Background: an optimization exercise with open tools, aiming at small area and a short achievable clock period. Do not read the settings as production practice.
Function was checked by simulation only, so behaviour that the tests miss may differ from the original.
The series may have gaps, and a smaller design here may also do less where the tests do not look.

**Run 1: M1 wires**

The bar under the picture is 200 um long. Supply wires on this layer in grey.
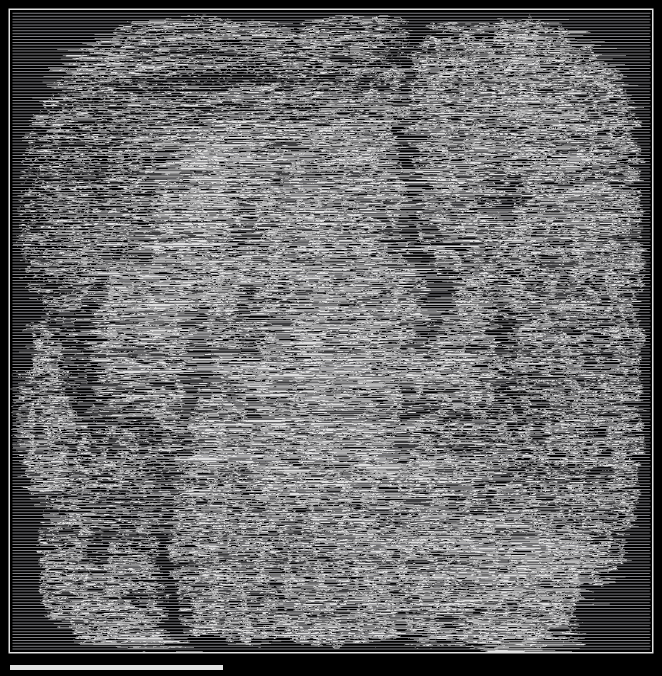
**Run 1: zoomed window**

Window x 286 to 316, y 406 to 436 um. Cells in grey, sequential cells in the stronger grey; small squares are vias.
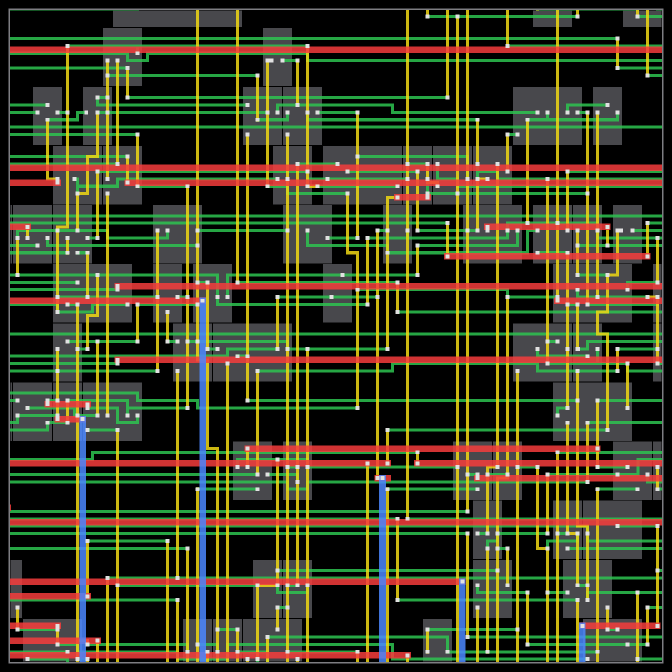
**Run 1: ports around the boundary**

Pins as bars across the die edge, other pins in grey.
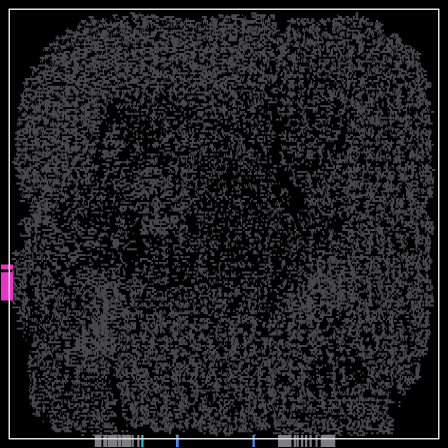
[config.mk]
export PLATFORM = sky130hd
export DESIGN_NAME = float_alu
export DESIGN_NICKNAME = float_alu
export VERILOG_FILES = /design/flow/design.v
export SDC_FILE = /design/flow/constraint.sdc
export NUM_CORES = 4
export LEC_CHECK = 0
export CAP_MARGIN = 20
export CORE_MARGIN = 2
export CORE_UTILIZATION = 40
export SLEW_MARGIN = 20
[constraint.sdc]
create_clock -name core_clock -period 300.0 [get_ports {clk}]
set_input_delay 60.0000 -clock core_clock [delete_from_list [all_inputs] [get_ports {clk}]]
set_output_delay 60.0000 -clock core_clock [all_outputs]
set_load 0.01 [all_outputs]
[design.v]
`timescale 1ns / 1ps
module float_alu(op,a,b,clk,out);
input [31:0] a,b; 
input [2:0] op;
input clk;
output reg [31:0] out;
reg signed [7:0] exp_a,exp_b,expo;
reg signed [22:0] integ_a,integ_b,float_a,float_b,a_s,b_s,intega_s,integb_s,floata_s,floatb_s,intego,floato,intego_s,floato_s,intego_so,floato_so,mano;
reg signed [45:0] arg_a,arg_b,res_md;
reg [2:0] op_s;
reg [5:0] ia,ib,ja,jb,io,jo,fla,flb,fla_s,flb_s;
integer neg_flag,neg_flag_s;
always@(posedge clk) begin
	exp_a=a[30:23]-127;
	if(exp_a==0) begin
		integ_a=1;
		float_a=0; end
	else begin
		a_s=a[22:0];
		if(exp_a<0) begin
			exp_a=exp_a*-1;
			a_s={1'b1,a_s}>>exp_a; 
			integ_a=0;
		end
		else
			integ_a={1'b1,a_s}>>(23-exp_a);
		float_a=a_s<<exp_a; 
	end
	if(a[31]) begin
		integ_a=-integ_a;
		float_a=-float_a;
	end
	ja=23;
	for(ia=0;ia<23;ia=ia+1)
		if((float_a[ia]==1)&&(ja>ia))
			ja=ia;
	fla=23-ja;
end
always@(posedge clk) begin
	exp_b=b[30:23]-127;
	if(exp_b==0) begin
		integ_b=1;
		float_b=0; end
	else begin
		b_s=b[22:0];
		if(exp_b<0) begin
			exp_b=exp_b*-1;
			b_s={1'b1,b_s}>>exp_b; 
			integ_b=0;
		end
		else
			integ_b={1'b1,b_s}>>(23-exp_b);
		float_b=b_s<<exp_b; 
	end
	if(b[31]) begin
		integ_b=-integ_b;
		float_b=-float_b;
	end
	jb=23;
	for(ib=0;ib<23;ib=ib+1)
		if((float_b[ib]==1)&&(jb>ib))	
			jb=ib;
	flb=23-jb;
end
always@(negedge clk) begin
	intega_s=integ_a;
	floata_s=float_a;
	integb_s=integ_b;
	floatb_s=float_b;
	op_s=op;
	fla_s=fla;
	flb_s=flb;
end
always@(posedge clk) begin
case(op_s)
3'b00:begin
	{intego,floato}={intega_s,floata_s}+{integb_s,floatb_s};
	if(intego<0) begin
		{intego,floato}=-{intego,floato};
		neg_flag=1; 
		end
	else
		neg_flag=0;	
	end
3'b001:begin
	{intego,floato}={intega_s,floata_s}-{integb_s,floatb_s}; 
	end
3'b010:begin
	arg_a={intega_s,floata_s};
	arg_b={integb_s,floatb_s};
	arg_a=arg_a>>(23-fla_s);
	arg_b=arg_b>>(23-flb_s);
	res_md=arg_a*arg_b;
	res_md=res_md<<23-(fla_s+flb_s);
	{intego,floato}=res_md;
	end
3'b011:begin
	arg_a={intega_s,floata_s};
	arg_b={integb_s,floatb_s};
	arg_a=arg_a>>(23-fla_s);
	arg_b=arg_b>>(23-flb_s);
	if(arg_b==0) res_md=0;
	else res_md=arg_a/arg_b;
	res_md=res_md<<23-(fla_s-flb_s);
	{intego,floato}=res_md;
	end
3'b100:{intego,floato}={intega_s,floata_s};
3'b101:{intego,floato}=-{intega_s,floata_s};
3'b110:{intego,floato}={intega_s,floata_s}>>>integb_s;
3'b111:{intego,floato}={intega_s,floata_s}<<<integb_s;
endcase
if(intego<0) begin 
		{intego,floato}=-{intego,floato};
		neg_flag=1; 
		end
	else
		neg_flag=0;
end
always@(negedge clk) begin
	neg_flag_s=neg_flag;
	intego_s=intego;
	floato_s=floato;
end
always@(posedge clk) begin
	if({intego_s,floato_s}) begin
		if(intego_s) begin
			jo=0;
			for(io=22;io>0;io=io-1)
				if((intego_s[io]==1) && (jo<io))
					jo=io;
			expo=jo+127;
			if(jo) mano={intego_s,floato_s}>>jo;
			else
				mano=floato_s;
		end
		else begin
			io=23;
			{intego_so,floato_so}={intego_s,floato_s}<<1;
			expo=io+125;
			mano=floato_so;
		end
		out={neg_flag_s,expo,mano};
	end
	else
		out=0;
end
endmodule
[run.sh]
#!/bin/bash
# synth_recipe.tcl (not shown) runs the flow's synth.tcl, then flattens the netlist and writes it again
# the make line also repeats each setting of config.mk as NAME=value (left out here)
make -C /OpenROAD-flow-scripts/flow DESIGN_CONFIG=/design/flow/config.mk WORK_HOME=/design/flow/orfs CLKGATE_MAP_FILE= SYNTH_SCRIPT=/design/flow/synth_recipe.tcl finish
==> out/results.tsv, run 1 <==
stage	metric	value	unit
drt	DR pass1 iterations	7	
layout	number of flip-flops under the largest register name	32	
place	Post-DP Area	152700	um2
logic_synthesis	sequential share of the synthesized area	0.04724	
sta	Final WS setup	6.722	ns
critical_path	slowest library cell on the worst path	a2111oi_1	
grt	antenna violations before repair	57	
floorplanning	core area	355700	um2
logic_synthesis	top cells by count, synth	2,530 x nand2_1, 2,039 x nor2_1, 1,457 x ha_1, 1,372 x a21oi_1, 1,321 x inv_1	
run_status	status	no timing/DRC/antenna violations	
drt	post-DR vias/cell	6.556	
critical_path	r2r startpoint	flb_s[4]	
place	Final GP Congestion	1.100	
logic_synthesis	ys async rst share	0	
critical_path	RR Endpoint	intego[21]	
logic_synthesis	Post-synth EDFFs	0	
worst_hold_path	Cells on Worst Hold Path	3	
logic_synthesis	share of the synthesized area in the top cell type	0.1276	
grt	first-pass GRT wire length	1105000	um
sta	worst slew pin tran	1.370	ns
place	pre-CTS WS	-4.666	ns
logic_synthesis	synthesized cell area	142800	um2
critical_path	Largest stage delay, worst path	0.98	ns
worst_hold_path	hold path endpoint	integ_a[17]	
critical_path	Worst Setup EP	intego[21]	
logic_synthesis	Avg Cell Area, Syn	7.130	um2
flow_run	max_cap viols	0	
logic_synthesis	Yosys warnings	1	
layout	post-route cell area	156900	um2
logic_synthesis	post-synthesis cell count	20030	
sta	Pins Over Slew Limit	0	
critical_path	Setup Crit Path Kind	reg -> reg	
clock_network	H-tree lvl count	2	
drt	initial DRC count	21320	
floorplanning	# IOs	100	
critical_path	CP most frequent cell	a21oi_1	
place	dpl cells	24550	
drt	drt wl/cell	31.43	um
critical_path	cells on worst reg2reg path	641	
clock_network	Reg clk slew, reported paths	0.10	ns
clock_network	hold buffer count at CTS	0	
clock_network	total CTS buffers	37	
floorplanning	Initial Util	0.4016	
clock_network	Clock Latency Late Sink	0.66	ns
drt	final antenna-violating net count	0	
critical_path	Crit Path Max Fanout	28	
worst_hold_path	Worst Hold Class	in -> reg	
-- 'M1 wires' (at the start) --
21,260 nets have wire on it. The layer holds 40% of the routed length. The longest straight run is 158 um.

-- 'zoomed window' (at the start) --
M1: drawn in green. M2: drawn in yellow. M4: drawn in blue. M3: drawn in red.
Sequential cells in the window: 0. 56 logic cells have their middle in the window. Most frequent: nor2_1 (15), a21oi_1 (7), o21ai_0 (7).

-- 'ports around the boundary' (at the start) --
b: drawn in magenta, pins 32, direction input, edge left. clk: drawn in cyan, pins 1, direction input, edge bottom. op: drawn in blue, pins 3, direction input, edge bottom.
Chip Height: 601.5 um
IO Port Bufs: 99
die width: 601.5 um

-- run 1: cells by family (layout without fill, tap and decap cells) --
family | count (synthesis) | after routing | share of synthesized area
AND/OR/NAND/NOR | 7388 | 7389 | 0.2383
other | 0 | 28 | 0
AO/OA/AOI/OAI | 5508 | 5508 | 0.2517
buffers and inverters | 2452 | 2509 | 0.06545
adder cells (fa/ha/maj) | 2366 | 2366 | 0.2551
multiplexers | 754 | 754 | 0.06683
flip-flops | 337 | 337 | 0.04724
XOR/XNOR | 1227 | 1227 | 0.07544
-- run 1: cell type report --
cell class / count / area (um2)
Antenna cell: 28 / 70.07
Clock buffer: 45 / 1030
Clock inverter: 174 / 799.5
Fill cell: 37420 / 198800
Inverter: 1339 / 5029
Multi-Input combinational cell: 17240 / 129500
Sequential cell: 337 / 6784
Tap cell: 4751 / 5944
Timing Repair Buffer: 951 / 7721
-- run 1: cells in the final DEF, fill, tap and decap left out, types with 48 or more instances in the layout --
| cell | netlist | final |
|---|---|---|
| and2_1 | 257 | 250 |
| nand2_1 | 2530 | 2514 |
| nor2_1 | 2039 | 2002 |
| inv_1 | 1321 | 1469 |
| a211oi_1 | 215 | 195 |
| nand2b_1 | 208 | 208 |
| ha_1 | 1457 | 1455 |
| mux2i_1 | 375 | 364 |
| a21oi_1 | 1372 | 1344 |
| and3_1 | 162 | 161 |
| a211o_1 | 48 | 48 |
| mux4_2 | 135 | 135 |
| buf_4 | 10 | 810 |
| nand4_1 | 223 | 223 |
| xor2_1 | 420 | 407 |
| o21bai_1 | 130 | 129 |
| o21ai_1 | 45 | 61 |
| o221ai_1 | 73 | 67 |
| o21ai_0 | 1122 | 1087 |
| fa_1 | 909 | 907 |
| o21a_1 | 299 | 299 |
| nor4_1 | 126 | 113 |
| or3_1 | 182 | 173 |
| a31oi_1 | 272 | 252 |
| a221oi_1 | 91 | 86 |
| o31ai_1 | 182 | 166 |
| nor2b_1 | 262 | 261 |
| a21o_1 | 452 | 450 |
| clkdlybuf4s50_1 | 0 | 96 |
| a21boi_0 | 63 | 54 |
| nand3_1 | 452 | 446 |
| dfxtp_1 | 337 | 321 |
| xnor2_1 | 805 | 756 |
| nor3_1 | 580 | 548 |
| o211ai_1 | 216 | 216 |
| a22oi_1 | 90 | 85 |
| o22ai_1 | 156 | 149 |
| or2_2 | 127 | 127 |
| mux2_2 | 237 | 237 |
-- run 1: per-stage QoR --
step	util
after floorplan	-
after global placement	0.4289
after detailed placement	0.4293
after CTS	0.4354
after global routing	0.4409
final	0.4411
-- run 1: layer usage --
metal | vias up | routed length [um] | global-route usage
li1 | 71560 | - | -
met1 | 78960 | 309700 | 0.5334
met2 | 10080 | 324800 | 0.6164
met3 | 2426 | 86710 | 0.1000
met4 | 22 | 60110 | 0.2583
met5 | - | 243 | 0
-- run 1: timing repair --
action | in CTS | in global routing
cloned | 0 | 1
buffers inserted | 15 | 54
pin swaps | 8 | 32
gates resized for setup | 48 | 309
setup endpoints to repair | 47 | 47
## Run 2: files that changed since run 1, shown whole
==> design.v <==
module float_alu(op,a,b,clk,out);
input [31:0] a,b;
input [2:0] op;
input clk;
output reg [31:0] out;
localparam CUT = 11;    
function [45:0] xpos;
  input [31:0] x;
  reg [7:0] e8, k; reg [22:0] m;
  begin
    m = x[22:0]; e8 = x[30:23] - 8'd127;
    if (e8 == 8'd0) xpos = 46'd1 << 23;
    else if (e8[7]) begin
      k = -e8;
      xpos = (k >= 8'd23) ? 46'd0 : {23'd0, m & ~((23'd1 << k) - 23'd1)};
    end
    else if (e8 <= 8'd23) xpos = {22'd0, 1'b1, m} << e8[4:0];
    else xpos = 46'd0;
  end
endfunction
function [5:0] ctz23;
  input [22:0] f; integer i;
  begin ctz23 = 6'd23; for (i = 22; i >= 0; i = i - 1) if (f[i]) ctz23 = i; end
endfunction
function [5:0] clz46;
  input [45:0] x; integer i;
  begin clz46 = 6'd46; for (i = 0; i <= 45; i = i + 1) if (x[i]) clz46 = 45 - i; end
endfunction
function [45:0] rev46;
  input [45:0] x; integer i;
  begin for (i = 0; i < 46; i = i + 1) rev46[i] = x[45-i]; end
endfunction
reg [31:0] ar, br; reg [2:0] opr;
always @(posedge clk) begin ar <= a; br <= b; opr <= op; end
wire [45:0] xpa = xpos(ar), xpb = xpos(br);
wire [45:0] Xa = ar[31] ? {-xpa[45:23], -xpa[22:0]} : xpa;
wire [45:0] Xb = br[31] ? {-xpb[45:23], -xpb[22:0]} : xpb;
wire [5:0] ja = ctz23(xpa[22:0]), jb = ctz23(xpb[22:0]);
wire [5:0] La = clz46(Xa), Lb = clz46(Xb);
wire is_mul = (opr == 3'd2), is_div = (opr == 3'd3);
wire [22:0] Ib = Xb[45:23];
wire [5:0] Ibs = (|Ib[22:6]) ? 6'd63 : Ib[5:0];
reg [5:0] sha; reg ra;
always @(*) begin
  ra = 1'b0; sha = 6'd0;
  case (opr)
    3'd2: begin ra = 1'b1; sha = ja; end
    3'd3: begin ra = 1'b0; sha = La; end
    3'd6: begin ra = 1'b1; sha = Ibs; end
    3'd7: begin ra = 1'b0; sha = Ibs; end
    default: ;
  endcase
end
wire [45:0] xa_in = ra ? rev46(Xa) : Xa;
wire [45:0] xa_sh = xa_in << sha;
wire [45:0] Xa_s = ra ? rev46(xa_sh) : xa_sh;
wire [5:0] shb = is_mul ? (6'd23 - ja) : Lb;
wire [45:0] xb_in = is_mul ? rev46(Xb) : Xb;
wire [45:0] xb_sh = xb_in << shb;
wire [45:0] V = is_mul ? rev46(xb_sh) : {1'b0, xb_sh[45:1]};
wire [45:0] add1 = (opr == 3'd5) ? 46'd0 : Xa_s;
wire [45:0] add2 = (opr == 3'd0) ? Xb : (opr == 3'd1) ? ~Xb : (opr == 3'd5) ? ~Xa : 46'd0;
wire addc = (opr == 3'd1) || (opr == 3'd5);
wire [45:0] SR = add1 + add2 + addc;
wire [44:0] An = Xa_s[45:1];                    
wire [46:0] Ab = {2'b00, Xa_s[44:0]};           
wire [47:0] S [0:23];
wire [47:0] C [0:23];
wire [2:0] pd [0:22];    
reg [47:0] S_r, C_r; reg [45:0] V_r; reg [23:0] Ab_r;
reg [2*CUT*2-1:0] dg_r;
reg div_r, mul_r, mval_r, dz_r; reg [2:0] op_r2; reg [45:0] SR_r;
reg [6:0] dsh_r; reg [5:0] s_r;
wire [45:0] Vrow [0:22];
wire divrow [0:22];
wire [47:0] Ain;
genvar gi;
generate
  for (gi = 22; gi >= 0; gi = gi - 1) begin : rows
    wire [47:0] sin, cin_;
    wire [45:0] vv;
    wire dv;
    wire [2:0] bb;   
    if (gi == 22) begin
      assign sin = is_div ? {5'b00000, An[44:2]} : 48'd0;   
      assign cin_ = 48'd0;
    end else if (gi == 22 - CUT) begin
      assign sin = S_r; assign cin_ = C_r;
    end else begin
      assign sin = S[gi+1]; assign cin_ = C[gi+1];
    end
    if (gi > 22 - CUT) begin
      assign vv = V; assign dv = is_div;
      assign bb = {Xa_s[2*gi+1], Xa_s[2*gi], (gi == 0) ? 1'b0 : Xa_s[2*gi-1]};
    end else begin
      assign vv = V_r; assign dv = div_r;
      assign bb = {Ab_r[2*gi+1], Ab_r[2*gi], (gi == 0) ? 1'b0 : Ab_r[2*gi-1]};
    end
    wire [1:0] nn = (gi == 22 && 1) ? (is_div ? An[1:0] : 2'b00) : 2'b00;
    srt_row r (.s(sin), .c(cin_), .v(vv), .n(nn), .div(dv), .bb(bb),
               .so(S[gi]), .co(C[gi]), .dig(pd[gi]));
  end
endgenerate
wire [6:0] dsh = {1'b0, La} - {1'b0, Lb} + 7'd45;
wire [5:0] sdiv = 6'd23 + ja - jb;
wire [6:0] jsum = {1'b0, ja} + {1'b0, jb};
integer k;
always @(posedge clk) begin
  S_r <= S[23-CUT]; C_r <= C[23-CUT]; V_r <= V; Ab_r <= Xa_s[23:0];
  for (k = 0; k < CUT; k = k + 1) begin
    dg_r[4*k +: 4] <= {pd[22-k][2], pd[22-k][1:0]};
  end
  div_r <= is_div; mul_r <= is_mul; op_r2 <= opr;
  mval_r <= (jsum >= 7'd23);
  dz_r <= (Xa == 46'd0) || (Xb == 46'd0);
  SR_r <= SR; dsh_r <= dsh; s_r <= sdiv;
end
wire [47:0] T = S[0] + C[0];
wire rneg = T[47];
reg [45:0] Pq, Mq;
integer j;
always @(*) begin
  Pq = 0; Mq = 0;
  for (j = 0; j < 23; j = j + 1) begin
    if (j > 22 - CUT) begin
      if (dg_r[4*(22-j)+2]) Mq[2*j +: 2] = dg_r[4*(22-j) +: 2];
      else Pq[2*j +: 2] = dg_r[4*(22-j) +: 2];
    end else begin
      if (pd[j][2]) Mq[2*j +: 2] = pd[j][1:0];
      else Pq[2*j +: 2] = pd[j][1:0];
    end
  end
end
wire [45:0] qv = Pq - Mq - rneg;
wire [68:0] qx = {qv[44:0], 24'd0};
wire [68:0] qs = qx >> dsh_r;
wire [45:0] dmask = ~((46'd1 << s_r) - 46'd1);
wire [45:0] divres = dz_r ? 46'd0 : (qs[45:0] & dmask);
wire [45:0] mulres = mval_r ? T[45:0] : 46'd0;
wire [45:0] R = mul_r ? mulres : div_r ? divres : SR_r;
wire nf = (op_r2 == 3'd0) ? (R == 46'h200000000000) : R[45];
wire [45:0] X = R[45] ? -R : R;
reg [4:0] jo; integer i;
always @(*) begin
  jo = 0;
  for (i = 1; i <= 22; i = i + 1) if (X[23+i]) jo = i;
end
wire [45:0] Xsh = X >> jo;
always @(posedge clk) begin
  if (X == 0) out <= 32'd0;
  else if (X[45:23] != 0) out <= {nf, 8'd127 + {3'd0, jo}, Xsh[22:0]};
  else out <= {nf, 8'd148, X[21:0], 1'b0};
end
endmodule
module srt_row(input [47:0] s, input [47:0] c, input [45:0] v, input [1:0] n,
               input div, input [2:0] bb,
               output [47:0] so, output [47:0] co, output [2:0] dig);
  wire [47:0] ys = {s[45:0], n};
  wire [47:0] yc = {c[45:0], 2'b00};
  wire [6:0] est = ys[47:41] + yc[47:41];
  wire [2:0] d3 = v[43:41];
  reg signed [6:0] m2, m1, m0, mm1;
  always @(*) begin
    case (d3)
      3'd0: begin m2 = 12; m1 = 4; m0 = -4; mm1 = -13; end
      3'd1: begin m2 = 14; m1 = 4; m0 = -6; mm1 = -15; end
      3'd2: begin m2 = 15; m1 = 4; m0 = -6; mm1 = -16; end
      3'd3: begin m2 = 16; m1 = 4; m0 = -6; mm1 = -18; end
      3'd4: begin m2 = 18; m1 = 6; m0 = -6; mm1 = -20; end
      3'd5: begin m2 = 20; m1 = 6; m0 = -8; mm1 = -20; end
      3'd6: begin m2 = 20; m1 = 8; m0 = -8; mm1 = -22; end
      default: begin m2 = 24; m1 = 8; m0 = -8; mm1 = -24; end
    endcase
  end
  wire signed [6:0] se = est;
  reg [2:0] qd;    
  always @(*) begin
    if (se >= m2) qd = 3'b010;
    else if (se >= m1) qd = 3'b001;
    else if (se >= m0) qd = 3'b000;
    else if (se >= mm1) qd = 3'b101;
    else qd = 3'b110;
  end
  reg [2:0] bd;
  always @(*) begin
    case (bb)
      3'b000, 3'b111: bd = 3'b000;
      3'b001, 3'b010: bd = 3'b101;    
      3'b011: bd = 3'b110;            
      3'b100: bd = 3'b010;            
      default: bd = 3'b001;           
    endcase
  end
  wire [2:0] e = div ? qd : bd;
  wire inv = ~e[2] & (e[1] | e[0]);           
  wire [47:0] vx = {2'b00, v};
  wire [47:0] mg = ({48{e[0]}} & vx) | ({48{e[1]}} & {vx[46:0], 1'b0});
  wire [47:0] o = mg ^ {48{inv}};
  assign so = ys ^ yc ^ o;
  wire [47:0] cy = (ys & yc) | (ys & o) | (yc & o);
  assign co = {cy[46:0], inv};
  assign dig = e;
endmodule
==> run 2 against run 1 <==
Against the previous run: still clean on timing, DRC and antenna; die area down 20%; global-route usage down 6.6 points; sequential cell count rose by 19; largest cell class unchanged.
==> out/results.tsv, run 2 <==
stage	metric	value	unit
logic_synthesis	top cells by count, synth	1,197 x o21ai_0, 1,113 x inv_1, 1,104 x nor2_1, 1,037 x nand2_1, 1,024 x a21oi_1	
logic_synthesis	proportion of synthesized area in mux cells	0.04626	
drt	drt wl/cell	28.84	um
floorplanning	# IOs	100	
logic_synthesis	largest family of logic cells by synthesized area	compound AO/OA/AOI/OAI gates	
grt	antenna violations before repair	32	
clock_network	H-tree lvl count	2	
layout	most common cell after layout, fill and taps aside	o21ai_0	
layout	commonest non-fill, non-tap cells in the layout	1,185 x o21ai_0, 1,109 x inv_1, 1,089 x nor2_1	
place	Final GP Congestion	1.076	
drt	DR pass1 iterations	7	
logic_synthesis	post-synthesis cell count	14950	
logic_synthesis	sequential share of the synthesized area	0.06247	
worst_hold_path	Worst Hold Class	reg -> reg	
layout	post-route cell area	118600	um2
critical_path	Setup Crit Path Kind	reg -> reg	
critical_path	CP most frequent cell	inv_1	
run_status	status	no timing/DRC/antenna violations	
logic_synthesis	Yosys warnings	2	
logic_synthesis	ys async rst share	0	
floorplanning	Initial Util	0.4011	
logic_synthesis	compound-gate portion of the synthesized area	0.3248	
logic_synthesis	Simple-Gate Fraction of Synth Area	0.1595	
floorplanning	Chip Height	538.1	um
logic_synthesis	Synth Area in XOR/XNOR	0.07135	
## run 2: cell count changes in the layout (fill, tap and decap cells not counted), moves of 163 or more
cell     change
o22ai_1    +402
nor2_1     -913
o21a_1     -182
nor3_1     -265
nand2_1   -1482
ha_1       -728
inv_1      -360
a21o_1     -163
o22a_1     +217
nand3_1    -185
buf_4      -438
a21oi_1    -333
xor2_1     -190
## run 2: final cells by class
cell class                      instances  area (um2)
Inverter                             1162        4441
Antenna cell                           11       27.53
Timing Repair Buffer                  473        3796
Fill cell                           29450      165900
Multi-Input combinational cell      12200       96700
Clock inverter                         35       501.7
Sequential cell                       356        7178
Clock buffer                           54        1244
Tap cell                             3762        4707
## run 2: path summary, 6_finish.rpt
kind	start	to	slack [ns]	depth (start not counted)
max	br[23]	S_r[44]	233.39	220
min	opr[2]	op_r2[2]	0.56	0
max reg2reg	br[23]	S_r[44]	233.39	220
min reg2reg	opr[2]	op_r2[2]	0.56	0
## run 2: per-layer routing
layer  vias to the layer above  global-route usage  part of all wire
met2                      7429              0.5142              0.42
met1                     58060              0.4675              0.41
li1                      53000                   -                 -
met3                      1367             0.09224              0.12
met5                         -                   0           0.00054
met4                        42              0.1574             0.055
## run 2: cell families (layout without fill, tap and decap cells)
group           Yosys count  count (layout)
compound gates         5463            5463
xor+xnor                911             911
fa+ha+maj              1642            1642
buf+inv                2400            1724
flops                   356             356
mux                     439             439
other cells               0              11
simple gates           3742            3742
## run 2: stage by stage
stage / setup WS (ns) / cells / utilization / hold slack, ns
2_1_floorplan: 239.67 / 14950 / - / 0.3290
3_3_place_gp: 235.94 / 17950 / 0.4106 / 0.5286
3_5_place_dp: 235.55 / 17950 / 0.4106 / 0.5264
4_1_cts: 235.38 / 18040 / 0.4167 / 0.5320
5_1_grt: 229.81 / 18040 / 0.4168 / 0.5556
6_report: 233.39 / 18050 / 0.4169 / 0.5579
**Run 2: ports around the boundary**

Pins as bars across the die edge, other pins in grey.
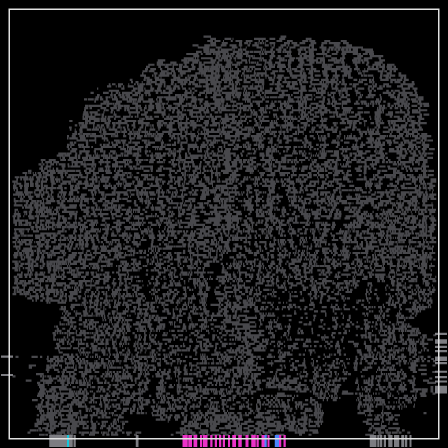
op: drawn in blue, pins 3, direction input, edge bottom. clk: drawn in cyan, pins 1, direction input, edge bottom. b: drawn in magenta, pins 32, direction input, edge bottom.

**Run 2: zoomed window**

Window x 254 to 284, y 362 to 392 um. Cells in grey, sequential cells in the stronger grey; small squares are vias.
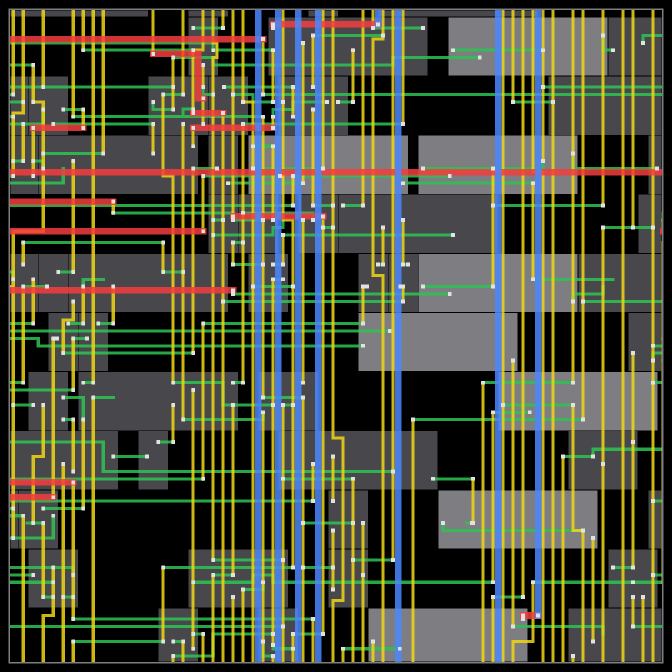
M4: drawn in blue. M2: drawn in yellow. M3: drawn in red. M1: drawn in green.
Netlist names of flops here include S_r (4), C_r (3). Sequential cells in the window: 8. 50 logic cells have their middle in the window. Most frequent: fa_1 (9), dfxtp_1 (8), inv_1 (8).

--- run 3 (changed files replaced; the others as in run 2) ---
==> design.v <==
module float_alu(op,a,b,clk,out);
input [31:0] a,b;
input [2:0] op;
input clk;
output reg [31:0] out;
localparam CUT = 12;    
function [45:0] xpos;
  input [31:0] x;
  reg [7:0] e8, k; reg [22:0] m;
  begin
    m = x[22:0]; e8 = x[30:23] - 8'd127;
    if (e8 == 8'd0) xpos = 46'd1 << 23;
    else if (e8[7]) begin
      k = -e8;
      xpos = (k >= 8'd23) ? 46'd0 : {23'd0, m & ~((23'd1 << k) - 23'd1)};
    end
    else if (e8 <= 8'd23) xpos = {22'd0, 1'b1, m} << e8[4:0];
    else xpos = 46'd0;
  end
endfunction
function [5:0] ctz23;
  input [22:0] f; integer i;
  begin ctz23 = 6'd23; for (i = 22; i >= 0; i = i - 1) if (f[i]) ctz23 = i; end
endfunction
function [5:0] clz46;
  input [45:0] x; integer i;
  begin clz46 = 6'd46; for (i = 0; i <= 45; i = i + 1) if (x[i]) clz46 = 45 - i; end
endfunction
function [45:0] rev46;
  input [45:0] x; integer i;
  begin for (i = 0; i < 46; i = i + 1) rev46[i] = x[45-i]; end
endfunction
reg [31:0] ar, br; reg [2:0] opr;
always @(posedge clk) begin ar <= a; br <= b; opr <= op; end
wire [45:0] xpa = xpos(ar), xpb = xpos(br);
wire [45:0] Xa = ar[31] ? {-xpa[45:23], -xpa[22:0]} : xpa;
wire [45:0] Xb = br[31] ? {-xpb[45:23], -xpb[22:0]} : xpb;
wire [5:0] ja = ctz23(xpa[22:0]), jb = ctz23(xpb[22:0]);
wire [5:0] La = clz46(Xa), Lb = clz46(Xb);
wire is_mul = (opr == 3'd2), is_div = (opr == 3'd3);
wire [22:0] Ib = Xb[45:23];
wire [5:0] Ibs = (|Ib[22:6]) ? 6'd63 : Ib[5:0];
reg [5:0] sha; reg ra;
always @(*) begin
  ra = 1'b0; sha = 6'd0;
  case (opr)
    3'd2: begin ra = 1'b1; sha = ja; end
    3'd3: begin ra = 1'b0; sha = La; end
    3'd6: begin ra = 1'b1; sha = Ibs; end
    3'd7: begin ra = 1'b0; sha = Ibs; end
    default: ;
  endcase
end
wire [45:0] xa_in = ra ? rev46(Xa) : Xa;
wire [45:0] xa_sh = xa_in << sha;
wire [45:0] Xa_s = ra ? rev46(xa_sh) : xa_sh;
wire [5:0] shb = is_mul ? (6'd23 - ja) : Lb;
wire [45:0] xb_in = is_mul ? rev46(Xb) : Xb;
wire [45:0] xb_sh = xb_in << shb;
wire [45:0] V = is_mul ? rev46(xb_sh) : {1'b0, xb_sh[45:1]};
wire [45:0] add1 = (opr == 3'd5) ? 46'd0 : Xa_s;
wire [45:0] add2 = (opr == 3'd0) ? Xb : (opr == 3'd1) ? ~Xb : (opr == 3'd5) ? ~Xa : 46'd0;
wire addc = (opr == 3'd1) || (opr == 3'd5);
wire [45:0] SR = add1 + add2 + addc;
wire [44:0] An = Xa_s[45:1];                    
wire [46:0] Ab = {2'b00, Xa_s[44:0]};           
wire [45:0] S [0:23];
wire [45:0] C [0:23];
wire [2:0] pd [0:22];    
reg [45:0] S_r, C_r; reg [45:0] V_r; reg [23:0] Ab_r;
reg [4*CUT-1:0] dg_r;
reg div_r, mul_r, mval_r, dz_r; reg [2:0] op_r2; reg [45:0] SR_r;
reg [6:0] dsh_r; reg [5:0] s_r;
genvar gi;
generate
  for (gi = 22; gi >= 0; gi = gi - 1) begin : rows
    wire [45:0] sin, cin_;
    wire [45:0] vv;
    wire dv;
    wire [2:0] bb;   
    if (gi == 22) begin
      assign sin = is_div ? {3'b000, An[44:2]} : 46'd0;   
      assign cin_ = 46'd0;
    end else if (gi == 22 - CUT) begin
      assign sin = S_r; assign cin_ = C_r;
    end else begin
      assign sin = S[gi+1]; assign cin_ = C[gi+1];
    end
    if (gi > 22 - CUT) begin
      assign vv = V; assign dv = is_div;
      assign bb = {Xa_s[2*gi+1], Xa_s[2*gi], (gi == 0) ? 1'b0 : Xa_s[2*gi-1]};
    end else begin
      assign vv = V_r; assign dv = div_r;
      assign bb = {Ab_r[2*gi+1], Ab_r[2*gi], (gi == 0) ? 1'b0 : Ab_r[2*gi-1]};
    end
    wire [1:0] nn = (gi == 22) ? (is_div ? An[1:0] : 2'b00) : 2'b00;
    wire [6:0] est = sin[45:39] + cin_[45:39];
    wire [2:0] d3 = vv[43:41];
    reg signed [6:0] m2, m1, m0, mm1;
    always @(*) begin
      case (d3)
        3'd0: begin m2 = 12; m1 = 4; m0 = -4; mm1 = -13; end
        3'd1: begin m2 = 14; m1 = 4; m0 = -6; mm1 = -15; end
        3'd2: begin m2 = 15; m1 = 4; m0 = -6; mm1 = -16; end
        3'd3: begin m2 = 16; m1 = 4; m0 = -6; mm1 = -18; end
        3'd4: begin m2 = 18; m1 = 6; m0 = -6; mm1 = -20; end
        3'd5: begin m2 = 20; m1 = 6; m0 = -8; mm1 = -20; end
        3'd6: begin m2 = 20; m1 = 8; m0 = -8; mm1 = -22; end
        default: begin m2 = 24; m1 = 8; m0 = -8; mm1 = -24; end
      endcase
    end
    wire signed [6:0] se = est;
    reg [2:0] qd;    
    always @(*) begin
      if (se >= m2) qd = 3'b010;
      else if (se >= m1) qd = 3'b001;
      else if (se >= m0) qd = 3'b000;
      else if (se >= mm1) qd = 3'b101;
      else qd = 3'b110;
    end
    reg [2:0] bd;
    always @(*) begin
      case (bb)
        3'b000, 3'b111: bd = 3'b000;
        3'b001, 3'b010: bd = 3'b101;
        3'b011: bd = 3'b110;
        3'b100: bd = 3'b010;
        default: bd = 3'b001;
      endcase
    end
    wire [2:0] e = dv ? qd : bd;
    wire inv = ~e[2] & (e[1] | e[0]);
    wire [45:0] mg = e[1] ? {vv[44:0], 1'b0} : (e[0] ? vv : 46'd0);
    wire [45:0] o = mg ^ {46{inv}};
    wire [45:0] ys = {sin[43:0], nn};
    wire [45:0] yc = {cin_[43:0], 1'b0, inv};
    wire [45:0] so, cy;
    if (gi == 22) begin
      assign so = ys ^ yc ^ o;
      assign cy = (ys & yc) | (ys & o) | (yc & o);
    end else begin
      assign so[1:0] = {o[1], yc[0] ^ o[0]};
      assign cy[1:0] = {1'b0, yc[0] & o[0]};
      csa #(.W(43)) u (.a(ys[44:2]), .b(yc[44:2]), .c(o[44:2]), .s(so[44:2]), .cy(cy[44:2]));
      assign so[45] = ys[45] ^ yc[45] ^ o[45];
      assign cy[45] = 1'b0;
    end
    assign S[gi] = so;
    assign C[gi] = {cy[44:0], 1'b0};
    assign pd[gi] = e;
  end
endgenerate
wire [6:0] dsh = {1'b0, La} - {1'b0, Lb} + 7'd45;
wire [5:0] sdiv = 6'd23 + ja - jb;
wire [6:0] jsum = {1'b0, ja} + {1'b0, jb};
integer k;
always @(posedge clk) begin
  S_r <= S[23-CUT]; C_r <= C[23-CUT]; V_r <= V; Ab_r <= Xa_s[23:0];
  for (k = 0; k < CUT; k = k + 1) begin
    dg_r[4*k +: 4] <= {pd[22-k][2], pd[22-k][1:0]};
  end
  div_r <= is_div; mul_r <= is_mul; op_r2 <= opr;
  mval_r <= (jsum >= 7'd23);
  dz_r <= (Xa == 46'd0) || (Xb == 46'd0);
  SR_r <= SR; dsh_r <= dsh; s_r <= sdiv;
end
wire [45:0] T = S[0] + C[0];
wire rneg = T[45];
reg [45:0] Pq, Mq;
integer j;
always @(*) begin
  Pq = 0; Mq = 0;
  for (j = 0; j < 23; j = j + 1) begin
    if (j > 22 - CUT) begin
      if (dg_r[4*(22-j)+2]) Mq[2*j +: 2] = dg_r[4*(22-j) +: 2];
      else Pq[2*j +: 2] = dg_r[4*(22-j) +: 2];
    end else begin
      if (pd[j][2]) Mq[2*j +: 2] = pd[j][1:0];
      else Pq[2*j +: 2] = pd[j][1:0];
    end
  end
end
wire [45:0] qv = Pq - Mq - rneg;
wire [68:0] qx = {qv[44:0], 24'd0};
wire [68:0] qs = qx >> dsh_r;
wire [45:0] dmask = ~((46'd1 << s_r) - 46'd1);
wire [45:0] divres = dz_r ? 46'd0 : (qs[45:0] & dmask);
wire [45:0] mulres = mval_r ? T[45:0] : 46'd0;
wire [45:0] R = mul_r ? mulres : div_r ? divres : SR_r;
wire nf = (op_r2 == 3'd0) ? (R == 46'h200000000000) : R[45];
wire [45:0] X = R[45] ? -R : R;
reg [4:0] jo; integer i;
always @(*) begin
  jo = 0;
  for (i = 1; i <= 22; i = i + 1) if (X[23+i]) jo = i;
end
wire [45:0] Xsh = X >> jo;
always @(posedge clk) begin
  if (X == 0) out <= 32'd0;
  else if (X[45:23] != 0) out <= {nf, 8'd127 + {3'd0, jo}, Xsh[22:0]};
  else out <= {nf, 8'd148, X[21:0], 1'b0};
end
endmodule
module csa #(parameter W = 8) (input [W-1:0] a, input [W-1:0] b, input [W-1:0] c,
                               output [W-1:0] s, output [W-1:0] cy);
  assign s = a ^ b ^ c;
  assign cy = (a & b) | (a & c) | (b & c);
endmodule
==> config.mk <==
export PLATFORM = sky130hd
export DESIGN_NAME = float_alu
export DESIGN_NICKNAME = float_alu
export VERILOG_FILES = /design/flow/design.v
export SDC_FILE = /design/flow/constraint.sdc
export NUM_CORES = 4
export LEC_CHECK = 0
export CAP_MARGIN = 20
export CORE_MARGIN = 2
export CORE_UTILIZATION = 40
export SLEW_MARGIN = 20
export SYNTH_HIERARCHICAL = 1
==> run 3 against run 2 <==
Against the previous run: critical path type unchanged; clock skew rose by 0.056 ns; highest routed layer unchanged; final area fell by 1.9%; synthesized cell count fell by 1.7%; critical path depth rose by 33; core utilization rose by 0.30 points; still clean; largest cell class unchanged; cell count fell by 2.1%.
==> out/results.tsv, run 3 <==
stage	metric	value	unit
critical_path	Largest stage delay, worst path	0.93	ns
layout	post-route cell area	116300	um2
place	Post-DP Area	114700	um2
grt	first-pass GRT wire length	739500	um
logic_synthesis	sequential share of the synthesized area	0.06405	
critical_path	slowest library cell on the worst path	a221oi_1	
place	Final GP Congestion	1.077	
critical_path	CP most frequent cell	a21oi_1	
logic_synthesis	most frequent cell after synthesis	nor2_1	
clock_network	hold buffer count at CTS	0	
drt	initial DRC count	18080	
clock_network	total CTS buffers	46	
layout	Finished Layout Cells	17670	
critical_path	Worst EP required	300.58	ns
floorplanning	Chip Height	532.2	um
place	pre-CTS WS	232.82	ns
clock_network	CTS resizes	0	
layout	commonest non-fill, non-tap cells in the layout	1,429 x nor2_1, 1,343 x nand2_1, 1,175 x a21oi_1	
drt	final antenna-violating net count	0	
logic_synthesis	top cells by count, synth	1,442 x nor2_1, 1,347 x nand2_1, 1,187 x a21oi_1, 974 x fa_1, 885 x clkbuf_1	
critical_path	Setup Crit Path Kind	reg -> reg	
run_status	status	no timing/DRC/antenna violations	
clock_network	Post-CTS Setup Repair Bufs	0	
grt	antenna violations before repair	28	
floorplanning	die width	532.2	um
logic_synthesis	ys async rst share	0	
drt	drt wl/cell	28.62	um
sta	worst slew pin tran	1.262	ns
floorplanning	# IOs	100	
sta	Pins Over Slew Limit	0	
sta	Final WS setup	231.87	ns
clock_network	Reg clk slew, reported paths	0.07	ns
drt	DRC	0	
logic_synthesis	synthesized cell area	111600	um2
place	IO Port Bufs	99	
drt	post-DR vias/cell	6.672	
sta	min Tclk post-route	68.13	ns
clock_network	Clock Latency Late Sink	0.75	ns
clock_network	H-tree lvl count	2	
layout	Fillers	28480	
drt	DR pass1 iterations	10	
floorplanning	Initial Util	0.4028	
flow_run	max_cap viols	0	
place	dpl cells	17570	
floorplanning	core area	277000	um2
clock_network	clock sink count	357	
logic_synthesis	Post-synth EDFFs	0	
worst_hold_path	Worst Hold Class	reg -> reg	
logic_synthesis	share of the synthesized area in the top cell type	0.1747	
critical_path	Crit Path Max Fanout	92	
layout	most common cell after layout, fill and taps aside	nor2_1	
logic_synthesis	Yosys warnings	7	
logic_synthesis	post-synthesis cell count	14690	
run 3: per-stage QoR:
stage	util	hold WS (ns)
floorplan	-	0.3290
global placement	0.4139	0.6797
CTS	0.4197	0.7186
global route	0.4198	0.7392
detailed placement	0.4139	0.6946
finish	0.4199	0.7081
run 3: critical path, delay by kind of cell, from the launching register on:
kind / cells / cell delay (ns)
AOI/OAI and AO/OA: 99 / 21.94
buffers and inverters: 29 / 9.77
muxes: 10 / 2.60
and+or+nand+nor: 61 / 11.65
DFF: 1 / 0.44
adders and majority gates: 41 / 16.25
xor gates and xnor gates: 13 / 4.88
run 3: final cells by class:
cell class                 count  area [um2]  share of cell area
antenna                       11       27.53           0.0002367
clock buffer                  53        1197             0.01030
clock inverter                30       390.4            0.003357
inverter                     448        1708             0.01469
multi-input combinational  12560       97200              0.8357
sequential                   357        7166             0.06161
tap                         3705        4636             0.03986
timing repair buffer         497        3979             0.03421
run 3: cell families after synthesis:
family,count (synthesis),synth area share
compound gates,5078,0.3020
simple gates,4224,0.1731
buf+inv,1813,0.07262
fa+ha+maj,1680,0.2539
xor+xnor,980,0.07763
mux,559,0.05672
flops,357,0.06405
other cells,1,0.00003361
run 3: final timing paths:
check | cells past startpoint | slack [ns] | end | start
min reg2reg | 2 | 0.71 | out[31] | op_r2[2]
max | 253 | 231.87 | out[12] | V_r[43]
max reg2reg | 253 | 231.87 | out[12] | V_r[43]
min | 2 | 0.71 | out[31] | op_r2[2]
run 3: per-layer routing:
layer  global-route usage  part of all wire
met5                    0           0.00037
met4               0.1507             0.053
met3              0.09715              0.12
met2               0.4948              0.41
met1               0.4632              0.41
**Run 3: zoomed window**

Window x 251 to 281, y 358 to 388 um. Cells in grey, sequential cells in the stronger grey; small squares are vias.
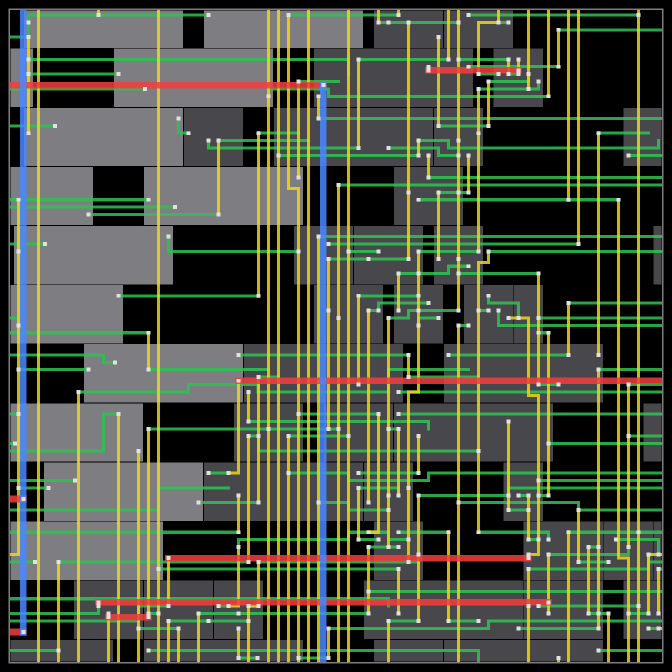
M1: drawn in green. M4: drawn in blue. M2: drawn in yellow. M3: drawn in red.
44 logic cells have their middle in the window. Most frequent: dfxtp_1 (12), o22ai_1 (9), xor2_1 (9). Netlist names of flops here include C_r (6), S_r (4), V_r (2). Sequential cells in the window: 12.

**Run 3: where the registers sit**

The bar under the picture is 200 um long.
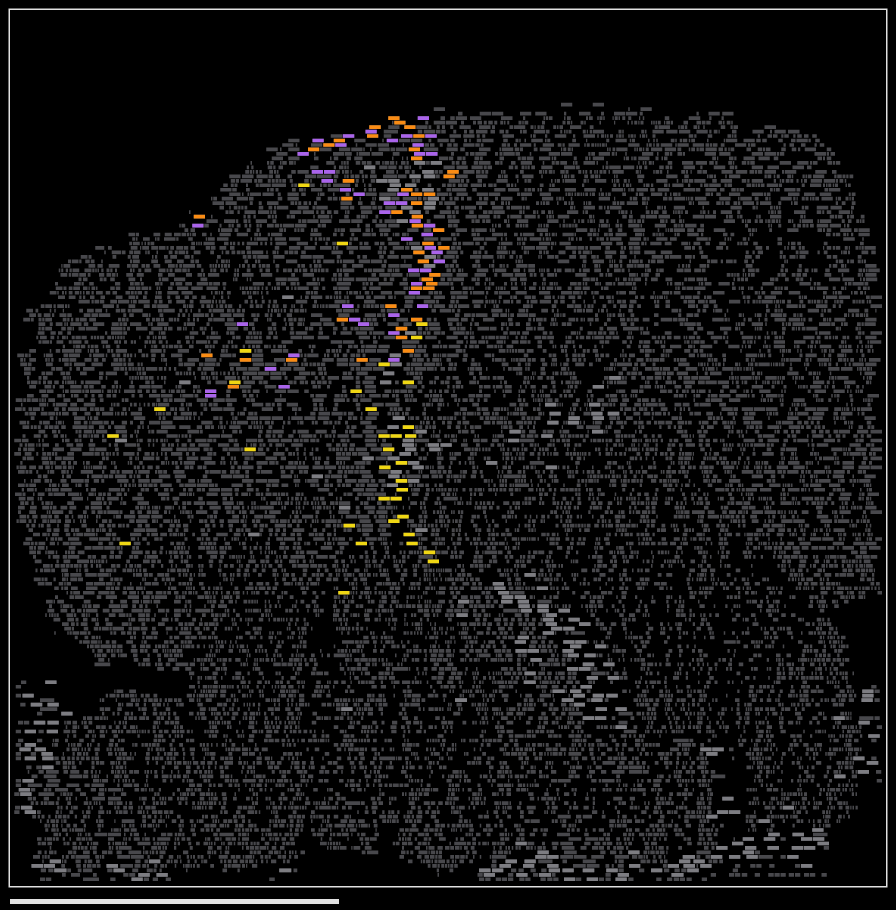
C_r: drawn in orange, flops 44, where top middle. S_r: drawn in purple, flops 46, where top middle. dg_r: drawn in yellow, flops 34, where middle.

==> run 4, diff against run 3 <==
--- a/design.v
+++ b/design.v
@@ -3,18 +3,19 @@
 input [2:0] op;
 input clk;
 output reg [31:0] out;
-localparam CUT = 12;    
+localparam CUT = 13;    
 function [45:0] xpos;
   input [31:0] x;
-  reg [7:0] e8, k; reg [22:0] m;
+  reg [7:0] E; reg [22:0] m, keep; reg [4:0] k;
+  integer i;
   begin
-    m = x[22:0]; e8 = x[30:23] - 8'd127;
-    if (e8 == 8'd0) xpos = 46'd1 << 23;
-    else if (e8[7]) begin
-      k = -e8;
-      xpos = (k >= 8'd23) ? 46'd0 : {23'd0, m & ~((23'd1 << k) - 23'd1)};
-    end
-    else if (e8 <= 8'd23) xpos = {22'd0, 1'b1, m} << e8[4:0];
+    m = x[22:0]; E = x[30:23]; k = ~E[4:0];
+    for (i = 0; i < 23; i = i + 1) keep[i] = (i >= k);
+    if (E[7:5] == 3'b100 && E[4:0] <= 5'd22)       
+      xpos = {21'd0, 1'b1, m, 1'b0} << E[4:0];
+    else if (E == 8'd127) xpos = 46'd1 << 23;
+    else if (E[7:5] == 3'b011 && E[4:0] >= 5'd9)   
+      xpos = {23'd0, m & keep};
     else xpos = 46'd0;
   end
 endfunction
@@ -36,7 +37,7 @@
 wire [45:0] Xa = ar[31] ? {-xpa[45:23], -xpa[22:0]} : xpa;
 wire [45:0] Xb = br[31] ? {-xpb[45:23], -xpb[22:0]} : xpb;
 wire [5:0] ja = ctz23(xpa[22:0]), jb = ctz23(xpb[22:0]);
-wire [5:0] La = clz46(Xa), Lb = clz46(Xb);
+wire [5:0] Lb = clz46(Xb);
 wire is_mul = (opr == 3'd2), is_div = (opr == 3'd3);
 wire [22:0] Ib = Xb[45:23];
 wire [5:0] Ibs = (|Ib[22:6]) ? 6'd63 : Ib[5:0];
@@ -45,7 +46,6 @@
   ra = 1'b0; sha = 6'd0;
   case (opr)
     3'd2: begin ra = 1'b1; sha = ja; end
-    3'd3: begin ra = 1'b0; sha = La; end
     3'd6: begin ra = 1'b1; sha = Ibs; end
     3'd7: begin ra = 1'b0; sha = Ibs; end
     default: ;
@@ -62,7 +62,7 @@
 wire [45:0] add2 = (opr == 3'd0) ? Xb : (opr == 3'd1) ? ~Xb : (opr == 3'd5) ? ~Xa : 46'd0;
 wire addc = (opr == 3'd1) || (opr == 3'd5);
 wire [45:0] SR = add1 + add2 + addc;
-wire [44:0] An = Xa_s[45:1];                    
+wire [44:0] An = Xa[45:1];                      
 wire [46:0] Ab = {2'b00, Xa_s[44:0]};           
 wire [45:0] S [0:23];
 wire [45:0] C [0:23];
@@ -150,7 +150,7 @@
     assign pd[gi] = e;
   end
 endgenerate
-wire [6:0] dsh = {1'b0, La} - {1'b0, Lb} + 7'd45;
+wire [6:0] dsh = 7'd45 - {1'b0, Lb};
 wire [5:0] sdiv = 6'd23 + ja - jb;
 wire [6:0] jsum = {1'b0, ja} + {1'b0, jb};
 integer k;
@@ -182,7 +182,7 @@
 end
 wire [45:0] qv = Pq - Mq - rneg;
 wire [68:0] qx = {qv[44:0], 24'd0};
-wire [68:0] qs = qx >> dsh_r;
+wire [68:0] qs = qx >> dsh_r[5:0];
 wire [45:0] dmask = ~((46'd1 << s_r) - 46'd1);
 wire [45:0] divres = dz_r ? 46'd0 : (qs[45:0] & dmask);
 wire [45:0] mulres = mval_r ? T[45:0] : 46'd0;
==> run 4 against run 3 <==
Against the previous run: still clean on timing, DRC and antenna; synthesized cell count fell by 10%; count of clock-buffer cells in the layout rose by 3; area after synthesis fell by 7.5%; sequential share of layout area rose by 0.38 points; setup slack improved by 0.70 ns; final area fell by 5.6%; clock skew fell by 0.094 ns; register-to-register slack improved by 0.70 ns; via count fell by 9.9%; core utilization rose by 0.76 points; critical endpoint is now S_r[42].
==> out/results.tsv, run 4 <==
stage	metric	value	unit
clock_network	H-tree lvl count	2	
clock_network	CTS resizes	0	
clock_network	Post-CTS Setup Repair Bufs	0	
logic_synthesis	most frequent cell after synthesis	nor2_1	
place	dpl cells	15930	
layout	most common cell after layout, fill and taps aside	nor2_1	
clock_network	Clock Latency Late Sink	0.72	ns
floorplanning	Initial Util	0.4023	
logic_synthesis	ys async rst share	0	
logic_synthesis	synthesized cell area	103300	um2
critical_path	Largest stage delay, worst path	0.99	ns
drt	initial DRC count	14920	
floorplanning	# IOs	100	
floorplanning	die width	512.1	um
sta	Pins Over Slew Limit	0	
clock_network	total CTS buffers	47	
worst_hold_path	Worst Hold Class	reg -> reg	
drt	DRC	0	
sta	WHS	0.5076	ns
drt	final antenna-violating net count	0	
place	IO Port Bufs	99	
logic_synthesis	Post-synth EDFFs	0	
layout	commonest non-fill, non-tap cells in the layout	1,001 x nor2_1, 977 x a21oi_1, 972 x fa_1	
drt	post-DR vias/cell	6.623	
logic_synthesis	Yosys warnings	7	
place	pre-CTS WS	233.10	ns
critical_path	Worst EP required	300.57	ns
drt	DR pass1 iterations	9	
run_status	status	no timing/DRC/antenna violations	
grt	antenna violations before repair	19	
logic_synthesis	sequential share of the synthesized area	0.06921	
floorplanning	core area	256700	um2
floorplanning	Chip Height	512.1	um
logic_synthesis	share of the synthesized area in the top cell type	0.1884	
clock_network	clock sink count	357	
flow_run	max_cap viols	0	
clock_network	hold buffer count at CTS	0	
sta	min Tclk post-route	67.43	ns
logic_synthesis	post-synthesis cell count	13180	
critical_path	Crit Path Max Fanout	67	
grt	first-pass GRT wire length	684600	um
place	Final GP Congestion	1.056	
sta	Hold Vio Cnt, Final	0	
==> run 4: per-layer routing <==
metal | up-vias | GRT usage | routed length (um)
li1 | 47200 | - | -
met1 | 51710 | 0.4550 | 187900
met2 | 6124 | 0.5117 | 198200
met3 | 1158 | 0.07583 | 49810
met4 | 4 | 0.1855 | 29830
met5 | - | 0 | 23
==> run 4: cell families (layout without fill, tap and decap cells) <==
logic type      Yosys count  in the layout  share of synthesized area
compound gates         4642           4642                     0.3000
flops                   357            357                    0.06921
xor+xnor               1129           1129                    0.09631
buf+inv                1557            973                    0.05788
mux                     449            449                    0.04962
fa+ha+maj              1660           1660                     0.2718
other cells               2             58                 0.00007272
simple gates           3382           3382                     0.1552
==> run 4: worst paths after layout <==
| check | start | slack (ns) | to | depth (start not counted) |
|---|---|---|---|---|
| worst max-delay path | br[24] | 232.58 | S_r[42] | 225 |
| worst min-delay path | opr[0] | 0.51 | op_r2[0] | 0 |
| worst max register to register | br[24] | 232.58 | S_r[42] | 225 |
| worst min register to register | opr[0] | 0.51 | op_r2[0] | 0 |
==> run 4: per-stage QoR <==
stage / cell area (um2) / utilization
after global routing: 109700 / 0.4274
after detailed placement: 107900 / 0.4204
after CTS: 109600 / 0.4271
after global placement: 107900 / 0.4203
final: 109700 / 0.4275
after floorplan: 103400 / -
==> run 4: critical path, delay by kind of cell, from the launching register on <==
| family | cells | cell delay [ns] |
|---|---|---|
| AND/OR/NAND/NOR | 53 | 11.48 |
| flip-flops | 1 | 0.31 |
| buffers and inverters | 27 | 11.37 |
| AO/OA/AOI/OAI | 73 | 19.23 |
| multiplexers | 5 | 1.62 |
| adder cells (fa/ha/maj) | 46 | 16.91 |
| XOR/XNOR | 21 | 5.74 |
==> run 4: cell type report <==
type / instances / area, um2
Timing Repair Buffer: 514 / 4131
Sequential cell: 357 / 7173
Clock inverter: 31 / 451.7
Clock buffer: 56 / 1271
Multi-Input combinational cell: 11310 / 91050
Fill cell: 26250 / 147000
Inverter: 372 / 1399
Antenna cell: 13 / 32.53
Tap cell: 3384 / 4234
**Run 4: zoomed window**

Window x 241 to 271, y 343 to 373 um. Cells in grey, sequential cells in the stronger grey; small squares are vias.
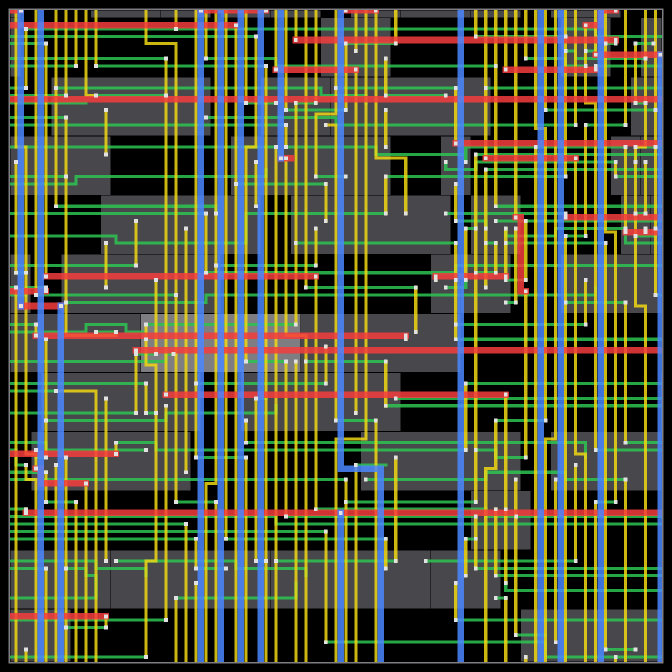
M1: drawn in green. M4: drawn in blue. M3: drawn in red. M2: drawn in yellow.
Sequential cells in the window: 1. Netlist names of flops here include dg_r (1). Most frequent: fa_1 (19), nand2_1 (4), xnor2_1 (3). 31 logic cells have their middle in the window.

**Run 4: ports around the boundary**

Pins as bars across the die edge, other pins in grey.
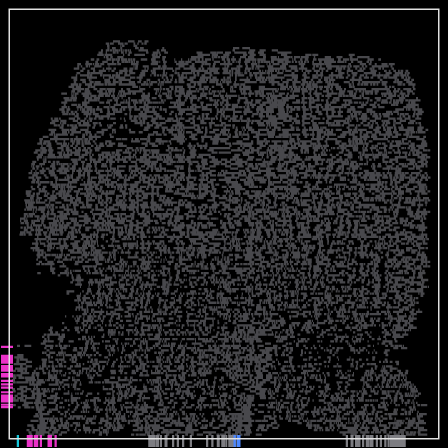
clk: drawn in cyan, pins 1, direction input, edge bottom. op: drawn in blue, pins 3, direction input, edge bottom. b: drawn in magenta, pins 32, direction input, edge 21 left, 11 bottom.

--- run 5 (changed files replaced; the others as in run 4) ---
==> design.v <==
module float_alu(op,a,b,clk,out);
input [31:0] a,b;
input [2:0] op;
input clk;
output reg [31:0] out;
localparam CUT = 12;    
function [45:0] xpos;
  input [31:0] x;
  reg [7:0] E; reg [22:0] m, keep; reg [4:0] k;
  integer i;
  begin
    m = x[22:0]; E = x[30:23]; k = ~E[4:0];
    for (i = 0; i < 23; i = i + 1) keep[i] = (i >= k);
    if (E[7:5] == 3'b100 && E[4:0] <= 5'd22)       
      xpos = {21'd0, 1'b1, m, 1'b0} << E[4:0];
    else if (E == 8'd127) xpos = 46'd1 << 23;
    else if (E[7:5] == 3'b011 && E[4:0] >= 5'd9)   
      xpos = {23'd0, m & keep};
    else xpos = 46'd0;
  end
endfunction
function [5:0] ctz23;
  input [22:0] f; integer i;
  begin ctz23 = 6'd23; for (i = 22; i >= 0; i = i - 1) if (f[i]) ctz23 = i; end
endfunction
function [5:0] clz46;
  input [45:0] x; integer i;
  begin clz46 = 6'd46; for (i = 0; i <= 45; i = i + 1) if (x[i]) clz46 = 45 - i; end
endfunction
function ge6;
  input [5:0] x; input [5:0] c;
  integer i; reg r;
  begin
    r = 1'b1;
    for (i = 0; i < 6; i = i + 1) r = c[i] ? (x[i] & r) : (x[i] | r);
    ge6 = r;
  end
endfunction
function [45:0] rev46;
  input [45:0] x; integer i;
  begin for (i = 0; i < 46; i = i + 1) rev46[i] = x[45-i]; end
endfunction
reg [31:0] ar, br; reg [2:0] opr;
always @(posedge clk) begin ar <= a; br <= b; opr <= op; end
wire [45:0] xpa = xpos(ar), xpb = xpos(br);
wire [45:0] Xa = ar[31] ? {-xpa[45:23], -xpa[22:0]} : xpa;
wire [45:0] Xb = br[31] ? {-xpb[45:23], -xpb[22:0]} : xpb;
wire [5:0] ja = ctz23(xpa[22:0]), jb = ctz23(xpb[22:0]);
wire [5:0] Lb = clz46(Xb);
wire is_mul = (opr == 3'd2), is_div = (opr == 3'd3);
wire [22:0] Ib = Xb[45:23];
wire [5:0] Ibs = (|Ib[22:6]) ? 6'd63 : Ib[5:0];
wire [5:0] sha = is_mul ? ja : (opr == 3'd6) ? Ibs : 6'd0;
wire [45:0] Xa_s = Xa >> sha;
wire [45:0] xb_src = (is_mul | is_div) ? Xb : (opr == 3'd5) ? {46{1'b1}} : 46'd1;
wire [5:0] shb = is_mul ? (6'd23 - ja) : is_div ? Lb : (opr == 3'd7) ? Ibs : 6'd0;
wire [45:0] xb_in = is_mul ? rev46(xb_src) : xb_src;
wire [45:0] xb_sh = xb_in << shb;
wire [45:0] V = is_mul ? rev46(xb_sh) : is_div ? {1'b0, xb_sh[45:1]} : xb_sh;
wire is_as = (opr == 3'd0) || (opr == 3'd1);
wire [45:0] asb = Xb ^ {46{opr[0]}};
wire [46:0] asc;
wire [45:0] SR;
assign asc[0] = opr[0];
genvar gk;
generate for (gk = 0; gk < 46; gk = gk + 1) begin : rca
  assign SR[gk] = Xa[gk] ^ asb[gk] ^ asc[gk];
  assign asc[gk+1] = (Xa[gk] & asb[gk]) | (asc[gk] & (Xa[gk] ^ asb[gk]));
end endgenerate
wire [44:0] An = Xa[45:1];                      
wire [46:0] Ab = {2'b00, Xa_s[44:0]};           
wire [45:0] S [0:23];
wire [45:0] C [0:23];
wire [2:0] pd [0:22];    
reg [45:0] S_r, C_r; reg [45:0] V_r; reg [23:0] Ab_r;
reg [4*CUT-1:0] dg_r;
reg div_r, as_r, mval_r, dz_r; reg [2:0] op_r2;
reg [6:0] dsh_r; reg [5:0] s_r;
wire [7:0] Da = 8'd1 << V[43:41];
wire [7:0] Db = 8'd1 << V_r[43:41];
genvar gi;
generate
  for (gi = 22; gi >= 0; gi = gi - 1) begin : rows
    wire [45:0] sin, cin_;
    wire [45:0] vv;
    wire dv;
    wire [2:0] bb;   
    wire [7:0] D;    
    if (gi == 22) begin
      assign sin = is_div ? {3'b000, An[44:2]} : 46'd0;   
      assign cin_ = 46'd0;
    end else if (gi == 22 - CUT) begin
      assign sin = S_r; assign cin_ = C_r;
    end else begin
      assign sin = S[gi+1]; assign cin_ = C[gi+1];
    end
    if (gi > 22 - CUT) begin
      assign vv = V; assign dv = is_div; assign D = Da;
      assign bb = {Xa_s[2*gi+1], Xa_s[2*gi], (gi == 0) ? 1'b0 : Xa_s[2*gi-1]};
    end else begin
      assign vv = V_r; assign dv = div_r; assign D = Db;
      assign bb = {Ab_r[2*gi+1], Ab_r[2*gi], (gi == 0) ? 1'b0 : Ab_r[2*gi-1]};
    end
    wire [1:0] nn = (gi == 22) ? (is_div ? An[1:0] : 2'b00) : 2'b00;
    wire [6:0] est = sin[45:39] + cin_[45:39];
    wire es = est[6];
    wire [5:0] e6 = est[5:0];
    wire [7:0] c2 = {ge6(e6, 24), ge6(e6, 20), ge6(e6, 20), ge6(e6, 18),
                     ge6(e6, 16), ge6(e6, 15), ge6(e6, 14), ge6(e6, 12)};
    wire [7:0] c1 = {ge6(e6, 8), ge6(e6, 8), ge6(e6, 6), ge6(e6, 6),
                     ge6(e6, 4), ge6(e6, 4), ge6(e6, 4), ge6(e6, 4)};
    wire [7:0] c0 = {ge6(e6, 56), ge6(e6, 56), ge6(e6, 56), ge6(e6, 58),
                     ge6(e6, 58), ge6(e6, 58), ge6(e6, 58), ge6(e6, 60)};
    wire [7:0] cm = {ge6(e6, 40), ge6(e6, 42), ge6(e6, 44), ge6(e6, 44),
                     ge6(e6, 46), ge6(e6, 48), ge6(e6, 49), ge6(e6, 51)};
    wire p2 = |(c2 & D), p1 = |(c1 & D), n0 = |(~c0 & D), n1 = |(~cm & D);
    wire [2:0] qd = es ? (n1 ? 3'b110 : n0 ? 3'b101 : 3'b000)
                       : (p2 ? 3'b010 : p1 ? 3'b001 : 3'b000);
    reg [2:0] bd;
    always @(*) begin
      case (bb)
        3'b000, 3'b111: bd = 3'b000;
        3'b001, 3'b010: bd = 3'b101;
        3'b011: bd = 3'b110;
        3'b100: bd = 3'b010;
        default: bd = 3'b001;
      endcase
    end
    wire [2:0] e, eh;    
    drv dlo (.qd(qd), .bd(bd), .dv(dv), .c(e));
    drv dhi (.qd(qd), .bd(bd), .dv(dv), .c(eh));
    wire [45:0] mg;
    assign mg[33:0] = e[1] ? {vv[32:0], 1'b0} : (e[0] ? vv[33:0] : 34'd0);
    assign mg[45:34] = eh[1] ? vv[44:33] : (eh[0] ? vv[45:34] : 12'd0);
    wire [45:0] o = mg ^ {{12{eh[2]}}, {34{e[2]}}};
    wire inv = e[2];
    wire [45:0] ys = {sin[43:0], nn};
    wire [45:0] yc = {cin_[43:0], 1'b0, inv};
    wire [45:0] so, cy;
    if (gi == 22) begin
      assign so = ys ^ yc ^ o;
      assign cy = (ys & yc) | (ys & o) | (yc & o);
    end else begin
      assign so[1:0] = {o[1], yc[0] ^ o[0]};
      assign cy[1:0] = {1'b0, yc[0] & o[0]};
      csa #(.W(43)) u (.a(ys[44:2]), .b(yc[44:2]), .c(o[44:2]), .s(so[44:2]), .cy(cy[44:2]));
      assign so[45] = ys[45] ^ yc[45] ^ o[45];
      assign cy[45] = 1'b0;
    end
    assign S[gi] = so;
    assign C[gi] = {cy[44:0], 1'b0};
    assign pd[gi] = {e[2] ? 1'b0 : (e[1] | e[0]), e[1:0]};    
  end
endgenerate
wire [6:0] dsh = 7'd45 - {1'b0, Lb};
wire [5:0] sdiv = 6'd23 + ja - jb;
wire [6:0] jsum = {1'b0, ja} + {1'b0, jb};
integer k;
always @(posedge clk) begin
  S_r <= S[23-CUT]; C_r <= C[23-CUT]; Ab_r <= Xa_s[23:0];
  V_r <= is_as ? SR : V;      
  for (k = 0; k < CUT; k = k + 1) begin
    dg_r[4*k +: 4] <= {pd[22-k][2], pd[22-k][1:0]};
  end
  div_r <= is_div; as_r <= is_as; op_r2 <= opr;
  mval_r <= ~is_mul | (jsum >= 7'd23);
  dz_r <= (Xa == 46'd0) || (Xb == 46'd0);
  dsh_r <= dsh; s_r <= sdiv;
end
wire [45:0] T = S[0] + C[0];
wire rneg = T[45];
reg [45:0] Pq, Mq;
integer j;
always @(*) begin
  Pq = 0; Mq = 0;
  for (j = 0; j < 23; j = j + 1) begin
    if (j > 22 - CUT) begin
      if (dg_r[4*(22-j)+2]) Mq[2*j +: 2] = dg_r[4*(22-j) +: 2];
      else Pq[2*j +: 2] = dg_r[4*(22-j) +: 2];
    end else begin
      if (pd[j][2]) Mq[2*j +: 2] = pd[j][1:0];
      else Pq[2*j +: 2] = pd[j][1:0];
    end
  end
end
wire [45:0] qv = Pq - Mq - rneg;
wire [68:0] qx = {qv[44:0], 24'd0};
wire [68:0] qs = qx >> dsh_r[5:0];
wire [45:0] dmask = ~((46'd1 << s_r) - 46'd1);
wire [45:0] divres = dz_r ? 46'd0 : (qs[45:0] & dmask);
wire [45:0] mulres = mval_r ? T[45:0] : 46'd0;
wire [45:0] R = as_r ? V_r : div_r ? divres : mulres;
wire nf = (op_r2 == 3'd0) ? (R == 46'h200000000000) : R[45];
wire [45:0] X = R[45] ? -R : R;
reg [4:0] jo; integer i;
always @(*) begin
  jo = 0;
  for (i = 1; i <= 22; i = i + 1) if (X[23+i]) jo = i;
end
wire [45:0] Xsh = X >> jo;
always @(posedge clk) begin
  if (X == 0) out <= 32'd0;
  else if (X[45:23] != 0) out <= {nf, 8'd127 + {3'd0, jo}, Xsh[22:0]};
  else out <= {nf, 8'd148, X[21:0], 1'b0};
end
endmodule
module csa #(parameter W = 8) (input [W-1:0] a, input [W-1:0] b, input [W-1:0] c,
                               output [W-1:0] s, output [W-1:0] cy);
  assign s = a ^ b ^ c;
  assign cy = (a & b) | (a & c) | (b & c);
endmodule
module drv(input [2:0] qd, input [2:0] bd, input dv, output [2:0] c);
  wire [2:0] e = dv ? qd : bd;    
  assign c = {~e[2] & (e[1] | e[0]), e[1:0]};
endmodule
==> run 5 against run 4 <==
Against the previous run: setup slack improved by 5.9 ns; sequential cell count fell by 47; clock skew grew 0.029 ns; core utilization shrank 0.082 points; fmax increased by 9.6%; largest cell class unchanged; cell count down 7.3%; final area fell by 6.3%; still clean on timing, DRC and antenna; global-route usage rose by 1.8 points; critical endpoint is now out[9]; highest routed layer unchanged.
==> out/results.tsv, run 5 <==
stage	metric	value	unit
run_status	status	no timing/DRC/antenna violations	
critical_path	r2r setup slk	239.12	ns
drt	post-DR vias/cell	6.643	
critical_path	RR Endpoint	S_r[34]	
logic_synthesis	ys async rst share	0	
sta	Final WS setup	238.47	ns
layout	most common cell after layout, fill and taps aside	nand2_1	
logic_synthesis	Avg Cell Area, Syn	7.991	um2
clock_network	Clock Latency Late Sink	0.72	ns
layout	commonest non-fill, non-tap cells in the layout	1,213 x nand2_1, 1,204 x xnor2_1, 1,014 x fa_1	
critical_path	cells on worst reg2reg path	207	
clock_network	H-tree lvl count	2	
critical_path	Crit Path Max Fanout	1	
logic_synthesis	top cells by count, synth	1,216 x nand2_1, 1,205 x xnor2_1, 1,014 x fa_1, 902 x a22oi_1, 872 x nor2_1	
logic_synthesis	sequential share of the synthesized area	0.06393	
grt	antenna violations before repair	31	
clock_network	hold buffer count at CTS	0	
clock_network	Reg clk slew, reported paths	0.06	ns
grt	first-pass GRT wire length	668300	um
worst_hold_path	Cells on Worst Hold Path	1	
drt	drt wl/cell	30.71	um
logic_synthesis	share of the synthesized area in the top cell type	0.2091	
floorplanning	Chip Height	496.6	um
drt	DRC	0	
critical_path	slowest library cell on the worst path	clkdlybuf4s50_1	
floorplanning	die width	496.6	um
critical_path	Largest stage delay, worst path	0.54	ns
clock_network	clock sink count	310	
clock_network	CTS resizes	0	
sta	min Tclk post-route	61.53	ns
place	pre-CTS WS	239.15	ns
floorplanning	core area	241000	um2
place	Post-DP Area	101300	um2
drt	initial DRC count	10010	
drt	final antenna-violating net count	0	
sta	Pins Over Slew Limit	0	
place	IO Port Bufs	99	
critical_path	WP buf/inv	1	
sta	worst slew pin tran	1.334	ns
drt	max layer used	met5	
worst_hold_path	hold path endpoint	op_r2[1]	
drt	met3 WL	32670	um
drt	WL met2	213900	um
critical_path	CP top delay family	buffers and inverters	
logic_synthesis	post-synthesis cell count	12150	
logic_synthesis	most frequent cell after synthesis	nand2_1	
flow_run	max_cap viols	0	
layout	Fillers	24330	
place	Final GP Congestion	1.046	
floorplanning	Initial Util	0.4028	
critical_path	Crit. path cell count	1	
logic_synthesis	Yosys warnings	7	
critical_path	r2r startpoint	br[24]	
sta	Hold Vio Cnt, Final	0	
drt	M1 wire length	173400	um
[run 5: changes by cell type after synthesis, sizes merged, moves of 142 or more]
| cell | delta |
|---|---|
| nand2 | +247 |
| a21oi | -298 |
| xnor2 | +432 |
| nor2 | -142 |
| ha | -380 |
| a221oi | -174 |
| a22oi | +559 |
| o22a | -169 |
| o22ai | -416 |
| clkbuf | -163 |
[run 5: area by class of cell]
cell class / count / area, um2 / share of cell area
Antenna cell: 9 / 22.52 / 0.0002190
Clock buffer: 49 / 1120 / 0.01089
Clock inverter: 30 / 367.9 / 0.003577
Inverter: 237 / 893.4 / 0.008688
Multi-Input combinational cell: 10590 / 86530 / 0.8415
Sequential cell: 310 / 6240 / 0.06068
Tap cell: 3185 / 3985 / 0.03876
Timing Repair Buffer: 451 / 3671 / 0.03570
[run 5: kinds of logic (layout without fill, tap and decap cells)]
logic type                 after synthesis  in the layout  synth area share
AOI/OAI and AO/OA                     3881           3881            0.2706
xor gates and xnor gates              1510           1510            0.1364
adders and majority gates             1333           1333            0.2499
buffers and inverters                 1294            767           0.05254
DFF                                    310            310           0.06393
muxes                                  575            575           0.07391
other                                    2             56        0.00007737
and+or+nand+nor                       3242           3242            0.1526
[run 5: worst max-delay path by stage]
stage	end	start
2_1_floorplan	out[0]	out[0]
3_3_place_gp	out[11]	out[11]
3_5_place_dp	out[26]	out[26]
4_1_cts	out[26]	out[26]
5_1_grt	S_r[34]	br[24]
6_report	out[9]	out[9]
[run 5: stage by stage]
stage	std cells	util
floorplan	12190	-
global placement	14770	0.4200
detailed placement	14770	0.4202
CTS	14850	0.4263
global route	14850	0.4266
finish	14860	0.4267
[run 5: worst reg2reg max path: cells and delay by family (launching register included)]
| kind | cells | cell delay, ns |
|---|---|---|
| buf+inv | 7 | 1.84 |
| flops | 1 | 0.31 |
| simple gates | 42 | 13.87 |
| xor+xnor | 27 | 7.22 |
| compound gates | 84 | 19.45 |
| mux | 15 | 5.47 |
| fa+ha+maj | 32 | 12.55 |
[run 5: per-layer routing]
metal,global-route usage,vias to the layer above
li1,-,42950
met1,0.4247,49360
met2,0.6040,4961
met3,0.05617,1410
met4,0.2395,30
met5,0,-
[run 5: Yosys stat by module, one instance, submodules excluded, a selection]
module / area, um2 / copies in the design
drv: 47.55 / 46
float_alu: 75950 / 1
**Run 5: where the registers sit**

The bar under the picture is 100 um long.
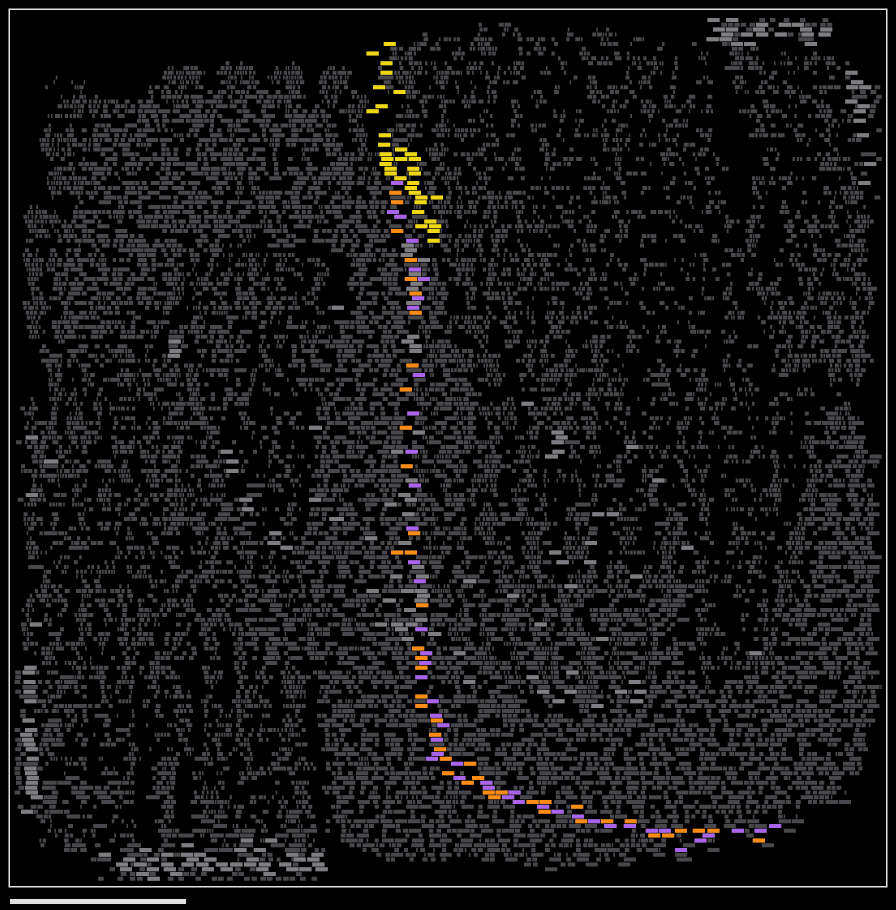
S_r: drawn in purple, flops 46. dg_r: drawn in yellow, flops 34, where top middle. C_r: drawn in orange, flops 44.
Another 186 sequential cells are not coloured.
Storage cell area: 6240 um2
fraction of area in registers: 0.06068

**Run 5: zoomed window**

Window x 233 to 263, y 333 to 363 um. Cells in grey, sequential cells in the stronger grey; small squares are vias.
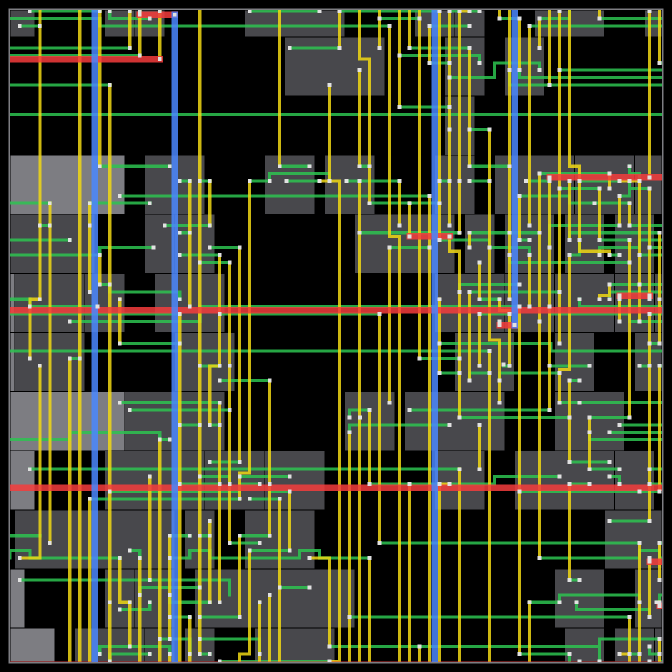
M4: drawn in blue. M3: drawn in red. M1: drawn in green. M2: drawn in yellow.
Netlist names of flops here include Ab_r (1), S_r (1). Most frequent: ha_1 (8), a21oi_1 (7), nand2b_1 (6). 57 logic cells have their middle in the window. Sequential cells in the window: 2.

==> run 6, diff against run 5 <==
--- a/design.v
+++ b/design.v
@@ -105,15 +105,13 @@
     wire [6:0] est = sin[45:39] + cin_[45:39];
     wire es = est[6];
     wire [5:0] e6 = est[5:0];
-    wire [7:0] c2 = {ge6(e6, 24), ge6(e6, 20), ge6(e6, 20), ge6(e6, 18),
+    wire [7:0] c2 = {ge6(e6, 22), ge6(e6, 22), ge6(e6, 19), ge6(e6, 19),
                      ge6(e6, 16), ge6(e6, 15), ge6(e6, 14), ge6(e6, 12)};
-    wire [7:0] c1 = {ge6(e6, 8), ge6(e6, 8), ge6(e6, 6), ge6(e6, 6),
-                     ge6(e6, 4), ge6(e6, 4), ge6(e6, 4), ge6(e6, 4)};
-    wire [7:0] c0 = {ge6(e6, 56), ge6(e6, 56), ge6(e6, 56), ge6(e6, 58),
-                     ge6(e6, 58), ge6(e6, 58), ge6(e6, 58), ge6(e6, 60)};
-    wire [7:0] cm = {ge6(e6, 40), ge6(e6, 42), ge6(e6, 44), ge6(e6, 44),
-                     ge6(e6, 46), ge6(e6, 48), ge6(e6, 49), ge6(e6, 51)};
-    wire p2 = |(c2 & D), p1 = |(c1 & D), n0 = |(~c0 & D), n1 = |(~cm & D);
+    wire [7:0] cm = {ge6(e6, 41), ge6(e6, 41), ge6(e6, 44), ge6(e6, 44),
+                     ge6(e6, 47), ge6(e6, 48), ge6(e6, 49), ge6(e6, 51)};
+    wire p2 = |(c2 & D), n1 = ~|(cm & D);
+    wire p1 = D[7] | D[6] | D[5] | D[4] ? ge6(e6, 6) : ge6(e6, 4);
+    wire n0 = D[7] | D[6] | D[5] | D[4] ? ~ge6(e6, 57) : ~ge6(e6, 59);
     wire [2:0] qd = es ? (n1 ? 3'b110 : n0 ? 3'b101 : 3'b000)
                        : (p2 ? 3'b010 : p1 ? 3'b001 : 3'b000);
     reg [2:0] bd;
@@ -130,9 +128,9 @@
     drv dlo (.qd(qd), .bd(bd), .dv(dv), .c(e));
     drv dhi (.qd(qd), .bd(bd), .dv(dv), .c(eh));
     wire [45:0] mg;
-    assign mg[33:0] = e[1] ? {vv[32:0], 1'b0} : (e[0] ? vv[33:0] : 34'd0);
-    assign mg[45:34] = eh[1] ? vv[44:33] : (eh[0] ? vv[45:34] : 12'd0);
-    wire [45:0] o = mg ^ {{12{eh[2]}}, {34{e[2]}}};
+    assign mg[37:0] = e[1] ? {vv[36:0], 1'b0} : (e[0] ? vv[37:0] : 38'd0);
+    assign mg[45:38] = eh[1] ? vv[44:37] : (eh[0] ? vv[45:38] : 8'd0);
+    wire [45:0] o = mg ^ {{8{eh[2]}}, {38{e[2]}}};
     wire inv = e[2];
     wire [45:0] ys = {sin[43:0], nn};
     wire [45:0] yc = {cin_[43:0], 1'b0, inv};
==> run 6 against run 5 <==
Against the previous run: still clean; area after synthesis decreased by 0.60%; synthesized cell count decreased by 2.0%; sequential cell count unchanged; via count decreased by 1.7%; count of clock-buffer cells in the layout increased by 4; critical path type unchanged; critical endpoint is now out[24]; largest cell class unchanged.
==> out/results.tsv, run 6 <==
stage	metric	value	unit
run_status	status	no timing/DRC/antenna violations	
worst_hold_path	hold path start	opr[0]	
flow_run	max_cap viols	0	
critical_path	RR Endpoint	out[8]	
logic_synthesis	compound-gate portion of the synthesized area	0.2792	
logic_synthesis	Simple-Gate Fraction of Synth Area	0.1549	
floorplanning	# IOs	100	
critical_path	r2r setup slk	242.06	ns
clock_network	H-tree lvl count	2	
drt	DRC	0	
critical_path	WP buf/inv	1	
logic_synthesis	largest family of logic cells by synthesized area	compound AO/OA/AOI/OAI gates	
clock_network	Post-CTS Setup Repair Bufs	0	
drt	initial DRC count	11070	
logic_synthesis	proportion of synthesized area in mux cells	0.05803	
logic_synthesis	most frequent cell after synthesis	xnor2_1	
drt	DR pass1 iterations	8	
logic_synthesis	Post-Synth Adder-Cell Area	0.2526	
layout	most common cell after layout, fill and taps aside	xnor2_1	
clock_network	Reg clk slew, reported paths	0.10	ns
critical_path	Worst EP required	240.00	ns
drt	post-DR vias/cell	6.658	
floorplanning	Initial Util	0.4015	
clock_network	total CTS buffers	42	
grt	first-pass GRT wire length	652700	um
sta	Hold Vio Cnt, Final	0	
run 6: cell count changes in the layout (fill, tap and decap cells not counted), sizes merged, moves of 42 or more:
cell    previous run  this run
a21oi            693       642
a22oi            902       955
mux2i            320       214
nand2           1219      1027
nor3             195       237
o211ai           170       111
o21ai            753       690
xnor2           1205      1262
xor2             304       225
run 6: metal layers:
metal  global-route usage  vias up  wire, um
met3              0.07065     1078     39020
met1               0.4497    48870    178200
met2               0.5529     5011    196400
li1                     -    42100         -
met5                    0        -         7
met4               0.1927        2     28080
run 6: worst max path at each step:
stage	endpoint	slack, ns	depth (start not counted)	start
6_report	out[24]	238.42	1	out[24]
5_1_grt	out[0]	238.38	1	out[0]
4_1_cts	out[24]	238.37	1	out[24]
3_5_place_dp	out[5]	239.12	1	out[5]
3_3_place_gp	out[15]	239.18	1	out[15]
2_1_floorplan	out[0]	239.67	0	out[0]
run 6: cells by family (layout without fill, tap and decap cells):
| kind of cell | after synthesis | after routing |
|---|---|---|
| AO/OA/AOI/OAI | 3869 | 3869 |
| adder cells (fa/ha/maj) | 1344 | 1344 |
| AND/OR/NAND/NOR | 3149 | 3149 |
| multiplexers | 432 | 432 |
| flip-flops | 310 | 310 |
| other | 2 | 61 |
| XOR/XNOR | 1489 | 1489 |
| buffers and inverters | 1315 | 741 |
run 6: cell type report:
class                   count  area, um2
diodes                     14      35.03
inverters                 239      899.6
clock buffers              53       1144
fillers                 24220     138500
clock inverters            25      356.6
flip-flops and latches    310       6240
repair buffers            424       3453
multi-input cells       10330      85710
well taps                3185       3985
run 6: stage by stage:
stage	cell area, um2	util	worst slack, ns	instances
6_report	101800	0.4237	238.42	14580
5_1_grt	101800	0.4236	238.38	14570
4_1_cts	101700	0.4233	238.37	14570
3_5_place_dp	100200	0.4171	239.12	14490
3_3_place_gp	100200	0.4169	239.18	14490
2_1_floorplan	96660	-	239.67	11960
run 6: modules after synthesis, one instance, submodules excluded, excerpt:
module | flip-flops and latches | cells
drv | 0 | 4
float_alu | 310 | 10780
**Run 6: where the registers sit**

The bar under the picture is 100 um long.
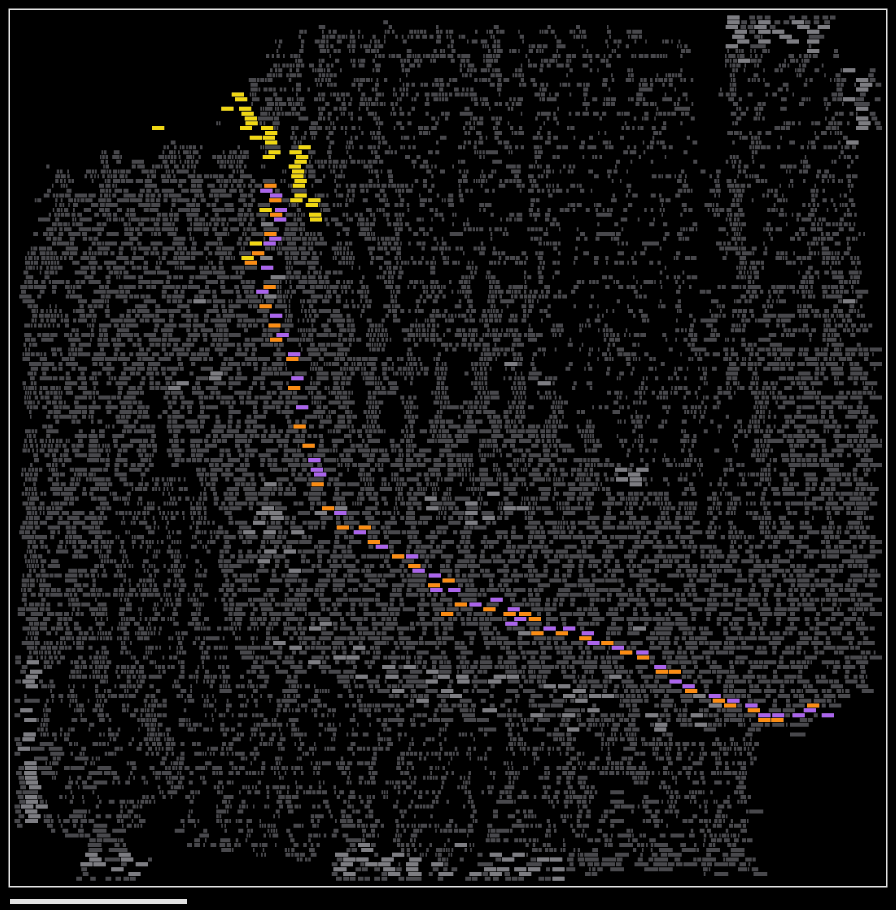
S_r: drawn in purple, flops 46. C_r: drawn in orange, flops 44. dg_r: drawn in yellow, flops 34.
Another 186 sequential cells are not coloured.

**Run 6: zoomed window**

Window x 233 to 263, y 332 to 362 um. Cells in grey, sequential cells in the stronger grey; small squares are vias.
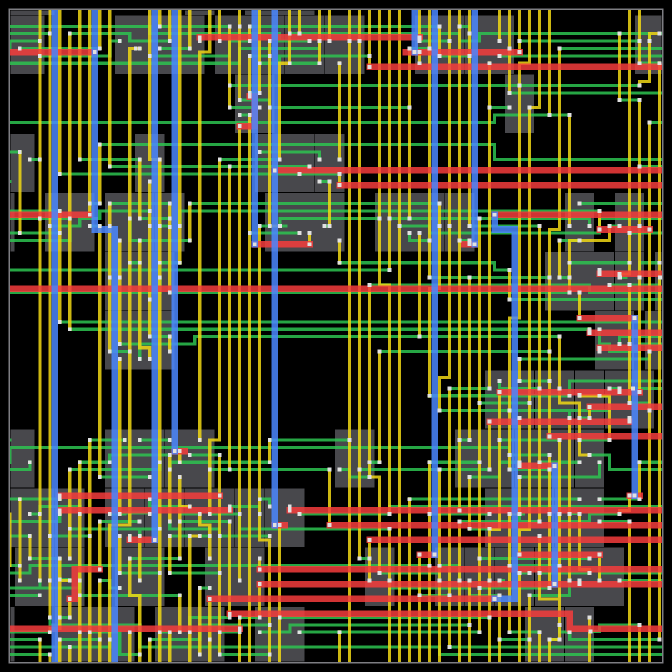
M3: drawn in red. M1: drawn in green. M4: drawn in blue. M2: drawn in yellow.
61 logic cells have their middle in the window. Most frequent: nand2_1 (11), nor2_1 (7), nand3_1 (5). Sequential cells in the window: 0.

==> run 7, diff against run 6 <==
--- a/design.v
+++ b/design.v
@@ -36,6 +36,24 @@
     ge6 = r;
   end
 endfunction
+function [45:0] bkadd;
+  input [45:0] a, b; input cin;
+  reg [45:0] g, p, G, P; integer l, i;
+  begin
+    g = a & b; p = a ^ b;
+    G = g; P = p;
+    G[0] = g[0] | (p[0] & cin);
+    for (l = 0; l < 6; l = l + 1)
+      for (i = (2 << l) - 1; i < 46; i = i + (2 << l)) begin
+        G[i] = G[i] | (P[i] & G[i - (1 << l)]);
+        P[i] = P[i] & P[i - (1 << l)];
+      end
+    for (l = 4; l >= 0; l = l - 1)
+      for (i = (3 << l) - 1; i < 46; i = i + (2 << l))
+        G[i] = G[i] | (P[i] & G[i - (1 << l)]);
+    bkadd = p ^ {G[44:0], cin};
+  end
+endfunction
 function [45:0] rev46;
   input [45:0] x; integer i;
   begin for (i = 0; i < 46; i = i + 1) rev46[i] = x[45-i]; end
@@ -43,8 +61,10 @@
 reg [31:0] ar, br; reg [2:0] opr;
 always @(posedge clk) begin ar <= a; br <= b; opr <= op; end
 wire [45:0] xpa = xpos(ar), xpb = xpos(br);
-wire [45:0] Xa = ar[31] ? {-xpa[45:23], -xpa[22:0]} : xpa;
-wire [45:0] Xb = br[31] ? {-xpb[45:23], -xpb[22:0]} : xpb;
+wire [45:0] nIa = bkadd({23'd0, ~xpa[45:23]}, 46'd0, 1'b1), nFa = bkadd({23'd0, ~xpa[22:0]}, 46'd0, 1'b1);
+wire [45:0] nIb = bkadd({23'd0, ~xpb[45:23]}, 46'd0, 1'b1), nFb = bkadd({23'd0, ~xpb[22:0]}, 46'd0, 1'b1);
+wire [45:0] Xa = ar[31] ? {nIa[22:0], nFa[22:0]} : xpa;
+wire [45:0] Xb = br[31] ? {nIb[22:0], nFb[22:0]} : xpb;
 wire [5:0] ja = ctz23(xpa[22:0]), jb = ctz23(xpb[22:0]);
 wire [5:0] Lb = clz46(Xb);
 wire is_mul = (opr == 3'd2), is_div = (opr == 3'd3);
@@ -126,11 +146,19 @@
     end
     wire [2:0] e, eh;    
     drv dlo (.qd(qd), .bd(bd), .dv(dv), .c(e));
-    drv dhi (.qd(qd), .bd(bd), .dv(dv), .c(eh));
-    wire [45:0] mg;
-    assign mg[37:0] = e[1] ? {vv[36:0], 1'b0} : (e[0] ? vv[37:0] : 38'd0);
-    assign mg[45:38] = eh[1] ? vv[44:37] : (eh[0] ? vv[45:38] : 8'd0);
-    wire [45:0] o = mg ^ {{8{eh[2]}}, {38{e[2]}}};
+    if (gi <= 26 - CUT || gi == 23 - CUT) begin
+      drv dhi (.qd(qd), .bd(bd), .dv(dv), .c(eh));
+    end else begin
+      assign eh = e;    
+    end
+    localparam integer SP = (gi == 23 - CUT || gi == 0) ? 23 : 38;
+    wire [45:0] mg, vx = {vv[44:0], 1'b0};
+    genvar gb;
+    for (gb = 0; gb < 46; gb = gb + 1) begin : ob
+      wire [2:0] c = (gb >= SP) ? eh : e;
+      assign mg[gb] = (c[1] ? vx[gb] : (c[0] ? vv[gb] : 1'b0)) ^ c[2];
+    end
+    wire [45:0] o = mg;
     wire inv = e[2];
     wire [45:0] ys = {sin[43:0], nn};
     wire [45:0] yc = {cin_[43:0], 1'b0, inv};
@@ -162,10 +190,10 @@
   end
   div_r <= is_div; as_r <= is_as; op_r2 <= opr;
   mval_r <= ~is_mul | (jsum >= 7'd23);
-  dz_r <= (Xa == 46'd0) || (Xb == 46'd0);
+  dz_r <= (Xb == 46'd0);     
   dsh_r <= dsh; s_r <= sdiv;
 end
-wire [45:0] T = S[0] + C[0];
+wire [45:0] T = bkadd(S[0], C[0], 1'b0);
 wire rneg = T[45];
 reg [45:0] Pq, Mq;
 integer j;
@@ -181,7 +209,7 @@
     end
   end
 end
-wire [45:0] qv = Pq - Mq - rneg;
+wire [45:0] qv = bkadd(Pq, ~Mq, ~rneg);
 wire [68:0] qx = {qv[44:0], 24'd0};
 wire [68:0] qs = qx >> dsh_r[5:0];
 wire [45:0] dmask = ~((46'd1 << s_r) - 46'd1);
@@ -189,7 +217,8 @@
 wire [45:0] mulres = mval_r ? T[45:0] : 46'd0;
 wire [45:0] R = as_r ? V_r : div_r ? divres : mulres;
 wire nf = (op_r2 == 3'd0) ? (R == 46'h200000000000) : R[45];
-wire [45:0] X = R[45] ? -R : R;
+wire [45:0] nR = bkadd(~R, 46'd0, 1'b1);
+wire [45:0] X = R[45] ? nR : R;
 reg [4:0] jo; integer i;
 always @(*) begin
   jo = 0;
--- a/config.mk
+++ b/config.mk
@@ -5,6 +5,7 @@
 export SDC_FILE = /design/flow/constraint.sdc
 export NUM_CORES = 4
 export LEC_CHECK = 0
+export ABC_AREA = 1
 export CAP_MARGIN = 20
 export CORE_MARGIN = 2
 export CORE_UTILIZATION = 40
==> run 7 against run 6 <==
Against the previous run: still clean on timing, DRC and antenna; sequential cell count stayed put; register-to-register slack worse by 3.6 ns; core utilization is 0.060 points higher; count of clock-buffer cells in the layout stayed put; sequential share of layout area is 0.40 points higher; first-iteration DRC count is 10% higher; worst hold slack better by 0.13 ns; die area is 6.8% lower; via count is 3.6% lower; wire length is 13% lower; clock skew is 0.022 ns lower; highest routed layer unchanged.
==> out/results.tsv, run 7 <==
stage	metric	value	unit
drt	final antenna-violating net count	0	
logic_synthesis	ys async rst share	0	
layout	commonest non-fill, non-tap cells in the layout	2,830 x nand2_1, 1,701 x o21ai_0, 1,138 x inv_1	
floorplanning	Chip Height	478.1	um
sta	Pins Over Slew Limit	0	
drt	drt wl/cell	23.97	um
logic_synthesis	Yosys warnings	7	
floorplanning	core area	224200	um2
logic_synthesis	sequential share of the synthesized area	0.06901	
place	IO Port Bufs	99	
sta	Hold Vio Cnt, Final	0	
floorplanning	Initial Util	0.4010	
clock_network	CTS resizes	0	
floorplanning	die width	478.1	um
layout	most common cell after layout, fill and taps aside	nand2_1	
logic_synthesis	post-synthesis cell count	13370	
logic_synthesis	Post-synth EDFFs	0	
clock_network	Clock Latency Late Sink	0.70	ns
critical_path	Worst EP required	240.00	ns
logic_synthesis	share of the synthesized area in the top cell type	0.2304	
logic_synthesis	Avg Cell Area, Syn	6.726	um2
critical_path	beginning of the critical path	out[8]	
run_status	status	no timing/DRC/antenna violations	
grt	antenna violations before repair	41	
critical_path	Largest stage delay, worst path	0.53	ns
flow_run	max_cap viols	0	
drt	DRC	0	
logic_synthesis	synthesized cell area	89930	um2
critical_path	slowest library cell on the worst path	clkdlybuf4s50_1	
drt	initial DRC count	12230	
critical_path	Crit Path Max Fanout	1	
drt	DR pass1 iterations	9	
clock_network	H-tree lvl count	2	
floorplanning	# IOs	100	
critical_path	r2r startpoint	br[25]	
sta	min Tclk post-route	61.53	ns
worst_hold_path	Worst Hold Class	reg -> reg	
critical_path	Setup Crit Path Kind	reg -> out	
clock_network	total CTS buffers	43	
## run 7: cell types whose count changed in the layout (fill, tap and decap cells not counted), moves of 173 or more
cell     previous run  this run
nand2_1          1023      2830
o22ai_1           115       410
a21oi_1           610       315
inv_1             220      1138
o21ai_0           618      1701
xor2_1            221      1105
mux2i_1           212        39
nand3_1           242       831
a22oi_1           953        12
xnor2_1          1257        99
## run 7: per-module statistics from Yosys, one instance, submodules excluded, excerpt
module	cells inside	cell area, um2	flops+latches
float_alu	11970	68900	310
drv	12	55.05	0
## run 7: routing by layer
metal / vias up / share of wire / GRT usage
li1: 43120 / - / -
met1: 44390 / 0.40 / 0.4289
met2: 4999 / 0.42 / 0.4867
met4: 42 / 0.069 / 0.1877
met3: 1002 / 0.11 / 0.07783
met5: - / 0.00078 / 0
## run 7: logic make-up after synthesis
logic type | after synthesis | synth area share
muxes | 41 | 0.004591
xor gates and xnor gates | 1206 | 0.1176
DFF | 310 | 0.06901
and+or+nand+nor | 5233 | 0.2492
other | 2 | 0.00008351
adders and majority gates | 1369 | 0.2769
AOI/OAI and AO/OA | 3039 | 0.1886
buffers and inverters | 2170 | 0.09400
## run 7: area by class of cell
class | count | area [um2]
fill | 23880 | 129100
multi-input combinational | 10930 | 75670
sequential | 310 | 6210
inverter | 1262 | 4737
tap | 2992 | 3744
timing repair buffer | 381 | 3108
clock buffer | 53 | 1196
clock inverter | 26 | 324.1
antenna | 63 | 157.7
## run 7: worst paths after layout
check                           slack [ns]  depth (start not counted)        to
worst max register to register      238.48                        311   C_r[39]
worst min-delay path                  0.67                          1  op_r2[0]
worst min register to register        0.67                          1  op_r2[0]
worst max-delay path                238.47                          1    out[8]
## run 7: through the flow
| stage | area (um2) | hold WS, ns | instances | utilization |
|---|---|---|---|---|
| 2_1_floorplan | 90090 | 0.3290 | 13410 | - |
| 3_3_place_gp | 93430 | 0.6514 | 15880 | 0.4166 |
| 3_5_place_dp | 93430 | 0.6617 | 15880 | 0.4167 |
| 4_1_cts | 94950 | 0.6683 | 15960 | 0.4235 |
| 5_1_grt | 95130 | 0.6773 | 16010 | 0.4242 |
| 6_report | 95150 | 0.6739 | 16020 | 0.4243 |
**Run 7: zoomed window**

Window x 224 to 254, y 320 to 350 um. Cells in grey, sequential cells in the stronger grey; small squares are vias.
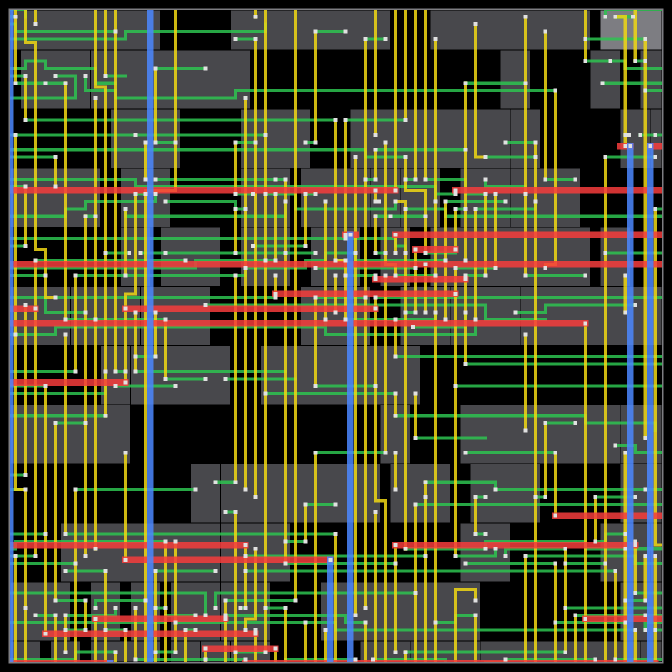
M3: drawn in red. M2: drawn in yellow. M1: drawn in green. M4: drawn in blue.
56 logic cells have their middle in the window. Sequential cells in the window: 0. Most frequent: fa_1 (14), xor2_1 (12), o22ai_1 (11).

**Run 7: where the registers sit**

The bar under the picture is 100 um long.
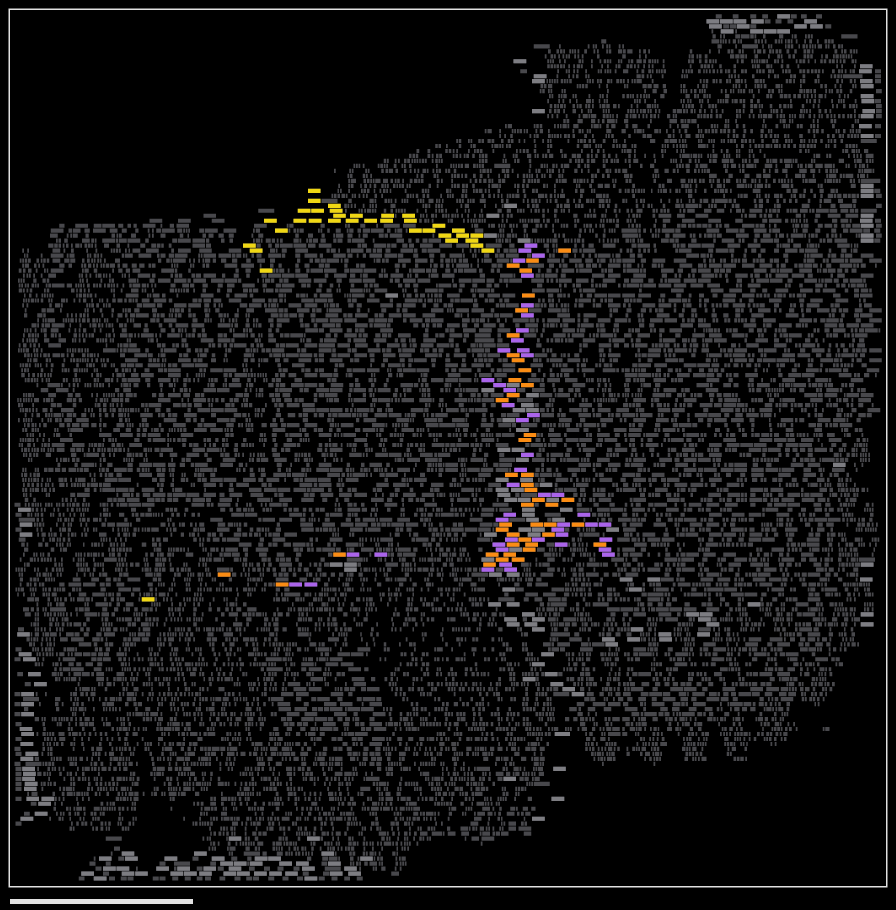
C_r: drawn in orange, flops 44, where middle. S_r: drawn in purple, flops 46, where middle. dg_r: drawn in yellow, flops 34, where top middle.
Another 186 sequential cells are not coloured.

==> run 8, diff against run 7 <==
--- a/design.v
+++ b/design.v
@@ -52,6 +52,15 @@
       for (i = (3 << l) - 1; i < 46; i = i + (2 << l))
         G[i] = G[i] | (P[i] & G[i - (1 << l)]);
     bkadd = p ^ {G[44:0], cin};
+  end
+endfunction
+function gev;
+  input [5:0] x, y;
+  integer i; reg r;
+  begin
+    r = 1'b1;
+    for (i = 0; i < 6; i = i + 1) r = (x[i] & ~y[i]) | ((x[i] | ~y[i]) & r);
+    gev = r;
   end
 endfunction
 function [45:0] rev46;
@@ -92,12 +101,22 @@
 wire [45:0] S [0:23];
 wire [45:0] C [0:23];
 wire [2:0] pd [0:22];    
-reg [45:0] S_r, C_r; reg [45:0] V_r; reg [23:0] Ab_r;
-reg [4*CUT-1:0] dg_r;
-reg div_r, as_r, mval_r, dz_r; reg [2:0] op_r2;
+reg [45:0] S_r, C_r; reg [45:0] V_r;
+reg [3*CUT-1:0] dq_r;
+reg div_r, as_r, mval_r, dz_r, op0_r;
 reg [6:0] dsh_r; reg [5:0] s_r;
-wire [7:0] Da = 8'd1 << V[43:41];
-wire [7:0] Db = 8'd1 << V_r[43:41];
+function [11:0] thr;
+  input [2:0] d3;
+  case (d3)
+    3'd0: thr = {6'd12, 6'd51}; 3'd1: thr = {6'd14, 6'd49};
+    3'd2: thr = {6'd15, 6'd48}; 3'd3: thr = {6'd16, 6'd47};
+    3'd4, 3'd5: thr = {6'd19, 6'd44};
+    default: thr = {6'd22, 6'd41};
+  endcase
+endfunction
+wire [5:0] T2a, Tma, T2b, Tmb;
+assign {T2a, Tma} = thr(V[43:41]);
+assign {T2b, Tmb} = thr(V_r[43:41]);
 genvar gi;
 generate
   for (gi = 22; gi >= 0; gi = gi - 1) begin : rows
@@ -105,7 +124,7 @@
     wire [45:0] vv;
     wire dv;
     wire [2:0] bb;   
-    wire [7:0] D;    
+    wire [5:0] T2, Tm; wire DH;    
     if (gi == 22) begin
       assign sin = is_div ? {3'b000, An[44:2]} : 46'd0;   
       assign cin_ = 46'd0;
@@ -115,23 +134,20 @@
       assign sin = S[gi+1]; assign cin_ = C[gi+1];
     end
     if (gi > 22 - CUT) begin
-      assign vv = V; assign dv = is_div; assign D = Da;
+      assign vv = V; assign dv = is_div; assign T2 = T2a; assign Tm = Tma; assign DH = V[43];
       assign bb = {Xa_s[2*gi+1], Xa_s[2*gi], (gi == 0) ? 1'b0 : Xa_s[2*gi-1]};
     end else begin
-      assign vv = V_r; assign dv = div_r; assign D = Db;
-      assign bb = {Ab_r[2*gi+1], Ab_r[2*gi], (gi == 0) ? 1'b0 : Ab_r[2*gi-1]};
+      assign vv = V_r; assign dv = div_r; assign T2 = T2b; assign Tm = Tmb; assign DH = V_r[43];
+      assign bb = {dq_r[2*gi+1], dq_r[2*gi], (gi == 0) ? 1'b0 : dq_r[2*gi-1]};
     end
     wire [1:0] nn = (gi == 22) ? (is_div ? An[1:0] : 2'b00) : 2'b00;
-    wire [6:0] est = sin[45:39] + cin_[45:39];
+    wire [45:0] esum = bkadd({39'd0, sin[45:39]}, {39'd0, cin_[45:39]}, 1'b0);
+    wire [6:0] est = esum[6:0];
     wire es = est[6];
     wire [5:0] e6 = est[5:0];
-    wire [7:0] c2 = {ge6(e6, 22), ge6(e6, 22), ge6(e6, 19), ge6(e6, 19),
-                     ge6(e6, 16), ge6(e6, 15), ge6(e6, 14), ge6(e6, 12)};
-    wire [7:0] cm = {ge6(e6, 41), ge6(e6, 41), ge6(e6, 44), ge6(e6, 44),
-                     ge6(e6, 47), ge6(e6, 48), ge6(e6, 49), ge6(e6, 51)};
-    wire p2 = |(c2 & D), n1 = ~|(cm & D);
-    wire p1 = D[7] | D[6] | D[5] | D[4] ? ge6(e6, 6) : ge6(e6, 4);
-    wire n0 = D[7] | D[6] | D[5] | D[4] ? ~ge6(e6, 57) : ~ge6(e6, 59);
+    wire p2 = gev(e6, T2), n1 = ~gev(e6, Tm);
+    wire p1 = gev(e6, {4'b0001, DH, 1'b0});           
+    wire n0 = ~gev(e6, {4'b1110, ~DH, 1'b1});         
     wire [2:0] qd = es ? (n1 ? 3'b110 : n0 ? 3'b101 : 3'b000)
                        : (p2 ? 3'b010 : p1 ? 3'b001 : 3'b000);
     reg [2:0] bd;
@@ -181,14 +197,14 @@
 wire [6:0] dsh = 7'd45 - {1'b0, Lb};
 wire [5:0] sdiv = 6'd23 + ja - jb;
 wire [6:0] jsum = {1'b0, ja} + {1'b0, jb};
+reg [3*CUT-1:0] dgp;
 integer k;
+always @(*) for (k = 0; k < CUT; k = k + 1) dgp[3*k +: 3] = pd[22-k];
 always @(posedge clk) begin
-  S_r <= S[23-CUT]; C_r <= C[23-CUT]; Ab_r <= Xa_s[23:0];
+  S_r <= S[23-CUT]; C_r <= C[23-CUT];
   V_r <= is_as ? SR : V;      
-  for (k = 0; k < CUT; k = k + 1) begin
-    dg_r[4*k +: 4] <= {pd[22-k][2], pd[22-k][1:0]};
-  end
-  div_r <= is_div; as_r <= is_as; op_r2 <= opr;
+  dq_r <= is_div ? dgp : {{(3*CUT-2*(23-CUT)){1'b0}}, Xa_s[2*(23-CUT)-1:0]};
+  div_r <= is_div; as_r <= is_as; op0_r <= (opr == 3'd0);
   mval_r <= ~is_mul | (jsum >= 7'd23);
   dz_r <= (Xb == 46'd0);     
   dsh_r <= dsh; s_r <= sdiv;
@@ -201,8 +217,8 @@
   Pq = 0; Mq = 0;
   for (j = 0; j < 23; j = j + 1) begin
     if (j > 22 - CUT) begin
-      if (dg_r[4*(22-j)+2]) Mq[2*j +: 2] = dg_r[4*(22-j) +: 2];
-      else Pq[2*j +: 2] = dg_r[4*(22-j) +: 2];
+      if (dq_r[3*(22-j)+2]) Mq[2*j +: 2] = dq_r[3*(22-j) +: 2];
+      else Pq[2*j +: 2] = dq_r[3*(22-j) +: 2];
     end else begin
       if (pd[j][2]) Mq[2*j +: 2] = pd[j][1:0];
       else Pq[2*j +: 2] = pd[j][1:0];
@@ -216,7 +232,7 @@
 wire [45:0] divres = dz_r ? 46'd0 : (qs[45:0] & dmask);
 wire [45:0] mulres = mval_r ? T[45:0] : 46'd0;
 wire [45:0] R = as_r ? V_r : div_r ? divres : mulres;
-wire nf = (op_r2 == 3'd0) ? (R == 46'h200000000000) : R[45];
+wire nf = op0_r ? (R == 46'h200000000000) : R[45];
 wire [45:0] nR = bkadd(~R, 46'd0, 1'b1);
 wire [45:0] X = R[45] ? nR : R;
 reg [4:0] jo; integer i;
--- a/config.mk
+++ b/config.mk
@@ -6,8 +6,8 @@
 export NUM_CORES = 4
 export LEC_CHECK = 0
 export ABC_AREA = 1
-export CAP_MARGIN = 20
+export CAP_MARGIN = 40
 export CORE_MARGIN = 2
 export CORE_UTILIZATION = 40
-export SLEW_MARGIN = 20
+export SLEW_MARGIN = 40
 export SYNTH_HIERARCHICAL = 1
==> run 8 against run 7 <==
Against the previous run: worst hold slack better by 0.20 ns; count of clock-buffer cells in the layout is 4 lower; via count is 6.9% lower; global-route usage is 2.3 points higher; sequential share of layout area is 0.072 points lower; sequential cell count is 22 lower; die area is 6.2% lower; still clean; synthesized cell count is 12% lower.
==> out/results.tsv, run 8 <==
stage	metric	value	unit
clock_network	H-tree lvl count	2	
clock_network	total CTS buffers	39	
clock_network	Clock Latency Late Sink	0.69	ns
floorplanning	Chip Height	463.2	um
drt	DRC	0	
drt	initial DRC count	11330	
drt	met3 WL	41540	um
clock_network	Post-CTS Setup Repair Bufs	0	
clock_network	hold buffer count at CTS	0	
grt	antenna violations before repair	17	
clock_network	CTS resizes	0	
sta	worst slew pin tran	0.9624	ns
critical_path	Crit Path Max Fanout	1	
drt	max layer used	met5	
place	IO Port Bufs	99	
floorplanning	die width	463.2	um
critical_path	slowest library cell on the worst path	clkdlybuf4s50_1	
critical_path	beginning of the critical path	out[9]	
logic_synthesis	share of the synthesized area in the top cell type	0.2561	
drt	post-DR vias/cell	6.097	
run_status	status	no timing/DRC/antenna violations	
sta	Hold Vio Cnt, Final	0	
critical_path	Worst EP required	240.00	ns
clock_network	Reg clk slew, reported paths	0.07	ns
logic_synthesis	Avg Cell Area, Syn	7.132	um2
logic_synthesis	sequential share of the synthesized area	0.06837	
logic_synthesis	most frequent cell after synthesis	nand2_1	
sta	Pins Over Slew Limit	0	
critical_path	WP buf/inv	1	
logic_synthesis	ys async rst share	0	
sta	min Tclk post-route	61.54	ns
==> run 8: cell types whose count changed after synthesis, sizes merged, moves of 140 or more <==
cell	before	now
inv	1243	1080
nand4	212	54
clkbuf	670	530
nand2	2965	2482
o21ai	1863	829
o22ai	412	1009
nor2	970	745
==> run 8: metrics by stage <==
stage,hold WS [ns],utilization,setup WS [ns],cell area [um2]
2_1_floorplan,0.4363,-,239.67,84490
3_3_place_gp,0.8796,0.4195,239.18,87910
3_5_place_dp,0.8607,0.4202,239.15,88070
4_1_cts,0.8035,0.4263,238.43,89330
5_1_grt,0.8940,0.4268,236.71,89450
6_report,0.8738,0.4269,238.46,89470
==> run 8: per-module statistics from Yosys (local to each module, per instance), excerpt <==
| module | flops+latches | cell area (um2) | times used | cells inside |
|---|---|---|---|---|
| drv | 0 | 55.05 | 38 | 12 |
| float_alu | 288 | 63300 | 1 | 10420 |
==> run 8: path summary, 6_finish.rpt <==
kind / end / slack [ns] / depth (start not counted)
max: out[9] / 238.46 / 1
min: out[31] / 0.87 / 3
max reg2reg: out[11] / 240.60 / 305
min reg2reg: out[31] / 0.87 / 3
==> run 8: cell type report <==
cell class	instances	area [um2]	area share
flip-flops and latches	288	5774	0.06454
repair buffers	373	3118	0.03485
diodes	9	22.52	0.0002517
well taps	2805	3510	0.03923
clock buffers	49	1075	0.01201
multi-input cells	9634	71620	0.8005
clock inverters	17	183.9	0.002056
inverters	1107	4165	0.04656
==> run 8: worst register-to-register path, delay by kind of cell, from the launching register on <==
kind	cells	cell delay, ns
muxes	1	0.20
buffers and inverters	35	5.56
AOI/OAI and AO/OA	68	13.80
xor gates and xnor gates	14	3.27
and+or+nand+nor	133	15.06
DFF	1	0.31
adders and majority gates	54	21.08
==> run 8: kinds of logic after synthesis <==
kind of cell,count (synthesis),share of synthesized area
fa+ha+maj,1409,0.3048
simple gates,4380,0.2217
mux,39,0.004644
compound gates,2452,0.1742
flops,288,0.06837
buf+inv,1946,0.09019
other cells,2,0.00008906
xor+xnor,1308,0.1359
==> run 8: per-layer routing <==
layer,vias up,track usage
li1,38430,-
met5,-,0
met2,5312,0.5272
met1,42210,0.4414
met4,14,0.2330
met3,1114,0.08438
**Run 8: zoomed window**

Window x 217 to 247, y 309 to 339 um. Cells in grey, sequential cells in the stronger grey; small squares are vias.
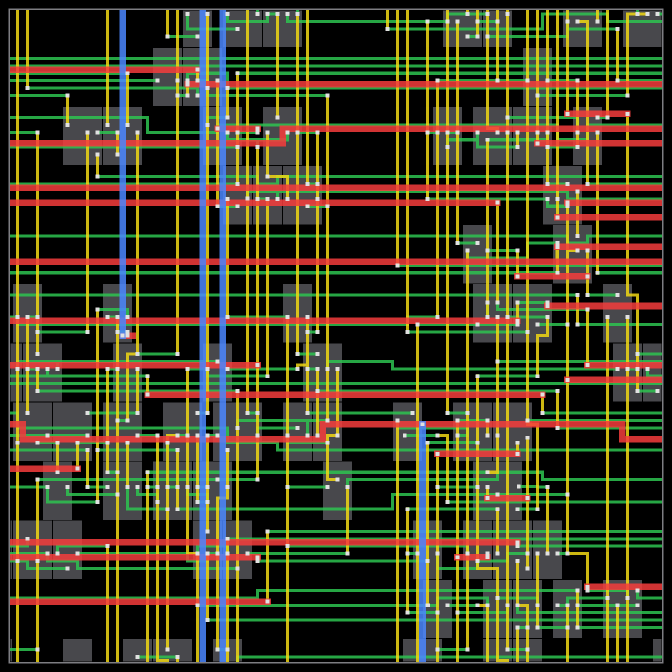
M3: drawn in red. M2: drawn in yellow. M4: drawn in blue. M1: drawn in green.
Sequential cells in the window: 0. 64 logic cells have their middle in the window. Most frequent: nand2_1 (27), nand3_1 (27).

**Run 8: where the registers sit**

The bar under the picture is 100 um long.
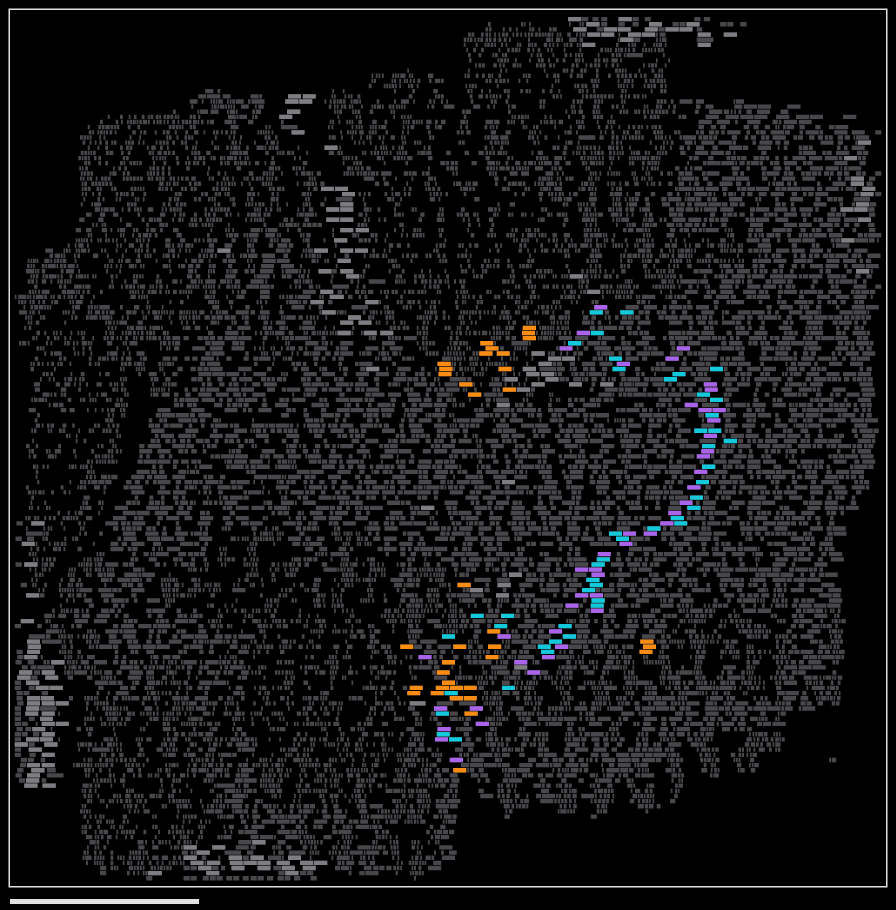
C_r: drawn in purple, flops 44. S_r: drawn in cyan, flops 46. dq_r: drawn in orange, flops 36.
Another 162 sequential cells are not coloured.
Storage cell area: 5774 um2
utilization after layout: 0.4269
fraction of area in registers: 0.06454


==> screenshots <==
Ports around the boundary.
Pins as bars across the die edge, other pins in grey.
image #1
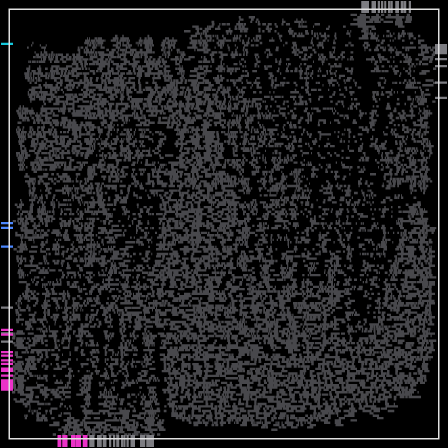
image #2
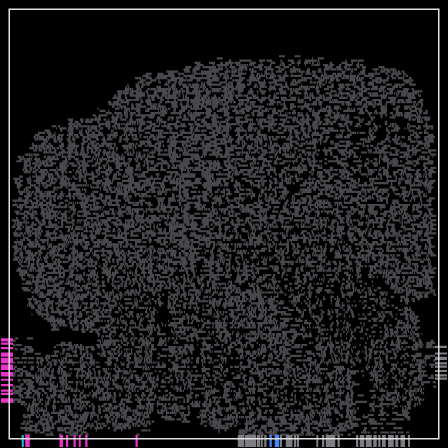
image #3
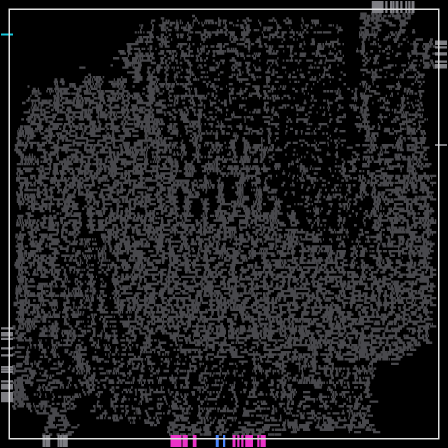
image #4
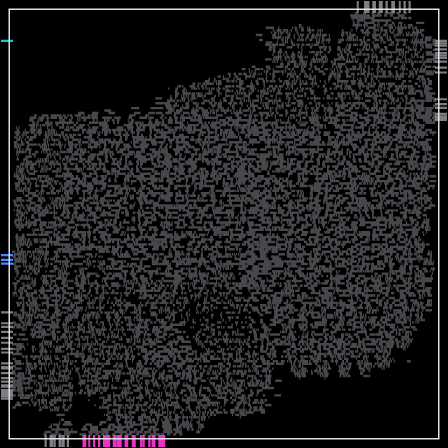
image #5
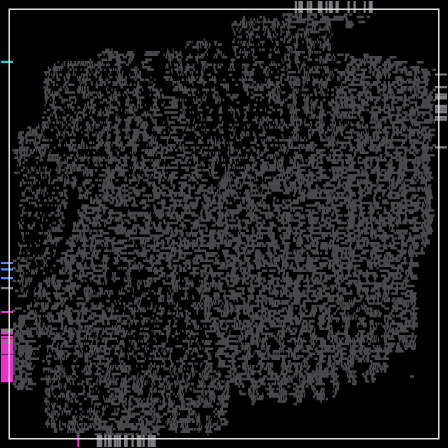
Run 6 is image #3.
Run 5 is image #1.
Run 7 is image #4.
Run 3 is image #2.
Run 8 is image #5.

Key to image #3:
clk: drawn in cyan, pins 1, direction input, edge left. op: drawn in blue, pins 3, direction input, edge bottom. b: drawn in magenta, pins 32, direction input, edge bottom.

## re-timing with driven ports
The flow's constraints put no driver on any port. The routed layouts listed below were extracted and timed again, unchanged, in two steps.
Step 1 assumes that a clkbuf_16 drives the clock port and a buf_2 every other input.
Step 2 moves the port delays by t, midway between the first and last clock arrival at a register: inputs arrive t later, outputs are due t later. That takes back most of the time a late clock gives input paths.
Slacks: no drivers / after step 1 / after step 2; pairs: no drivers / after step 1.
run | shift t [ns] | setup slack, ns | latest minus earliest clock arrival (ns) | worst slew at a driven data input, ns
run 2 | 0.767 | 233.390 / 233.390 / 233.390 | 0.067 / 0.068 | 0.06
run 3 | 0.803 | 231.872 / 231.872 / 231.872 | 0.123 / 0.124 | 0.12
run 4 | 0.790 | 232.575 / 232.575 / 232.575 | 0.028 / 0.028 | 0.05
run 5 | 0.789 | 238.470 / 238.377 / 239.125 | 0.058 / 0.058 | 0.04
run 6 | 0.790 | 238.422 / 238.322 / 239.112 | 0.096 / 0.096 | 0.04
run 7 | 0.755 | 238.473 / 238.387 / 238.483 | 0.060 / 0.060 | 0.04
run 8 | 0.740 | 238.458 / 238.369 / 239.109 | 0.081 / 0.081 | 0.04
After both steps every run listed still meets setup and hold.
